What follows belongs to an exercise in optimizing a design on an open flow for a short achievable clock period and few clock cycles per item; a production flow would make more cautious choices.
The RTL was checked by simulation tests, not by an equivalence proof against the original design.
Not every run is shown, and edits may drop behaviour that the tests do not exercise.
Power figures rest on the tool's default switching activity, not on a simulated workload.

### The whole layout, all layers, run 1

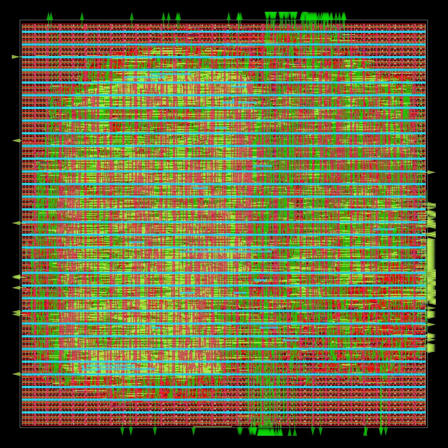
### Register map, names as in the netlist, run 1

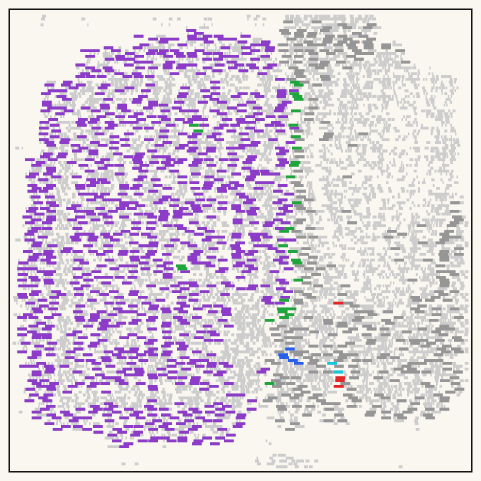
### I/O nets highlighted, run 1

The bar under the picture is 100 µm long.
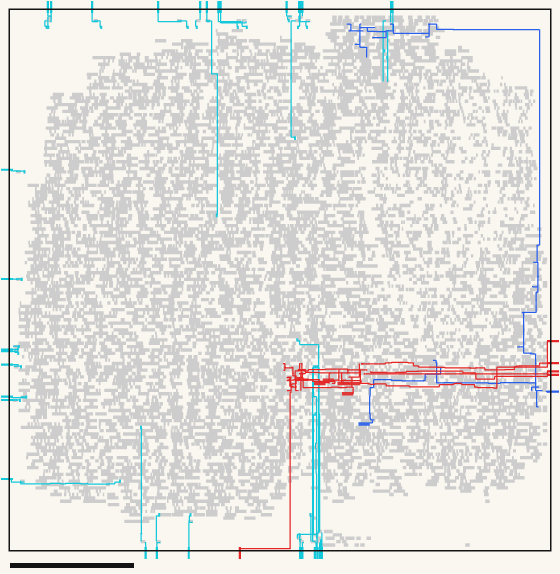
### Ports around the boundary, run 1

The bar under the picture is 100 µm long. Pins as bars across the die edge, other pins in grey.
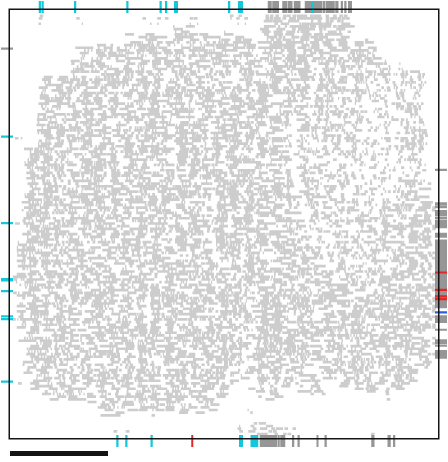
==> run.sh <==
#!/bin/bash
# synth_recipe.tcl (not shown) runs the flow's synth.tcl, then flattens the netlist and writes it again
# the make line also repeats each setting of config.mk as NAME=value (left out here)
make -C /OpenROAD-flow-scripts/flow DESIGN_CONFIG=/design/flow/config.mk WORK_HOME=/design/flow/orfs CLKGATE_MAP_FILE= SYNTH_SCRIPT=/design/flow/synth_recipe.tcl finish
==> config.mk <==
export PLATFORM = sky130hd
export DESIGN_NAME = mips_core
export DESIGN_NICKNAME = mips_core
export VERILOG_FILES = /design/flow/design.v
export SDC_FILE = /design/flow/constraint.sdc
export NUM_CORES = 4
export LEC_CHECK = 0
export CAP_MARGIN = 20
export CORE_MARGIN = 2
export CORE_UTILIZATION = 40
export SLEW_MARGIN = 20
==> constraint.sdc <==
create_clock -name core_clock -period 10.5 [get_ports {clk}]
set_input_delay 2.1000 -clock core_clock [delete_from_list [all_inputs] [get_ports {clk}]]
set_output_delay 2.1000 -clock core_clock [all_outputs]
set_load 0.01 [all_outputs]
==> design.v <==
module ALU(
    input [31:0] in1,
    input [31:0] in2,
    input [3:0] cmd,
    output [31:0] result
);
    assign result = (cmd==4'b0000) ? in1 + in2 :
                    (cmd==4'b0010) ? in1 - in2 :
                    (cmd==4'b0100) ? in1 & in2 :
                    (cmd==4'b0101) ? in1 | in2 :
                    (cmd==4'b0110) ? ~(in1 | in2) :
                    (cmd==4'b0111) ? in1 ^ in2 :
                    (cmd==4'b1000) ? in1 << in2 :
                    (cmd==4'b1001) ? $signed($signed(in1) >>> in2) :
                    (cmd==4'b1010) ? in1 >> in2 :
                    32'b0;
endmodule
module Condition_Check(
    input [31:0] val1,
    input [31:0] val2,
    input [1:0] branch_type,
    output branch_taken 
);
    assign branch_taken = (branch_type==2'b01) ? val1 == 32'b0 :
                          (branch_type==2'b10) ? val1 != val2 :
                          (branch_type==2'b11) ? 1'b1 :
                          1'b0;
endmodule
module Control_unit(
        input[5:0] opcode,
        input hazard_detected,
        output reg[3:0] exec_cmd,
        output reg mem_r_en,
        output reg mem_w_en,
        output reg wb_en,
        output reg is_imm,
        output reg[1:0] branch_type,
        output reg if_store_bne,
        output reg single_src,
        output single_src_decoded
);
    assign single_src_decoded = (opcode == 6'b100000) | (opcode == 6'b100001) |
                                (opcode == 6'b100100) | (opcode == 6'b101000) |
                                (opcode == 6'b101010);
    always @(*) begin
        if (hazard_detected) begin
            exec_cmd             <= 4'b0;
            is_imm               <= 0;
            mem_r_en             <= 0;
            mem_w_en             <= 0;
            wb_en                <= 0;
            branch_type          <= 2'b0;
            if_store_bne         <= 0;
            single_src           <= 0;
        end
        else begin
            exec_cmd             <= 4'b0;
            is_imm               <= 0;
            mem_r_en             <= 0;
            mem_w_en             <= 0;
            wb_en                <= 0;
            branch_type          <= 2'b0;
            if_store_bne         <= 0;
            single_src           <= 0;
            case(opcode)
                6'b000000: begin  
                    exec_cmd     <= 4'b0000;
                end
                6'b000001: begin  
                    exec_cmd     <= 4'b0000;
                    wb_en        <= 1;
                end
                6'b000011: begin  
                    exec_cmd     <= 4'b0010;
                    wb_en        <= 1;
                end
                6'b000101: begin  
                    exec_cmd     <= 4'b0100;
                    wb_en        <= 1;
                end
                6'b000110: begin  
                    exec_cmd     <= 4'b0101;
                    wb_en        <= 1;
                end
                6'b000111: begin  
                    exec_cmd     <= 4'b0110;
                    wb_en        <= 1;
                end
                6'b001000: begin  
                    exec_cmd     <= 4'b0111;
                    wb_en        <= 1;
                end
                6'b001001: begin  
                    exec_cmd     <= 4'b1000;
                    wb_en        <= 1;
                end
                6'b001010: begin  
                    exec_cmd     <= 4'b1000;
                    wb_en        <= 1;
                end
                6'b001011: begin  
                    exec_cmd     <= 4'b1001;
                    wb_en        <= 1;
                end
                6'b001100: begin  
                    exec_cmd     <= 4'b1010;
                    wb_en        <= 1;
                end
                6'b100000: begin  
                    exec_cmd     <= 4'b0000;
                    is_imm       <= 1;
                    wb_en        <= 1;
                    single_src   <= 1;
                end
                6'b100001: begin  
                    exec_cmd     <= 4'b0010;
                    is_imm       <= 1;
                    wb_en        <= 1;
                    single_src   <= 1;
                end
                6'b100100: begin  
                    exec_cmd     <= 4'b0000;
                    is_imm       <= 1;
                    mem_r_en     <= 1;
                    wb_en        <= 1;
                    single_src   <= 1;
                end
                6'b100101: begin  
                    exec_cmd     <= 4'b0000;
                    is_imm       <= 1;
                    mem_w_en     <= 1;
                    if_store_bne <= 1;
                end
                6'b101000: begin  
                    exec_cmd     <= 4'b0000;
                    is_imm       <= 1;
                    branch_type  <= 2'b01;
                    single_src   <= 1;
                end
                6'b101001: begin  
                    exec_cmd     <= 4'b0000;
                    is_imm       <= 1;
                    branch_type  <= 2'b10;
                    if_store_bne <= 1;
                end
                6'b101010: begin  
                    exec_cmd     <= 4'b0000;
                    is_imm       <= 1;
                    branch_type  <= 2'b11;
                    single_src   <= 1;
                end
                default: begin
                    exec_cmd     <= 4'b0000;
                    is_imm       <= 0;
                    branch_type  <= 2'b00;
                end
           endcase
        end
    end
endmodule
module Registers_file(
		input clk,
		input rst,
		input [4:0] src1,
		input [4:0] src2,
		input [4:0] dest,
		input [31:0] Write_Val,
		input Write_EN,
		output [31:0] out1,
		output [31:0] out2
);
	reg [31:0] registers[0:31];
	assign out1                     = registers[src1];
	assign out2                     = registers[src2];
	always @(negedge clk, posedge rst) begin : Memory
		if (rst) begin : reset_condition
			integer i;
			for(i = 0; i < 32; i = i + 1) begin
				registers[i] <= i;
			end
		end
		else if (Write_EN & (dest != 0))
			registers[dest] <= Write_Val;
	end
endmodule
module Hazard_Detection_Unit(
    input [4:0] src1,
    input [4:0] src2,
    input [4:0] EXE_Dest,
    input EXE_WB_EN,
    input [4:0] MEM_Dest,
    input MEM_R_EN,
    input MEM_WB_EN,
    input forwarding_enable, 
    input single_src,
    output reg hazard_detected
);
    always @(*) begin
        if(forwarding_enable) begin
            if(MEM_R_EN) begin
                hazard_detected = (src1 == EXE_Dest);
                if(~single_src) begin
                    hazard_detected = hazard_detected | (src2 == EXE_Dest);
                end
            end
            else begin
                hazard_detected = 0;
            end
        end
        else begin
            hazard_detected = 0;
            if (MEM_WB_EN) begin
                hazard_detected = (MEM_Dest == src1);
                if(~single_src)
                    hazard_detected = (hazard_detected | (MEM_Dest == src2));
            end
            if (EXE_WB_EN) begin
                hazard_detected = (EXE_Dest == src1);
                if (~single_src)
                    hazard_detected = (hazard_detected | (EXE_Dest == src2));
            end
        end
    end
endmodule
module Forwarding_Unit(
    input [4:0] src1,
    input [4:0] src2,
    input [4:0] src3,
    input [4:0] MEM_Dest,
    input MEM_WB_EN,
    input [4:0] WB_Dest,
    input WB_WB_EN,
    input forwarding_enable,
    input if_store_bne,
    input MEM_R_EN, 
    output [1:0] val1_forward_sel,
    output [1:0] val2_forward_sel,
    output [1:0] val3_forward_sel
);
    assign val1_forward_sel = (~forwarding_enable)             ? 2'b0 :
                              (if_store_bne & (MEM_Dest == src1) & MEM_WB_EN) ? 2'b01 :
                              (if_store_bne & (WB_Dest == src1) & WB_WB_EN) ? 2'b10 :
                              ((MEM_Dest == src1) & MEM_WB_EN) ? 2'b01 :
                              ((WB_Dest == src1) & WB_WB_EN)   ? 2'b10 :
                              2'b0;
    assign val2_forward_sel = (~forwarding_enable)             ? 2'b0 :
                              (if_store_bne) ? 2'b0 :
                              ((MEM_Dest == src2) & MEM_WB_EN) ? 2'b01 :
                              ((WB_Dest == src2) & WB_WB_EN)   ? 2'b10 :
                              2'b0;
    assign val3_forward_sel = (~forwarding_enable)             ? 2'b0 :
                              (if_store_bne & (MEM_Dest == src2) & MEM_WB_EN) ? 2'b01 :
                              (if_store_bne & (WB_Dest == src2) & WB_WB_EN) ? 2'b10 :
                              2'b0;
endmodule
module IF_Stage (
    input clk,
    input rst,
    input freeze,
    input Br_taken,
    input [31:0] Br_Addr,
    output [31:0] PC_inc,
    output [31:0] Instruction,
    output [31:0] imem_addr,
    input [31:0] imem_data
);
    reg [31:0] PC;
    assign PC_inc = PC + 4;
    assign imem_addr = PC;
    assign Instruction = imem_data;
    always @(posedge clk, posedge rst) begin
        if(rst)
            PC <= 32'b0;
        else begin
            if(Br_taken)
                PC <= Br_Addr;
            else if(freeze)
                PC <= PC;
            else begin
                PC <= PC_inc;
            end
        end
    end
endmodule
module IF_Stage_reg(
    input clk,
    input rst,
    input freeze,
    input flush,
    input [31:0] PC_in,
    input [31:0] Instruction_in,
    output reg[31:0] PC,
    output reg[31:0] Instruction
);
    always @(posedge clk, posedge rst) begin
        if(rst) begin
            PC <= 0;
            Instruction <= 0;
        end
        else if (flush) begin
            PC <= 0;
            Instruction <= 0;
		  end
        else if(freeze) begin
            PC <= PC;
            Instruction <= Instruction;
        end
        else begin
            PC <= PC_in;
            Instruction <= Instruction_in;
        end
    end
endmodule
module ID_Stage(
    input clk,
    input rst,
    input [31: 0] Instruction,
    input WB_Write_Enable,
    input [4:0] WB_Dest,
    input [31:0] WB_Data,
    input hazard_detected,
    output [4:0] Dest,
    output [4:0] Src1,
    output [4:0] Src2,
    output [31:0] Reg2,
    output [31:0] Val2,
    output [31:0] Val1,
    output [1:0] Br_type,
    output [3:0] EXE_CMD,
    output MEM_R_EN,
    output MEM_W_EN,
    output WB_EN,
    output is_imm,
    output if_store_bne,
    output single_src,
    output single_src_decoded
);
    wire cu_wb_en;
    wire [31:0] RegF1, RegF2;
    wire [31:0] sign_extended;
    Control_unit cu(
            .opcode(Instruction[31:26]),
            .hazard_detected(hazard_detected),
            .exec_cmd(EXE_CMD),
            .mem_r_en(MEM_R_EN),
            .mem_w_en(MEM_W_EN),
            .wb_en(cu_wb_en),
            .is_imm(is_imm),
            .branch_type(Br_type),
            .if_store_bne(if_store_bne),
            .single_src(single_src),
            .single_src_decoded(single_src_decoded)
    );
    Registers_file reg_file(
            .clk(clk),
            .rst(rst),
            .src1(Src1),
            .src2(Instruction[20:16]),
            .dest(WB_Dest),
            .Write_Val(WB_Data),
            .Write_EN(WB_Write_Enable),
            .out1(RegF1),
            .out2(RegF2)
    );
    assign sign_extended = {{16{Instruction[15]}}, Instruction[15:0]};
    assign Val2 = is_imm ? sign_extended : RegF2;
    assign Val1 = RegF1;
    assign Reg2 = RegF2;
    assign Src1 = Instruction[25:21];
    assign Src2 = single_src ? 5'b0 : Instruction[20:16];
    assign Dest = is_imm ? Instruction[20:16] : Instruction[15:11];
    assign WB_EN = cu_wb_en & (Dest != 5'b0);
endmodule
module ID_Stage_reg(
    input clk,
    input rst,
    input flush,
    input [4:0] Dest_in,
    input [4:0] Src1_in,
    input [4:0] Src2_in,
    input [31:0] Reg2_in,
    input [31:0] Val2_in,
    input [31:0] Val1_in,
    input [31:0] PC_in,
    input [1:0] Br_type_in,
    input [3:0] EXE_CMD_in,
    input MEM_R_EN_in,
    input MEM_W_EN_in,
    input WB_EN_in,
    input if_store_bne_in,
    output reg [4:0] Dest,
    output reg [4:0] Src1,
    output reg [4:0] Src2,
    output reg [31:0] Reg2,
    output reg [31:0] Val2,
    output reg [31:0] Val1,
    output reg [31:0] PC_out,
    output reg [1:0] Br_type,
    output reg [3:0] EXE_CMD,
    output reg MEM_R_EN,
    output reg MEM_W_EN,
    output reg WB_EN,
    output reg if_store_bne
);
    always @(posedge clk, posedge rst) begin
        if(rst) begin
            Dest <= 0;
            Src1 <= 0;
            Src2 <= 0;
            Reg2 <= 0;
            Val2 <= 0;
            Val1 <= 0;
            PC_out <= 0;
            Br_type <= 0;
            EXE_CMD <= 0;
            MEM_R_EN <= 0;
            MEM_W_EN <= 0;
            WB_EN <= 0;
            if_store_bne <= 0;
        end
        else if (flush) begin
            Dest <= 0;
            Src1 <= 0;
            Src2 <= 0;
            Reg2 <= 0;
            Val2 <= 0;
            Val1 <= 0;
            PC_out <= 0;
            Br_type <= 0;
            EXE_CMD <= 0;
            MEM_R_EN <= 0;
            MEM_W_EN <= 0;
            WB_EN <= 0;
            if_store_bne <= 0;
        end
        else begin
            Dest <= Dest_in;
            Src1 <= Src1_in;
            Src2 <= Src2_in;
            Reg2 <= Reg2_in;
            Val2 <= Val2_in;
            Val1 <= Val1_in;
            PC_out <= PC_in;
            Br_type <= Br_type_in;
            EXE_CMD <= EXE_CMD_in;
            MEM_R_EN <= MEM_R_EN_in;
            MEM_W_EN <= MEM_W_EN_in;
            WB_EN <= WB_EN_in;
            if_store_bne <= if_store_bne_in;
        end
    end
endmodule
module EXE_Stage(
        input clk,
        input [3:0] EXE_CMD,
        input [31:0] val1,
        input [31:0] val2,
        input [31:0] val_src2,
        input [1:0] Br_type,
        input [31:0] PC,
        input [1:0] val1_forward_sel,
        input [1:0] val2_forward_sel,
        input [1:0] val3_forward_sel,
        input [31:0] mem_forward,
        input [31:0] wb_forward,
        input [31:0] memory_read_value,
        output [31:0] ALU_result,
        output [31:0] Br_Addr,
        output Br_taken,
        output flush,
        output [31:0] ST_value
);
    wire [31:0] forwarded_val1, forwarded_val2;
    assign flush = Br_taken;
    assign Br_Addr = PC + (forwarded_val2 << 2);
    assign forwarded_val1 = (val1_forward_sel == 2'b01) ? mem_forward :
                            (val1_forward_sel == 2'b10) ? wb_forward :
                            val1;
    assign forwarded_val2 = (val2_forward_sel == 2'b01) ? mem_forward :
                            (val2_forward_sel == 2'b10) ? wb_forward :
                            val2;
    assign ST_value = (val3_forward_sel == 2'b01) ? mem_forward :
                      (val3_forward_sel == 2'b10) ? wb_forward :
                      val_src2;
    Condition_Check condition_check(
            .val1(forwarded_val1),
            .val2(ST_value),
            .branch_type(Br_type),
            .branch_taken(Br_taken)
    );
    ALU alu(
            .in1(forwarded_val1),
            .in2(forwarded_val2),
            .cmd(EXE_CMD),
            .result(ALU_result)
    );
endmodule
module EXE_Stage_reg(
	input clk,
	input rst,
	input WB_EN_in,
	input MEM_R_EN_in,
	input MEM_W_EN_in,
	input [31:0] PC_in,
	input [31:0] ALU_result_in,
	input [31:0] ST_val_in,
	input [4:0] Dest_in,
	output reg WB_EN,
	output reg MEM_R_EN,
	output reg MEM_W_EN,
	output reg [31:0] PC,
	output reg [31:0] ALU_result,
	output reg [31:0] ST_val,
	output reg [4:0] Dest
);
	always @(posedge clk, posedge rst) begin
		if(rst) begin
			WB_EN <= 0;
			MEM_R_EN <= 0;
			MEM_W_EN <= 0;
			PC <= 0;
			ALU_result <= 0;
			ST_val <= 0;
			Dest <= 0;
		end
		else begin
			WB_EN <= WB_EN_in;
			MEM_R_EN <= MEM_R_EN_in;
			MEM_W_EN <= MEM_W_EN_in;
			PC <= PC_in;
			ALU_result <= ALU_result_in;
			ST_val <= ST_val_in;
			Dest <= Dest_in;
		end
	end
endmodule
module MEM_Stage_reg(
    input clk,
    input rst,
    input WB_en_in,
    input MEM_R_EN_in,
    input [31:0] ALU_result_in,
    input [31:0] MEM_read_value_in,
    input [4:0] Dest_in,
    input [31:0] PC_in,
    output reg WB_en,
    output reg MEM_R_EN,
    output reg [31:0] ALU_result,
    output reg [31:0] MEM_read_value,
    output reg [4:0] Dest,
    output reg [31:0] PC
);
    always @(posedge clk, posedge rst) begin
        if(rst) begin
            WB_en <= 0;
            MEM_R_EN <= 0;
            ALU_result <= 0;
            MEM_read_value <= 0;
            Dest <= 0;
            PC <= 0;
        end
        else begin
            WB_en <= WB_en_in;
            MEM_R_EN <= MEM_R_EN_in;
            ALU_result <= ALU_result_in;
            MEM_read_value <= MEM_read_value_in;
            Dest <= Dest_in;
            PC <= PC_in;
        end
    end
endmodule
module WB_Stage(
    input clk,
    input WB_EN_in,
    input MEM_R_EN,
    input [31:0] ALU_result,
    input [31:0] Mem_read_value,
    input [4:0] Dest_in,
    output WB_en,
    output [31:0] Write_value,
    output [4:0] Dest
);
    assign Write_value = (MEM_R_EN) ? Mem_read_value : ALU_result; 
    assign Dest = Dest_in;
    assign WB_en = WB_EN_in;
endmodule
module mips_core(
	input clk,
	input rst,
	output [31:0] imem_addr,
	input  [31:0] imem_data,
	output [31:0] dmem_addr,
	output [31:0] dmem_wdata,
	output dmem_we,
	output dmem_re,
	input  [31:0] dmem_rdata,
	output wb_en,
	output [4:0] wb_dest,
	output [31:0] wb_data
);
	wire forwarding_enable;
	assign forwarding_enable = 1'b1;
	wire [31:0] exe_br_addr;
	wire exe_br_taken;
	wire[31:0] if_pc, if_pc_out, id_pc_out;
	wire[31:0] if_instruction, if_instruction_out;
	wire flush;
	wire hazard_detected;
	wire[31:0] mem_Mem_read_value;
	wire [31:0] exe_alu_result, st_value;
	wire [1:0] val1_forward_sel, val2_forward_sel, val3_forward_sel;
	wire [31:0] id_reg2, id_reg2_out, id_val2, id_val2_out, id_val1, id_val1_out;
	wire [1:0] id_br_type, id_br_type_out;
	wire [3:0] id_exe_cmd, id_exe_cmd_out;
	wire [4:0] id_dest, id_src1, id_src2;
	wire [4:0] id_dest_out, id_src1_out, id_src2_out;
	wire id_mem_r_en, id_mem_r_en_out, id_mem_w_en, id_mem_w_en_out, id_wb_en, id_wb_en_out;
	wire [31:0] id_wb_data;
	wire [4:0] id_wb_dest;
	wire [31:0] wb_wb_data;
	wire [4:0] wb_wb_dest;
	wire wb_wb_en;
	wire is_imm;
	wire single_src_decoded;
	wire single_src;
	wire id_if_store_bne, id_if_store_bne_out;
	wire exe_wb_en_out;
	wire exe_mem_r_en_out;
	wire exe_mem_w_en_out;
	wire[31:0] exe_alu_result_out;
	wire[31:0] exe_mem_read_value_out;
	wire[4:0] exe_dest_out;
	wire[31:0] ST_val_out;
	wire[31:0] exe_pc_out;
	wire[31:0] mem_alu_result_out, mem_pc_out, mem_Mem_read_value_out;
	wire mem_mem_r_en_out;
	wire[4:0] mem_dest_out;
	wire mem_wb_en_out;
	IF_Stage if_stage(
			.clk(clk),
			.imem_addr(imem_addr),
			.imem_data(imem_data),
			.rst(rst),
			.freeze(hazard_detected),
			.Br_taken(exe_br_taken),
			.Br_Addr(exe_br_addr),
			.PC_inc(if_pc),
			.Instruction(if_instruction)
	);
	IF_Stage_reg if_stage_reg(
			.clk(clk),
			.rst(rst),
			.freeze(hazard_detected),
			.flush(flush),
			.PC_in(if_pc),
			.Instruction_in(if_instruction),
			.PC(if_pc_out),
			.Instruction(if_instruction_out)
	);
	ID_Stage id_stage(
			.clk(clk),
			.rst(rst),
			.Instruction(if_instruction_out),
			.WB_Write_Enable(wb_wb_en),
			.WB_Dest(wb_wb_dest),
			.WB_Data(wb_wb_data),
			.hazard_detected(hazard_detected),
			.Dest(id_dest),
			.Src1(id_src1),
			.Src2(id_src2),
			.Reg2(id_reg2),
			.Val2(id_val2),
			.Val1(id_val1),
			.Br_type(id_br_type),
			.EXE_CMD(id_exe_cmd),
			.MEM_R_EN(id_mem_r_en),
			.MEM_W_EN(id_mem_w_en),
			.WB_EN(id_wb_en),
			.is_imm(is_imm),
			.if_store_bne(id_if_store_bne),
			.single_src(single_src),
			.single_src_decoded(single_src_decoded)
	);
    Hazard_Detection_Unit hdu(
        .single_src(single_src_decoded),
		.src1(if_instruction_out[25:21]),
		.src2(if_instruction_out[20:16]),
        .EXE_Dest(id_dest_out),
        .EXE_WB_EN(id_wb_en_out),
        .MEM_Dest(exe_dest_out),
        .MEM_WB_EN(exe_wb_en_out),
        .forwarding_enable(forwarding_enable),
        .MEM_R_EN(id_mem_r_en_out),
        .hazard_detected(hazard_detected)
    );
    Forwarding_Unit forwarding_unit(
			.src1(id_src1_out),
			.src2(id_src2_out),
			.src3(id_dest_out),
			.MEM_Dest(exe_dest_out),
			.MEM_WB_EN(exe_wb_en_out),
			.WB_Dest(mem_dest_out),
			.WB_WB_EN(mem_wb_en_out),
			.forwarding_enable(forwarding_enable),
			.if_store_bne(id_if_store_bne_out),
			.MEM_R_EN(exe_mem_r_en_out),
			.val1_forward_sel(val1_forward_sel),
			.val2_forward_sel(val2_forward_sel),
			.val3_forward_sel(val3_forward_sel)
	);
	ID_Stage_reg id_stage_reg(
			.clk(clk),
			.rst(rst),
			.flush(flush),
			.Dest_in(id_dest),
			.Src1_in(id_src1),
			.Src2_in(id_src2),
			.Reg2_in(id_reg2),
			.Val2_in(id_val2),
			.Val1_in(id_val1),
			.PC_in(if_pc_out),
			.Br_type_in(id_br_type),
			.EXE_CMD_in(id_exe_cmd),
			.MEM_R_EN_in(id_mem_r_en),
			.MEM_W_EN_in(id_mem_w_en),
			.WB_EN_in(id_wb_en),
			.if_store_bne_in(id_if_store_bne),
			.Dest(id_dest_out),
			.Src1(id_src1_out),
			.Src2(id_src2_out),
			.Reg2(id_reg2_out),
			.Val2(id_val2_out),
			.Val1(id_val1_out),
			.PC_out(id_pc_out),
			.Br_type(id_br_type_out),
			.EXE_CMD(id_exe_cmd_out),
			.MEM_R_EN(id_mem_r_en_out),
			.MEM_W_EN(id_mem_w_en_out),
			.WB_EN(id_wb_en_out),
			.if_store_bne(id_if_store_bne_out)
	);
	EXE_Stage exe_stage(
			.clk(clk),
			.EXE_CMD(id_exe_cmd_out),
			.val1(id_val1_out),
			.val2(id_val2_out),
			.val_src2(id_reg2_out),
			.Br_type(id_br_type_out),
			.PC(id_pc_out),
			.val1_forward_sel(val1_forward_sel),
			.val2_forward_sel(val2_forward_sel),
			.val3_forward_sel(val3_forward_sel),
			.mem_forward(exe_alu_result_out),
			.wb_forward(wb_wb_data),
			.memory_read_value(mem_Mem_read_value),
			.ALU_result(exe_alu_result),
			.Br_Addr(exe_br_addr),
			.Br_taken(exe_br_taken),
			.flush(flush),
			.ST_value(st_value)
	);
	EXE_Stage_reg exe_stage_register(
			.clk(clk),
			.rst(rst),
			.WB_EN_in(id_wb_en_out),
			.MEM_R_EN_in(id_mem_r_en_out),
			.MEM_W_EN_in(id_mem_w_en_out),
			.PC_in(id_pc_out),
			.ALU_result_in(exe_alu_result),
			.ST_val_in(st_value),
			.Dest_in(id_dest_out),
			.WB_EN(exe_wb_en_out),
			.MEM_R_EN(exe_mem_r_en_out),
			.MEM_W_EN(exe_mem_w_en_out),
			.PC(exe_pc_out),
			.ALU_result(exe_alu_result_out),
			.ST_val(ST_val_out),
			.Dest(exe_dest_out)
	);
	assign dmem_addr = exe_alu_result_out;
	assign dmem_wdata = ST_val_out;
	assign dmem_we = exe_mem_w_en_out;
	assign dmem_re = exe_mem_r_en_out;
	assign mem_Mem_read_value = (exe_mem_r_en_out) ? dmem_rdata : 32'b0;
	MEM_Stage_reg mem_stage_register(
			.clk(clk),
			.rst(rst),
			.WB_en_in(exe_wb_en_out),
			.MEM_R_EN_in(exe_mem_r_en_out),
			.ALU_result_in(exe_alu_result_out),
			.MEM_read_value_in(mem_Mem_read_value),
			.Dest_in(exe_dest_out),
			.PC_in(exe_pc_out),
			.WB_en(mem_wb_en_out),
			.MEM_R_EN(mem_mem_r_en_out),
			.ALU_result(mem_alu_result_out),
			.MEM_read_value(mem_Mem_read_value_out),
			.Dest(mem_dest_out),
			.PC(mem_pc_out)
	);
	WB_Stage wb_stage(
			.clk(clk),
			.WB_EN_in(mem_wb_en_out),
			.MEM_R_EN(mem_mem_r_en_out),
			.ALU_result(mem_alu_result_out),
			.Mem_read_value(mem_Mem_read_value_out),
			.Dest_in(mem_dest_out),
			.WB_en(wb_wb_en),
			.Write_value(wb_wb_data),
			.Dest(wb_wb_dest)
	);
	assign wb_en = wb_wb_en;
	assign wb_dest = wb_wb_dest;
	assign wb_data = wb_wb_data;
endmodule
==> results by group, run 1 <==
Status
  – Status: finished clean

Cells and area
  – Biggest register: id_stage.reg_file.registers
  – Finished Core Util: 46.6%
  – Finished Layout Cells: 10.8k
  – Most frequent cells in the layout: dfrtn_1 (944), nor2_1 (868), a21oi_1 (853)
  – Most common cell after layout, fill and taps aside: dfrtn_1
  – Largest register FFs: 1024
  – Nets: 8371
  – P&R area growth vs syn: 15.5%
  – Ratio of cells with drive above 1 in the final layout: 9.73%

Synth
  – Number of flops mapped to enable cells by yosys: 0
  – Synth warnings: 9
  – Register area share after synthesis: 47.4%
  – Syn nets: 8448
  – Ys async rst share: 100%
  – Mapped Cells: 8254
  – Syn avg cell area: 9.09 µm²
  – Synthesis-stage register bit count: 1416
  – Unique masters post-synth: 86
  – Predominant post-synthesis flop cell: dfrtn_1
  – Mapped Area: 75000 µm²

Global route
  – Largest net degree at the start of global routing: 140
  – GRT Residual Overflow: 0
  – Number of antenna violations at the first check in global routing: 32
  – GRT Util Overall: 39.9%
  – First-pass GRT wire length: 546000 µm
  – Vias in the first global route: 70.5k

Power
  – Switch Pwr: 8.84 mW
  – Combinational power share: 33.2%
  – Power, Total: 21.8 mW
  – Seq pwr share: 39.5%
  – Pwr per Cell Area: 252 nW/µm²
  – Clock share of power: 27.4%
  – Lkg Pwr: 37.3 nW
  – VDD IR-drop max: 0.169 mV
  – Internal Dissipation: 13.0 mW
  – Sw Ratio: 40.5%

Worst hold path
  – Worst Hold Depth: 0
  – Min-Delay Startpoint: id_stage_reg.MEM_W_EN
  – Destination of the worst hold path: exe_stage_register.MEM_W_EN
  – Worst hold path type: reg2reg

Routing
  – Vias post-DR: 75.6k
  – Avg Vias per Cell: 7.00
  – DR DRC count: 0
  – Drt wl/cell: 36.3 µm
  – Final Routed Wirelength: 392000 µm
  – Final ANT Viol Nets: 0
  – First-pass DRT Iterations: 11
  – Detailed router's first-iteration violation count: 12.7k

Placed design
  – RePlAce Congestion: 1.02
  – Cells after DPL: 10.4k
  – Port Buffer Count: 201
  – Placed Area: 80600 µm²
  – DPL Wire Length: 239000 µm

Die
  – Core area: 186000 µm²
  – DIE HEIGHT: 437 µm
  – Die X: 437 µm
  – Die Footprint: 191000 µm²
  – Initial Util: 40.4%

STA
  – Final setup fails: 0
  – RSZ-0062 raised after global routing: false
  – Slew Viols, Final: 0
  – Hold Violations, Final: 0
  – Setup TNS: 0 ns
  – Slew @ Worst Pin: 1.36 ns
  – Worst slew margin: 8.85%
  – Clk_skew: 0.116 ns

Worst setup path
  – Worst setup SP type: register
  – CP endpoint kind: register
  – Worst EP arrival: 3.95 ns
  – R2R setup slack: 1.85 ns
  – WS Path Type: reg2reg
  – R2r endpoint: id_stage.reg_file.registers[22][28]
  – Critical Path RT: 5.80 ns
  – CP max FO: 32
  – Reg-to-reg startpoint: mem_stage_register.Dest[1]
  – Cell depth of the worst flop-to-flop path: 5

Clock network
  – Clk buf depth: 3
  – Clk Latency, worst-skew pair: 0.83 ns
  – CTS Hold Buffers Added: 0
  – Setup Buffers After CTS: 0
  – Clk slew on worst S/H paths: 0.06 ns
  – CTS Buf Count: 156
  – Clk sinks: 1416
  – CTS H-Tree Depth: 4
  – Resized Gates After CTS: 0
  – TritonCTS clock tree: yes
  – Root Driver: clkbuf_16

Job
  – Max Cap Viol: 0
Testbench counts for the RTL of run 1, summed over its fixed seeds: cycles 17,412, instrs 14,330.
Back to the opening pictures, 'The whole layout, all layers':
Rows: 158
post-route cell area: 86600 µm²
I/O pin cnt: 202

Back to the opening pictures, 'Register map, names as in the netlist':
legend:
  blue:
    signal: exe_stage_register.Dest
    flops: 5
    where: bottom middle
  cyan:
    signal: id_stage_reg.Br_type
    flops: 2
  purple:
    signal: id_stage.reg_file.registers
    flops: 1024
  red:
    signal: id_stage_reg.EXE_CMD
    flops: 4
  green:
    signal: id_stage_reg.Val1
    flops: 32

Back to the opening pictures, 'I/O nets highlighted':
legend:
  red:
    port: wb_dest
    direction: output
    edge: 4 right, 1 bottom
    end_cells: 5
    buffers: 5
    wire: 1340 µm
  cyan:
    port: wb_data
    direction: output
    edge: 14 top, 10 bottom, 8 left
    end_cells: 32
    buffers: 32
    wire: 1810 µm
  blue:
    port: dmem_re
    direction: output
    edge: right
    end_cells: 1
    buffers: 2
    wire: 837 µm

Back to the opening pictures, 'Ports around the boundary':
legend:
  red:
    port: wb_dest
    pins: 5
    direction: output
    edge: 4 right, 1 bottom
  blue:
    port: dmem_re
    pins: 1
    direction: output
    edge: right
  cyan:
    port: wb_data
    pins: 32
    direction: output
    edge: 14 top, 10 bottom, 8 left

[run 1: power by group through the flow]
stage | sequential (mW) | combinational [mW] | clock [mW]
2_1_floorplan | 8.09 | 4.25 | 0.0467
4_1_cts | 8.54 | 6.92 | 5.99
6_report | 8.62 | 7.24 | 5.97
3_5_place_dp | 8.62 | 6.89 | 0.0467
3_3_place_gp | 8.59 | 6.79 | 0.0467
5_1_grt | 8.74 | 7.67 | 6.26
[run 1: Yosys cell counts, types with 35 or more instances]
cell type / count / area (µm²)
dfrtn_1: 944 / 23600
mux2i_1: 185 / 1850
ha_1: 125 / 1560
a221o_1: 59 / 591
nor2_1: 944 / 3540
a22o_1: 325 / 2850
nand2b_1: 35 / 219
dfrtp_1: 392 / 9810
and3_1: 51 / 319
xnor2_1: 123 / 1080
inv_1: 135 / 507
a221oi_1: 340 / 2980
o32ai_1: 39 / 342
xor2_1: 50 / 438
and2_1: 51 / 319
a22oi_1: 330 / 2480
a21oi_1: 853 / 4270
nand4_1: 173 / 1080
nand3_1: 177 / 886
nor4_1: 75 / 469
clkbuf_1: 725 / 2720
nor2b_1: 85 / 532
o21ai_0: 578 / 2890
a211oi_1: 49 / 368
nand2_1: 756 / 2840
buf_1: 35 / 131
nor3_1: 69 / 345
dfstp_2: 80 / 2100
[run 1: layout make-up]
cell class,instances,area (µm²)
fillers,17800,99200
multi-input cells,5906,37100
flip-flops and latches,1416,35500
repair buffers,476,4520
clock buffers,217,4520
well taps,2480,3100
clock inverters,149,1220
inverters,141,533
diodes,18,45.0
[run 1: cells by family after synthesis]
family	count (synthesis)	share of synthesized area, %
xor gates and xnor gates	173	2.02
buffers and inverters	932	4.76
AOI/OAI and AO/OA	2919	26.2
muxes	208	2.83
and+or+nand+nor	2478	14.7
adders and majority gates	128	2.17
DFF	1416	47.4
[run 1: worst max path at each step]
| stage | start | depth (start not counted) | slack (ns) | end |
|---|---|---|---|---|
| 2_1_floorplan | rst | 1 | -15.88 | id_stage.reg_file.registers[0][0] |
| 3_3_place_gp | rst | 4 | 1.33 | id_stage.reg_file.registers[13][7] |
| 3_5_place_dp | rst | 4 | 1.30 | id_stage.reg_file.registers[11][29] |
| 4_1_cts | mem_stage_register.Dest[1] | 5 | 1.85 | id_stage.reg_file.registers[22][20] |
| 5_1_grt | mem_stage_register.Dest[1] | 5 | 1.69 | id_stage.reg_file.registers[22][21] |
| 6_report | mem_stage_register.Dest[1] | 5 | 1.85 | id_stage.reg_file.registers[22][28] |
[run 1: through the flow]
step / hold WS [ns] / setup slack [ns]
2_1_floorplan: 0.331 / -15.88
3_3_place_gp: 0.334 / 1.33
3_5_place_dp: 0.335 / 1.30
4_1_cts: 0.348 / 1.85
5_1_grt: 0.359 / 1.69
6_report: 0.347 / 1.85
[run 1: layer usage]
layer / GRT usage [%] / part of all wire, % / up-vias
met5: 2.02 / 0.13 / -
met4: 28.1 / 9.1 / 39
li1: - / - / 30200
met2: 56.1 / 40 / 6667
met3: 17.2 / 15 / 2172
met1: 48.6 / 35 / 36600
[run 1: worst max-delay path, cell delays in order (launching register included)]
cell     delay (ns)
dfrtp_1        0.62
nor2b_1        0.60
nand3_1        0.38
nor2_4         0.95
buf_4          0.43
a21oi_1        0.11
### Placement by cell class, run 1

Fill, decap, tap and diode cells in grey.
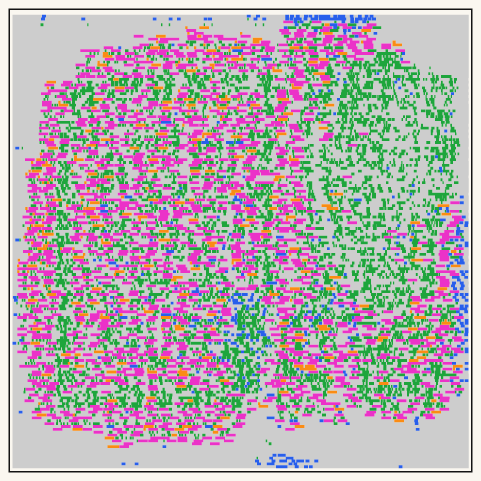

==> run 2: a larger rewrite; changed files in full <==
removed: run.sh
==> design.v <==
module mips_core(
	input clk,
	input rst,
	output [31:0] imem_addr,
	input  [31:0] imem_data,
	output [31:0] dmem_addr,
	output [31:0] dmem_wdata,
	output dmem_we,
	output dmem_re,
	input  [31:0] dmem_rdata,
	output wb_en,
	output [4:0] wb_dest,
	output [31:0] wb_data
);
	reg [31:0] pc_f;
	reg        d_valid;
	reg [31:0] d_instr;
	reg [31:0] d_pc4;
	reg [31:2] d_pc;
	reg [31:0] d_rs_oh, d_rt_oh;    
	reg        d_btb;               
	reg [15:0] d_btb_imm;           
	reg [29:0] d_btb_tag;           
	reg [31:0] pc_out;              
	localparam NB = 4;
	reg [NB-1:0] bt_valid;
	reg [29:0]   bt_tag [0:NB-1];
	reg [29:0]   bt_tgt [0:NB-1];
	reg [15:0]   bt_imm [0:NB-1];
	reg [1:0]    bt_ptr;
	reg        e_wb, e_ld, e_st, e_bez, e_bne, e_pred, e_cti, e_jmp;
	reg [4:0]  e_dest;
	reg [31:0] e_a, e_b, e_bn, e_s;
	reg [31:0] e_alt;
	reg [29:0] e_pcw;               
	reg [29:0] e_tgtw;              
	reg [15:0] e_imm;
	reg        e_add, e_sub, e_and, e_or, e_nor, e_xor, e_sll, e_sra, e_srl;
	reg        m_wb, m_ld, m_st;
	reg [4:0]  m_dest;
	reg [31:0] m_res, m_sdata;
	reg        w_en;
	reg [4:0]  w_dest;
	reg [31:0] w_data;
	wire [31:0] rfv [0:31];         
	wire [5:0] op = d_instr[31:26];
	wire [4:0] rs = d_instr[25:21];
	wire [4:0] rt = d_instr[20:16];
	wire [4:0] rd = d_instr[15:11];
	wire [31:0] imm = {{16{d_instr[15]}}, d_instr[15:0]};
	wire is_add  = op == 6'b000001;
	wire is_sub  = op == 6'b000011;
	wire is_and  = op == 6'b000101;
	wire is_or   = op == 6'b000110;
	wire is_nor  = op == 6'b000111;
	wire is_xor  = op == 6'b001000;
	wire is_sll  = (op == 6'b001001) | (op == 6'b001010);
	wire is_sra  = op == 6'b001011;
	wire is_srl  = op == 6'b001100;
	wire is_addi = op == 6'b100000;
	wire is_subi = op == 6'b100001;
	wire is_ld   = op == 6'b100100;
	wire is_st   = op == 6'b100101;
	wire is_bez  = op == 6'b101000;
	wire is_bne  = op == 6'b101001;
	wire is_jmp  = op == 6'b101010;
	wire is_rtype = is_add | is_sub | is_and | is_or | is_nor | is_xor |
	                is_sll | is_sra | is_srl;
	wire uses_rs = is_rtype | is_addi | is_subi | is_ld | is_st | is_bez | is_bne;
	wire uses_rt = is_rtype | is_st | is_bne;
	wire is_imm  = is_addi | is_subi | is_ld | is_st;
	wire [4:0] dest = is_rtype ? rd : rt;
	wire writes = (is_rtype | is_addi | is_subi | is_ld) & (dest != 5'd0);
	wire stall = d_valid & e_ld & e_wb &
	             ((uses_rs & (rs == e_dest)) | (uses_rt & (rt == e_dest)));
	wire [31:0] target = d_pc4 + {imm[29:0], 2'b00};
	wire static_taken = is_jmp | ((is_bez | is_bne) & d_instr[15]);
	wire btb_ok = (is_jmp | is_bez | is_bne) & (d_instr[15:0] == d_btb_imm) &
	              (d_btb_tag == d_pc);
	wire pred_taken = d_btb ? btb_ok : static_taken;
	wire d_redirect = d_valid & (d_btb ? ~btb_ok : static_taken);
	wire [31:0] d_redirect_pc = d_btb ? d_pc4 : target;
	reg [31:0] rf_rs, rf_rt;
	integer ri;
	always @(*) begin
		rf_rs = 32'd0;
		rf_rt = 32'd0;
		for (ri = 1; ri < 32; ri = ri + 1) begin
			rf_rs = rf_rs | ({32{d_rs_oh[ri]}} & rfv[ri]);
			rf_rt = rf_rt | ({32{d_rt_oh[ri]}} & rfv[ri]);
		end
	end
	wire m_hit_rs = m_wb & (m_dest == rs);
	wire m_hit_rt = m_wb & (m_dest == rt);
	wire w_hit_rs = w_en & (w_dest == rs);
	wire w_hit_rt = w_en & (w_dest == rt);
	wire [31:0] rs_old = m_hit_rs ? m_res : w_hit_rs ? w_data : rf_rs;
	wire [31:0] rt_old = m_hit_rt ? m_res : w_hit_rt ? w_data : rf_rt;
	wire [31:0] rs_val = (m_hit_rs & m_ld) ? dmem_rdata : rs_old;
	wire [31:0] rt_val = (m_hit_rt & m_ld) ? dmem_rdata : rt_old;
	wire fwd_rs = e_wb & (e_dest == rs);
	wire fwd_rt = e_wb & (e_dest == rt);
	wire [31:0] a = e_a;
	wire [31:0] b = e_b;
	wire [31:0] r_add, r_sub;
	prefix_add add_u(.a(a), .b(b),    .cin(1'b0), .s(r_add));
	prefix_add sub_u(.a(a), .b(e_bn), .cin(1'b1), .s(r_sub));
	wire big = |b[31:5];
	wire [31:0] r_sll = big ? 32'd0 : (a << b[4:0]);
	wire [31:0] r_srl = big ? 32'd0 : (a >> b[4:0]);
	wire [31:0] r_sra = big ? {32{a[31]}} : $signed($signed(a) >>> b[4:0]);
	wire [31:0] alu = ({32{e_add}} & r_add) | ({32{e_sub}} & r_sub) |
	                  ({32{e_and}} & (a & b)) | ({32{e_or}} & (a | b)) |
	                  ({32{e_nor}} & ~(a | b)) | ({32{e_xor}} & (a ^ b)) |
	                  ({32{e_sll}} & r_sll) | ({32{e_sra}} & r_sra) |
	                  ({32{e_srl}} & r_srl);
	wire taken = (e_bez & (a == 32'd0)) | (e_bne & (a != e_s));
	wire mispredict = (e_bez | e_bne) & (taken != e_pred);
	reg [NB-1:0] f_hit_v;
	reg [31:0]   f_hit_tgt;
	reg [15:0]   f_hit_imm;
	reg [29:0]   f_hit_tag;
	integer bi;
	always @(*) begin
		f_hit_tgt = 32'd0;
		f_hit_imm = 16'd0;
		f_hit_tag = 30'd0;
		for (bi = 0; bi < NB; bi = bi + 1) begin
			f_hit_v[bi] = bt_valid[bi] & (bt_tag[bi][7:0] == pc_f[9:2]);
			f_hit_tgt = f_hit_tgt | ({32{f_hit_v[bi]}} & {bt_tgt[bi], 2'b00});
			f_hit_imm = f_hit_imm | ({16{f_hit_v[bi]}} & bt_imm[bi]);
			f_hit_tag = f_hit_tag | ({30{f_hit_v[bi]}} & bt_tag[bi]);
		end
	end
	wire f_hit = |f_hit_v;
	reg        u_cti, u_taken;
	reg [29:0] u_pcw, u_tgtw;
	reg [15:0] u_imm;
	always @(posedge clk, posedge rst) begin
		if (rst)
			u_cti <= 1'b0;
		else
			u_cti <= e_cti;
	end
	always @(posedge clk) begin
		u_taken <= e_jmp | taken;
		u_pcw <= e_pcw;
		u_tgtw <= e_tgtw;
		u_imm <= e_imm;
	end
	reg [NB-1:0] u_hit_v;
	always @(*) begin
		for (bi = 0; bi < NB; bi = bi + 1)
			u_hit_v[bi] = bt_valid[bi] & (bt_tag[bi][7:0] == u_pcw[7:0]);
	end
	wire u_hit = |u_hit_v;
	always @(posedge clk, posedge rst) begin
		if (rst) begin
			bt_valid <= {NB{1'b0}};
			bt_ptr <= 2'd0;
		end else if (u_cti) begin
			if (u_hit) begin
				if (!u_taken)
					bt_valid <= bt_valid & ~u_hit_v;
			end else if (u_taken) begin
				bt_valid[bt_ptr] <= 1'b1;
				bt_ptr <= bt_ptr + 2'd1;
			end
		end
	end
	genvar bj;
	generate
		for (bj = 0; bj < NB; bj = bj + 1) begin : btb
			always @(posedge clk) begin
				if (u_cti & u_taken & (u_hit ? u_hit_v[bj] : (bt_ptr == bj))) begin
					bt_tag[bj] <= u_pcw;
					bt_tgt[bj] <= u_tgtw;
					bt_imm[bj] <= u_imm;
				end
			end
		end
	endgenerate
	assign imem_addr = pc_out;
	reg [31:0] pc_next;
	always @(*) begin
		if (mispredict)
			pc_next = e_alt;
		else if (stall)
			pc_next = pc_f;
		else if (d_redirect)
			pc_next = d_redirect_pc;
		else if (f_hit)
			pc_next = f_hit_tgt;
		else
			pc_next = pc_f + 32'd4;
	end
	always @(posedge clk)
		pc_out <= rst ? 32'd0 : pc_next;
	always @(posedge clk, posedge rst) begin
		if (rst) begin
			pc_f <= 32'd0;
			d_valid <= 1'b0;
		end else begin
			pc_f <= pc_next;
			if (mispredict)
				d_valid <= 1'b0;
			else if (stall)
				d_valid <= d_valid;
			else if (d_redirect)
				d_valid <= 1'b0;
			else
				d_valid <= 1'b1;
		end
	end
	integer fi;
	always @(posedge clk) begin
		if (!stall) begin
			d_instr <= imem_data;
			d_pc4 <= pc_f + 32'd4;
			d_pc <= pc_f[31:2];
			d_btb <= f_hit;
			d_btb_imm <= f_hit_imm;
			d_btb_tag <= f_hit_tag;
			for (fi = 0; fi < 32; fi = fi + 1) begin
				d_rs_oh[fi] <= imem_data[25:21] == fi;
				d_rt_oh[fi] <= imem_data[20:16] == fi;
			end
		end
	end
	wire d_go = d_valid & ~stall & ~mispredict;
	always @(posedge clk, posedge rst) begin
		if (rst) begin
			e_wb <= 1'b0;
			e_ld <= 1'b0;
			e_st <= 1'b0;
			e_bez <= 1'b0;
			e_bne <= 1'b0;
			e_cti <= 1'b0;
		end else begin
			e_wb <= d_go & writes;
			e_ld <= d_go & is_ld;
			e_st <= d_go & is_st;
			e_bez <= d_go & is_bez;
			e_bne <= d_go & is_bne;
			e_cti <= d_go & (is_jmp | is_bez | is_bne);
		end
	end
	always @(posedge clk) begin
		e_dest <= dest;
		e_pred <= pred_taken;
		e_alt <= pred_taken ? d_pc4 : target;
		e_pcw <= d_pc;
		e_tgtw <= target[31:2];
		e_imm <= d_instr[15:0];
		e_jmp <= is_jmp;
		e_a <= fwd_rs ? alu : rs_val;
		e_b <= is_imm ? imm : fwd_rt ? alu : rt_val;
		e_bn <= is_imm ? ~imm : fwd_rt ? ~alu : ~rt_val;
		e_s <= fwd_rt ? alu : rt_val;
		e_add <= is_add | is_addi | is_ld | is_st;
		e_sub <= is_sub | is_subi;
		e_and <= is_and;
		e_or <= is_or;
		e_nor <= is_nor;
		e_xor <= is_xor;
		e_sll <= is_sll;
		e_sra <= is_sra;
		e_srl <= is_srl;
	end
	always @(posedge clk, posedge rst) begin
		if (rst) begin
			m_wb <= 1'b0;
			m_ld <= 1'b0;
			m_st <= 1'b0;
		end else begin
			m_wb <= e_wb;
			m_ld <= e_ld;
			m_st <= e_st;
		end
	end
	always @(posedge clk) begin
		m_dest <= e_dest;
		m_res <= alu;
		m_sdata <= e_s;
	end
	assign dmem_addr = m_res;
	assign dmem_wdata = m_sdata;
	assign dmem_we = m_st;
	assign dmem_re = m_ld;
	always @(posedge clk, posedge rst) begin
		if (rst)
			w_en <= 1'b0;
		else
			w_en <= m_wb;
	end
	always @(posedge clk) begin
		w_dest <= m_dest;
		w_data <= m_ld ? dmem_rdata : m_res;
	end
	assign wb_en = w_en;
	assign wb_dest = w_dest;
	assign wb_data = w_data;
	assign rfv[0] = 32'd0;
	genvar gi;
	generate
		for (gi = 1; gi < 32; gi = gi + 1) begin : regs
			reg written;
			reg [31:0] q;
			always @(posedge clk, posedge rst) begin
				if (rst)
					written <= 1'b0;
				else if (w_en & (w_dest == gi))
					written <= 1'b1;
			end
			always @(posedge clk) begin
				if (w_en & (w_dest == gi))
					q <= w_data;
			end
			assign rfv[gi] = written ? q : gi;
		end
	endgenerate
endmodule
module prefix_add(
	input  [31:0] a,
	input  [31:0] b,
	input         cin,
	output [31:0] s
);
	wire [31:0] p = a ^ b;
	wire [31:0] g0 = a & b;
	wire [31:0] g [0:5];
	wire [31:0] pp [0:5];
	assign g[0] = {g0[31:1], g0[0] | (p[0] & cin)};
	assign pp[0] = p;
	genvar l, i;
	generate
		for (l = 0; l < 5; l = l + 1) begin : lvl
			for (i = 0; i < 32; i = i + 1) begin : bt
				if (i >= (1 << l)) begin : comb
					assign g[l+1][i] = g[l][i] | (pp[l][i] & g[l][i - (1 << l)]);
					assign pp[l+1][i] = pp[l][i] & pp[l][i - (1 << l)];
				end else begin : pass
					assign g[l+1][i] = g[l][i];
					assign pp[l+1][i] = pp[l][i];
				end
			end
		end
	endgenerate
	assign s = p ^ {g[5][30:0], cin};
endmodule
==> flow/run.sh <==
#!/bin/bash
set -o pipefail
bash standard.sh SETUP_SLACK_MARGIN=7.3 finish > standard.log 2>&1
==> standard.sh <==
#!/bin/bash
# synth_recipe.tcl (not shown) runs the flow's synth.tcl, then flattens the netlist and writes it again
# the make line also repeats each setting of config.mk as NAME=value (left out here)
make -C /OpenROAD-flow-scripts/flow DESIGN_CONFIG=/design/flow/config.mk WORK_HOME=/design/flow/orfs CLKGATE_MAP_FILE= SYNTH_SCRIPT=/design/flow/synth_recipe.tcl "${@:-finish}"
==> config.mk <==
export PLATFORM = sky130hd
export DESIGN_NAME = mips_core
export DESIGN_NICKNAME = mips_core
export VERILOG_FILES = /design/flow/design.v
export SDC_FILE = /design/flow/constraint.sdc
export NUM_CORES = 4
export LEC_CHECK = 0
export ABC_CLOCK_PERIOD_IN_PS = 3000
export CAP_MARGIN = 20
export CORE_MARGIN = 2
export CORE_UTILIZATION = 40
export CTS_CLUSTER_DIAMETER = 80
export CTS_CLUSTER_SIZE = 30
export SLEW_MARGIN = 20
### Placement by cell class, run 2

Fill, decap, tap and diode cells in grey.
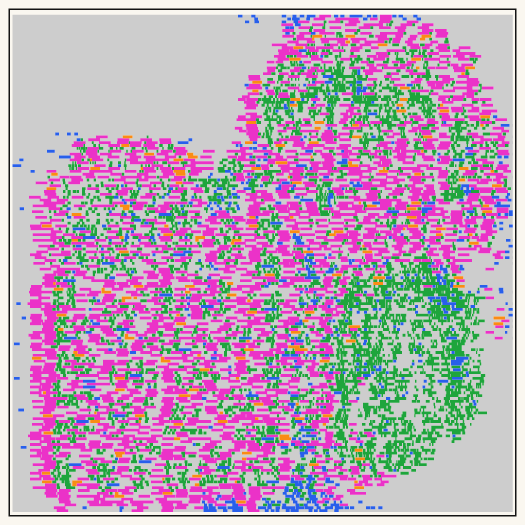
legend:
  magenta:
    class: sequential cells
    cells: 2047
    share_of_their_area: 55%
  blue:
    class: remaining buffers and delay cells
    cells: 715
    share_of_their_area: 7.8%
  orange:
    class: clock drivers and dummy loads
    cells: 190
    share_of_their_area: 3.6%
  green:
    class: combinational and other logic
    cells: 4479
    share_of_their_area: 34%

### I/O nets highlighted, run 2

The bar under the picture is 100 µm long.
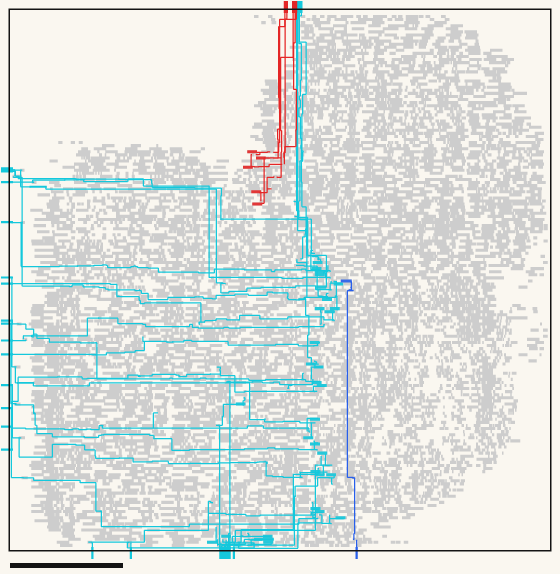
legend:
  cyan:
    port: wb_data
    direction: output
    edge: 15 left, 13 bottom, 4 top
    end_cells: 32
    buffers: 60
    wire: 8660 µm
  red:
    port: wb_dest
    direction: output
    edge: top
    end_cells: 5
    buffers: 5
    wire: 898 µm
  blue:
    port: dmem_re
    direction: output
    edge: bottom
    end_cells: 1
    buffers: 2
    wire: 251 µm

==> results by group, run 2 <==
Die
  – Rows: 173 (+9.5%)
  – Core area: 223000 µm² (+20%)
  – I/O pin cnt: 202 (unchanged)
  – Initial Util: 40.3% (-0.063 points)
  – Die X: 478 µm (+9.3%)
  – DIE HEIGHT: 478 µm (+9.3%)
  – Die Footprint: 228000 µm² (+19%)

Worst setup path
  – Reg-to-reg startpoint: regs[5].written
  – Worst setup SP type: register
  – Worst EP arrival: 1.56 ns (-2.39 ns)
  – CP endpoint kind: primary output
  – WS Path Type: reg2out
  – CP max FO: 2 (-94%)
  – Critical Path RT: 8.40 ns (+2.60 ns)
  – CP Launch Point: m_ld

Routing
  – Final ANT Viol Nets: 0 (unchanged)
  – DR DRC count: 0 (unchanged)
  – Avg Vias per Cell: 7.06 (+0.81%)
  – Drt wl/cell: 39.6 µm (+9.1%)
  – Final Routed Wirelength: 413000 µm (+5.3%)
  – First-pass DRT Iterations: 14 (+3)
  – Detailed router's first-iteration violation count: 15.3k (+20%)
  – Vias post-DR: 73.6k (-2.7%)

Power
  – Lkg Pwr: 37.7 nW (+0.92%)
  – Pwr per Cell Area: 198 nW/µm² (-22%)
  – VDD IR-drop max: 0.149 mV (-12%)
  – Power, Total: 21.2 mW (-3.0%)

Global route
  – Vias in the first global route: 68.1k (-3.4%)
  – GRT Residual Overflow: 0 (unchanged)
  – Largest net degree at the start of global routing: 71 (-49%)
  – Number of antenna violations at the first check in global routing: 22 (-31%)
  – First-pass GRT wire length: 555000 µm (+1.5%)
  – GRT Util Overall: 34.5% (-5.4 points)

Worst hold path
  – Worst hold path type: reg2reg
  – Min-Delay Startpoint: e_imm[14]

Synth
  – Syn nets: 7200 (-15%)
  – Ys async rst share: 3.96% (-96 points)
  – Top cells by count, synth: edfxtp_1 (1499), a22oi_1 (649), dfxtp_1 (467), clkbuf_1 (365), nand2_1 (357)
  – Number of flops mapped to enable cells by yosys: 1499 (+1499)
  – Synth warnings: 5 (-4)
  – Syn avg cell area: 12.8 µm² (+41%)
  – Yosys top cell area share: 50.2% (+19 points)
  – Mapped Area: 89700 µm² (+20%)
  – Mapped Cells: 6998 (-15%)
  – Post-synth top area cell: edfxtp_1
  – Most frequent cell after synthesis: edfxtp_1
  – Top cells by area, synth: edfxtp_1 (50%), dfxtp_1 (10%), a22oi_1 (5.4%)
  – Unique masters post-synth: 98 (+14%)
  – Predominant post-synthesis flop cell: edfxtp_1
  – Register area share after synthesis: 62.8% (+15 points)
  – Synthesis-stage register bit count: 2047 (+45%)

Clock network
  – CTS H-Tree Depth: 3 (-1)
  – CTS Hold Buffers Added: 0 (unchanged)
  – TritonCTS clock tree: yes
  – Root Driver: clkbuf_16
  – CTS Buf Count: 101 (-35%)
  – Clk sinks: 2047 (+45%)
  – Clk slew on worst S/H paths: 0.11 ns (+0.05 ns)
  – Clk Latency, worst-skew pair: 0.89 ns (+0.06 ns)
  – Clk buf depth: 3 (unchanged)

Placed design
  – RePlAce Congestion: 0.965 (-5.0%)
  – Cells after DPL: 9861 (-5.3%)
  – DPL Wire Length: 230000 µm (-3.9%)
  – Port Buffer Count: 201 (unchanged)
  – Placed Area: 95400 µm² (+18%)

Cells and area
  – Top flop regs: regs.q x992, bt_tag x120, bt_tgt x120
  – Largest register FFs: 992 (-3.1%)
  – P&R area growth vs syn: 19.4%
  – Nets: 7546 (-9.9%)
  – Most common cell after layout, fill and taps aside: edfxtp_1
  – Biggest register: regs.q
  – FILL cells: 19.3k (+8.3%)
  – Most frequent cells in the layout: edfxtp_1 (1499), a22oi_1 (644), buf_4 (356)
  – Finished Layout Cells: 10.4k (-3.5%)
  – Ratio of cells with drive above 1 in the final layout: 23.4% (+14 points)
  – Post-route cell area: 107000 µm² (+24%)

Job
  – Max Cap Viol: 0 (unchanged)

STA
  – Hold Violations, Final: 0 (unchanged)
  – Setup TNS: 0 ns (unchanged)
  – RSZ-0062 raised after global routing: true
  – Period utilization: 34.8%
  – Fin crit period: 3.66 ns
  – Fmax: 0.274 GHz
  – Worst slew margin: 22.2% (+13 points)
  – Clk_skew: 0.0986 ns (-0.0171 ns)
  – Slew Viols, Final: 0 (unchanged)
  – Final setup fails: 0 (unchanged)
  – Slew @ Worst Pin: 1.17 ns (-0.197 ns)

Status
  – Status: finished clean
Testbench counts for the RTL of run 2, summed over its fixed seeds: cycles 15,844, instrs 14,330.
-- run 2: cell count changes in the layout (fill, tap and decap cells not counted), moves of 400 or more --
| cell | previous run | this run |
|---|---|---|
| o21ai_0 | 578 | 124 |
| dfrtn_1 | 944 | 0 |
| a21oi_1 | 853 | 178 |
| nand2_1 | 747 | 347 |
| edfxtp_1 | 0 | 1499 |
| nor2_1 | 868 | 312 |
-- run 2: per-stage QoR --
step	util (%)	hold slack, ns	setup slack (ns)
2_1_floorplan	-	0.310	6.63
3_3_place_gp	42.8	0.310	5.62
3_5_place_dp	42.8	0.312	5.59
4_1_cts	46.9	0.321	6.83
5_1_grt	48.1	0.322	6.80
6_report	48.1	0.317	6.84
-- run 2: layout make-up --
| type | count | area [µm²] | area share (%) |
|---|---|---|---|
| Tap cell | 2975 | 3720 | 3.47 |
| Antenna cell | 23 | 57.6 | 0.0537 |
| Timing Repair Buffer | 715 | 8030 | 7.49 |
| Clock buffer | 113 | 2620 | 2.45 |
| Timing Repair inverter | 3 | 36.3 | 0.0339 |
| Sequential cell | 2047 | 56900 | 53.1 |
| Multi-Input combinational cell | 4336 | 34100 | 31.8 |
| Inverter | 140 | 599 | 0.559 |
| Clock inverter | 77 | 1090 | 1.02 |
-- run 2: where the power goes --
part	switching, mW	internal [mW]	total, mW
clock network	3.01	2.08	5.09
registers	0.908	9.72	10.6
logic	3.08	2.40	5.48
-- run 2: worst max-delay path, cell delays in order, from the launching register on --
cell and delay [ns]:
dfrtp_2 0.44, buf_12 0.15, buf_6 0.11
-- run 2: path summary, 6_finish.rpt --
| kind | end | slack, ns | cells after the start |
|---|---|---|---|
| setup / recovery | dmem_re | 6.84 | 2 |
| hold / removal | u_imm[14] | 0.32 | 0 |
| setup reg to reg | e_a[1] | 6.96 | 7 |
| hold reg to reg | u_imm[14] | 0.32 | 0 |
| max in group asynchronous | regs[31].written | 7.88 | 4 |
| min in group asynchronous | pc_f[13] | 1.79 | 3 |
-- run 2: per-layer routing --
metal / global-route usage, % / routed length (µm)
met2: 49.7 / 169000
met5: 0.441 / 236
met4: 20.3 / 34700
met1: 43.5 / 145000
met3: 13.9 / 63400
-- run 2: cells by family (layout without fill, tap and decap cells) --
logic type | Yosys count | in the layout | share of synthesized area (%)
adders and majority gates | 136 | 136 | 1.92
DFF | 2047 | 2047 | 62.8
other | 0 | 23 | 0
muxes | 282 | 282 | 4.07
xor gates and xnor gates | 246 | 246 | 2.40
buffers and inverters | 621 | 1048 | 2.68
AOI/OAI and AO/OA | 2036 | 2038 | 17.0
and+or+nand+nor | 1630 | 1634 | 9.11
-- run 2: timing repair --
action                                  in CTS  in global routing
gates cloned                                43                  8
buffers inserted                           194                110
endpoints found under the setup margin     702                425
resized for setup                         1405                380
pin swaps                                   50                127
### The whole layout, all layers, run 2

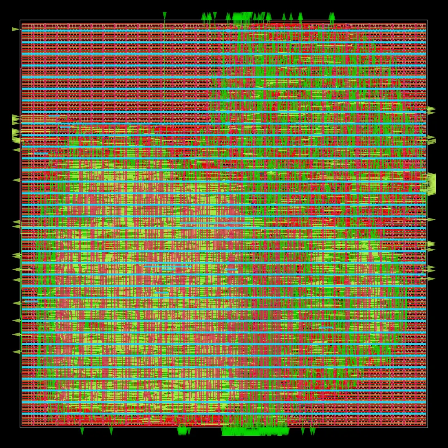

==> run 2 -> run 3 <==
--- a/design.v
+++ b/design.v
@@ -29,6 +29,7 @@
 	reg [15:0]   bt_imm [0:NB-1];
 	reg [1:0]    bt_ptr;
 	reg        e_wb, e_ld, e_st, e_bez, e_bne, e_pred, e_cti, e_jmp;
+	reg        e_off0;              
 	reg [4:0]  e_dest;
 	reg [31:0] e_a, e_b, e_bn, e_s;
 	reg [31:0] e_alt;
@@ -115,7 +116,7 @@
 	                  ({32{e_sll}} & r_sll) | ({32{e_sra}} & r_sra) |
 	                  ({32{e_srl}} & r_srl);
 	wire taken = (e_bez & (a == 32'd0)) | (e_bne & (a != e_s));
-	wire mispredict = (e_bez | e_bne) & (taken != e_pred);
+	wire mispredict = (e_bez | e_bne) & (taken != e_pred) & ~e_off0;
 	reg [NB-1:0] f_hit_v;
 	reg [31:0]   f_hit_tgt;
 	reg [15:0]   f_hit_imm;
@@ -248,6 +249,7 @@
 	always @(posedge clk) begin
 		e_dest <= dest;
 		e_pred <= pred_taken;
+		e_off0 <= d_instr[15:0] == 16'd0;
 		e_alt <= pred_taken ? d_pc4 : target;
 		e_pcw <= d_pc;
 		e_tgtw <= target[31:2];
@@ -283,10 +285,21 @@
 		m_res <= alu;
 		m_sdata <= e_s;
 	end
-	assign dmem_addr = m_res;
+	reg        o_we, o_re, o_wb_en;
+	reg [31:0] o_addr, o_wb_data;
+	reg [4:0]  o_wb_dest;
+	always @(posedge clk) begin
+		o_we <= ~rst & e_st;
+		o_re <= ~rst & e_ld;
+		o_addr <= rst ? 32'd0 : alu;
+		o_wb_en <= ~rst & m_wb;
+		o_wb_dest <= rst ? 5'd0 : m_dest;
+		o_wb_data <= rst ? 32'd0 : (m_ld ? dmem_rdata : m_res);
+	end
+	assign dmem_addr = o_addr;
 	assign dmem_wdata = m_sdata;
-	assign dmem_we = m_st;
-	assign dmem_re = m_ld;
+	assign dmem_we = o_we;
+	assign dmem_re = o_re;
 	always @(posedge clk, posedge rst) begin
 		if (rst)
 			w_en <= 1'b0;
@@ -297,9 +310,9 @@
 		w_dest <= m_dest;
 		w_data <= m_ld ? dmem_rdata : m_res;
 	end
-	assign wb_en = w_en;
-	assign wb_dest = w_dest;
-	assign wb_data = w_data;
+	assign wb_en = o_wb_en;
+	assign wb_dest = o_wb_dest;
+	assign wb_data = o_wb_data;
 	assign rfv[0] = 32'd0;
 	genvar gi;
 	generate
### The whole layout, all layers, run 3

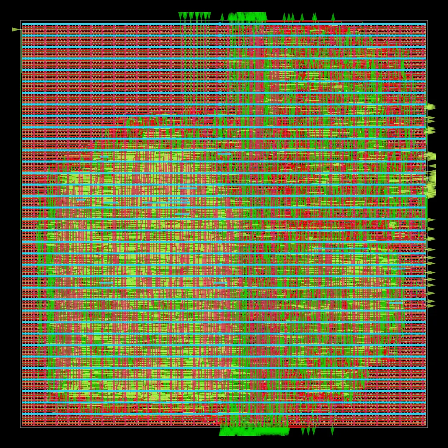
Rows: 175
DIE HEIGHT: 483 µm
Finished Layout Cells: 10.5k
Finished Core Util: 47.3%
Final Routed Wirelength: 411000 µm

### Placement by cell class, run 3

Fill, decap, tap and diode cells in grey.
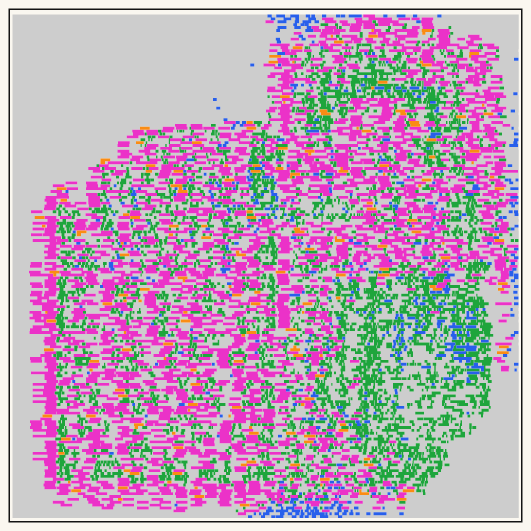
legend:
  green:
    class: combinational and other logic
    cells: 4518
    share_of_their_area: 34%
  blue:
    class: remaining buffers and delay cells
    cells: 666
    share_of_their_area: 6.4%
  magenta:
    class: sequential cells
    cells: 2119
    share_of_their_area: 56%
  orange:
    class: clock drivers and dummy loads
    cells: 191
    share_of_their_area: 3.5%

==> results by group, run 3 <==
Clock network
  – Clk slew on worst S/H paths: 0.11 ns (about the same)
  – Clk buf depth: 3 (unchanged)
  – TritonCTS clock tree: yes
  – Root Driver: clkbuf_16
  – CTS Hold Buffers Added: 0 (unchanged)
  – Clk Latency, worst-skew pair: 0.87 ns (-0.02 ns)
  – CTS H-Tree Depth: 3 (unchanged)
  – Clk sinks: 2119 (+3.5%)
  – CTS Buf Count: 103 (+2.0%)

Synth
  – Top cells by area, synth: edfxtp_1 (49%), dfxtp_1 (12%), a22oi_1 (4.9%)
  – Unique masters post-synth: 107 (+9.2%)
  – Predominant post-synthesis flop cell: edfxtp_1
  – Syn avg cell area: 12.9 µm² (+0.64%)
  – Syn nets: 7315 (+1.6%)
  – Synth warnings: 5 (unchanged)
  – Mapped Area: 91800 µm² (+2.3%)
  – Number of flops mapped to enable cells by yosys: 1499 (unchanged)
  – Post-synth top area cell: edfxtp_1
  – Top cells by count, synth: edfxtp_1 (1499), a22oi_1 (604), dfxtp_1 (540), nor2_1 (379), clkbuf_1 (346)
  – Most frequent cell after synthesis: edfxtp_1
  – Ys async rst share: 3.78% (-0.18 points)
  – Register area share after synthesis: 63.0% (+0.15 points)
  – Synthesis-stage register bit count: 2119 (+3.5%)
  – Mapped Cells: 7113 (+1.6%)
  – Yosys top cell area share: 49.0% (-1.1 points)

STA
  – Fin crit period: 3.51 ns (-0.147 ns)
  – Worst slew margin: 19.3% (-2.9 points)
  – RSZ-0062 raised after global routing: true
  – Slew Viols, Final: 0 (unchanged)
  – Period utilization: 33.4% (-1.4 points)
  – Final setup fails: 0 (unchanged)
  – Fmax: 0.285 GHz (+4.2%)
  – Clk_skew: 0.0718 ns (-0.0267 ns)
  – Setup TNS: 0 ns (unchanged)
  – Hold Violations, Final: 0 (unchanged)
  – Slew @ Worst Pin: 1.21 ns (+0.0421 ns)

Die
  – Die Footprint: 233000 µm² (+2.3%)
  – Die X: 483 µm (+1.1%)
  – I/O pin cnt: 202 (unchanged)
  – Initial Util: 40.3% (about the same)
  – Core area: 228000 µm² (+2.2%)

Global route
  – Largest net degree at the start of global routing: 74 (+4.2%)
  – GRT Residual Overflow: 0 (unchanged)
  – GRT Util Overall: 33.5% (-1.0 points)
  – Number of antenna violations at the first check in global routing: 29 (+32%)
  – Vias in the first global route: 68.1k (-0.13%)
  – First-pass GRT wire length: 554000 µm (about the same)

Status
  – Status: finished clean

Worst setup path
  – CP max-delay cell: dfxtp_4
  – Worst path max stage delay: 0.44 ns (about the same)
  – Worst setup SP type: register
  – CP delay by family, top: flip-flops
  – Critical Path RT: 8.40 ns (about the same)
  – Worst EP arrival: 1.41 ns (-0.15 ns)
  – WS Path Type: reg2out
  – CP max FO: 1 (-1)
  – CP endpoint kind: primary output
  – Worst-path cell chain: buf_6
  – Worst Path Buf+Inv: 1 (-1)

Placed design
  – DPL Wire Length: 241000 µm (+4.9%)
  – RePlAce Congestion: 0.990 (+2.6%)
  – Port Buffer Count: 201 (unchanged)
  – Cells after DPL: 10.0k (+1.6%)

Job
  – Max Cap Viol: 0 (unchanged)

Routing
  – Final ANT Viol Nets: 0 (unchanged)
  – Avg Vias per Cell: 6.98 (-1.1%)
  – Vias post-DR: 73.5k (-0.17%)
  – Detailed router's first-iteration violation count: 14.6k (-4.3%)
  – First-pass DRT Iterations: 10 (-4)
  – DR DRC count: 0 (unchanged)
  – Drt wl/cell: 39.0 µm (-1.4%)

Power
  – VDD IR-drop max: 0.144 mV (-3.0%)
  – Pwr per Cell Area: 195 nW/µm² (-1.2%)
  – Lkg Pwr: 37.8 nW (+0.31%)

Cells and area
  – P&R area growth vs syn: 17.4%
  – FILL cells: 20.0k (+3.6%)
  – Top flop regs: regs.q x992, bt_tag x120, bt_tgt x120
  – Biggest register: regs.q
  – Most frequent cells in the layout: edfxtp_1 (1499), a22oi_1 (601), dfxtp_1 (376)
  – Nets: 7610 (+0.85%)
  – Ratio of cells with drive above 1 in the final layout: 22.8% (-0.64 points)
  – Largest register FFs: 992 (unchanged)
  – Most common cell after layout, fill and taps aside: edfxtp_1

Worst hold path
  – Worst hold path type: reg2reg
Testbench counts for the RTL of run 3, summed over its fixed seeds: cycles 15,790, instrs 14,330.
## run 3: logic make-up (layout without fill, tap and decap cells)
group	after synthesis	count (layout)	synth area share, %
other	0	22	0
buffers and inverters	621	999	2.71
xor gates and xnor gates	254	254	2.42
DFF	2119	2119	63.0
and+or+nand+nor	1720	1723	9.52
muxes	279	279	4.08
adders and majority gates	136	136	1.88
AOI/OAI and AO/OA	1984	1984	16.4
## run 3: worst paths after layout
kind / slack [ns] / startpoint / endpoint / depth (start not counted)
setup / recovery: 6.99 / o_addr[4] / dmem_addr[4] / 1
hold / removal: 0.30 / e_pcw[25] / u_pcw[25] / 0
setup reg to reg: 7.12 / d_rs_oh[30] / e_a[28] / 9
hold reg to reg: 0.30 / e_pcw[25] / u_pcw[25] / 0
max in group asynchronous: 7.91 / rst / regs[15].written / 3
min in group asynchronous: 1.52 / rst / e_ld / 2
## run 3: worst register-to-register path, stage by stage (launching register included)
cell and delay [ns]:
edfxtp_1 0.68, and2_4 0.40, buf_4 0.35, a22o_1 0.30
a221oi_1 0.27, nand4_1 0.16, nor3_1 0.47, a211oi_1 0.18
a21oi_1 0.31, mux2i_1 0.14
## run 3: layout make-up
type	count	area [µm²]	share of cell area (%)
sequential	2119	58200	54.0
multi-input combinational	4376	34900	32.4
timing repair buffer	666	6650	6.17
tap	3009	3760	3.49
clock buffer	120	2660	2.47
clock inverter	71	937	0.869
inverter	140	624	0.579
antenna	22	55.1	0.0511
timing repair inverter	2	17.5	0.0162
## run 3: power by group
part | leakage [nW] | switching [mW] | internal (mW)
sequential | 19.9 | 0.967 | 9.99
combinational | 16.2 | 2.86 | 2.19
clock | 1.72 | 3.04 | 2.02
## run 3: routing by layer
metal | routed length (µm) | track usage [%]
met4 | 33400 | 21.3
met1 | 147000 | 42.1
met5 | 274 | 0
met2 | 173000 | 49.0
met3 | 57800 | 11.9
## run 3: what timing repair did
action	in CTS	in global routing
setup buffers	127	145
pin swaps	83	125
setup endpoints to repair	698	511
cloned	12	7
endpoints found under the hold margin	0	0
gates resized for setup	1257	396
## run 3: per-stage QoR
step                      hold slack (ns)  total power, mW  instance area, µm²  worst slack, ns
after floorplan                     0.310             13.3               91900             6.63
after global placement              0.310             14.9               97500             5.73
after detailed placement            0.312             15.0               97600             5.88
after CTS                           0.299             20.4              105000             6.97
after global routing                0.302             21.7              108000             6.98
final                               0.303             21.1              108000             6.99

## port drivers added, routing unchanged
The results above use ideal ports. As a check the final layouts listed here were re-extracted and re-timed, cells and wires unchanged.
Step 1 assumes that a clkbuf_16 drives the clock port and a buf_2 every other input.
Step 2 times the ports against the registers' clock, not the clock port: input delays grow and output delays shrink by t, the midpoint of the rising clock arrivals with the driver on.
Slacks: ideal ports / drivers / drivers and shift; pairs: ideal ports / drivers.
run	t (ns)	setup WS [ns]	worst setup path after step 2	worst register clock-pin slew, ns
run 2	0.926	6.844 / 6.748 / 6.500	input to register	0.12 / 0.12
run 3	0.907	6.991 / 6.906 / 6.445	input to register	0.12 / 0.12
After both steps every run listed still meets setup and hold. For run 3, which loses most, drivers alone change the setup slack by -0.085 ns; drivers and shift together by -0.546 ns.
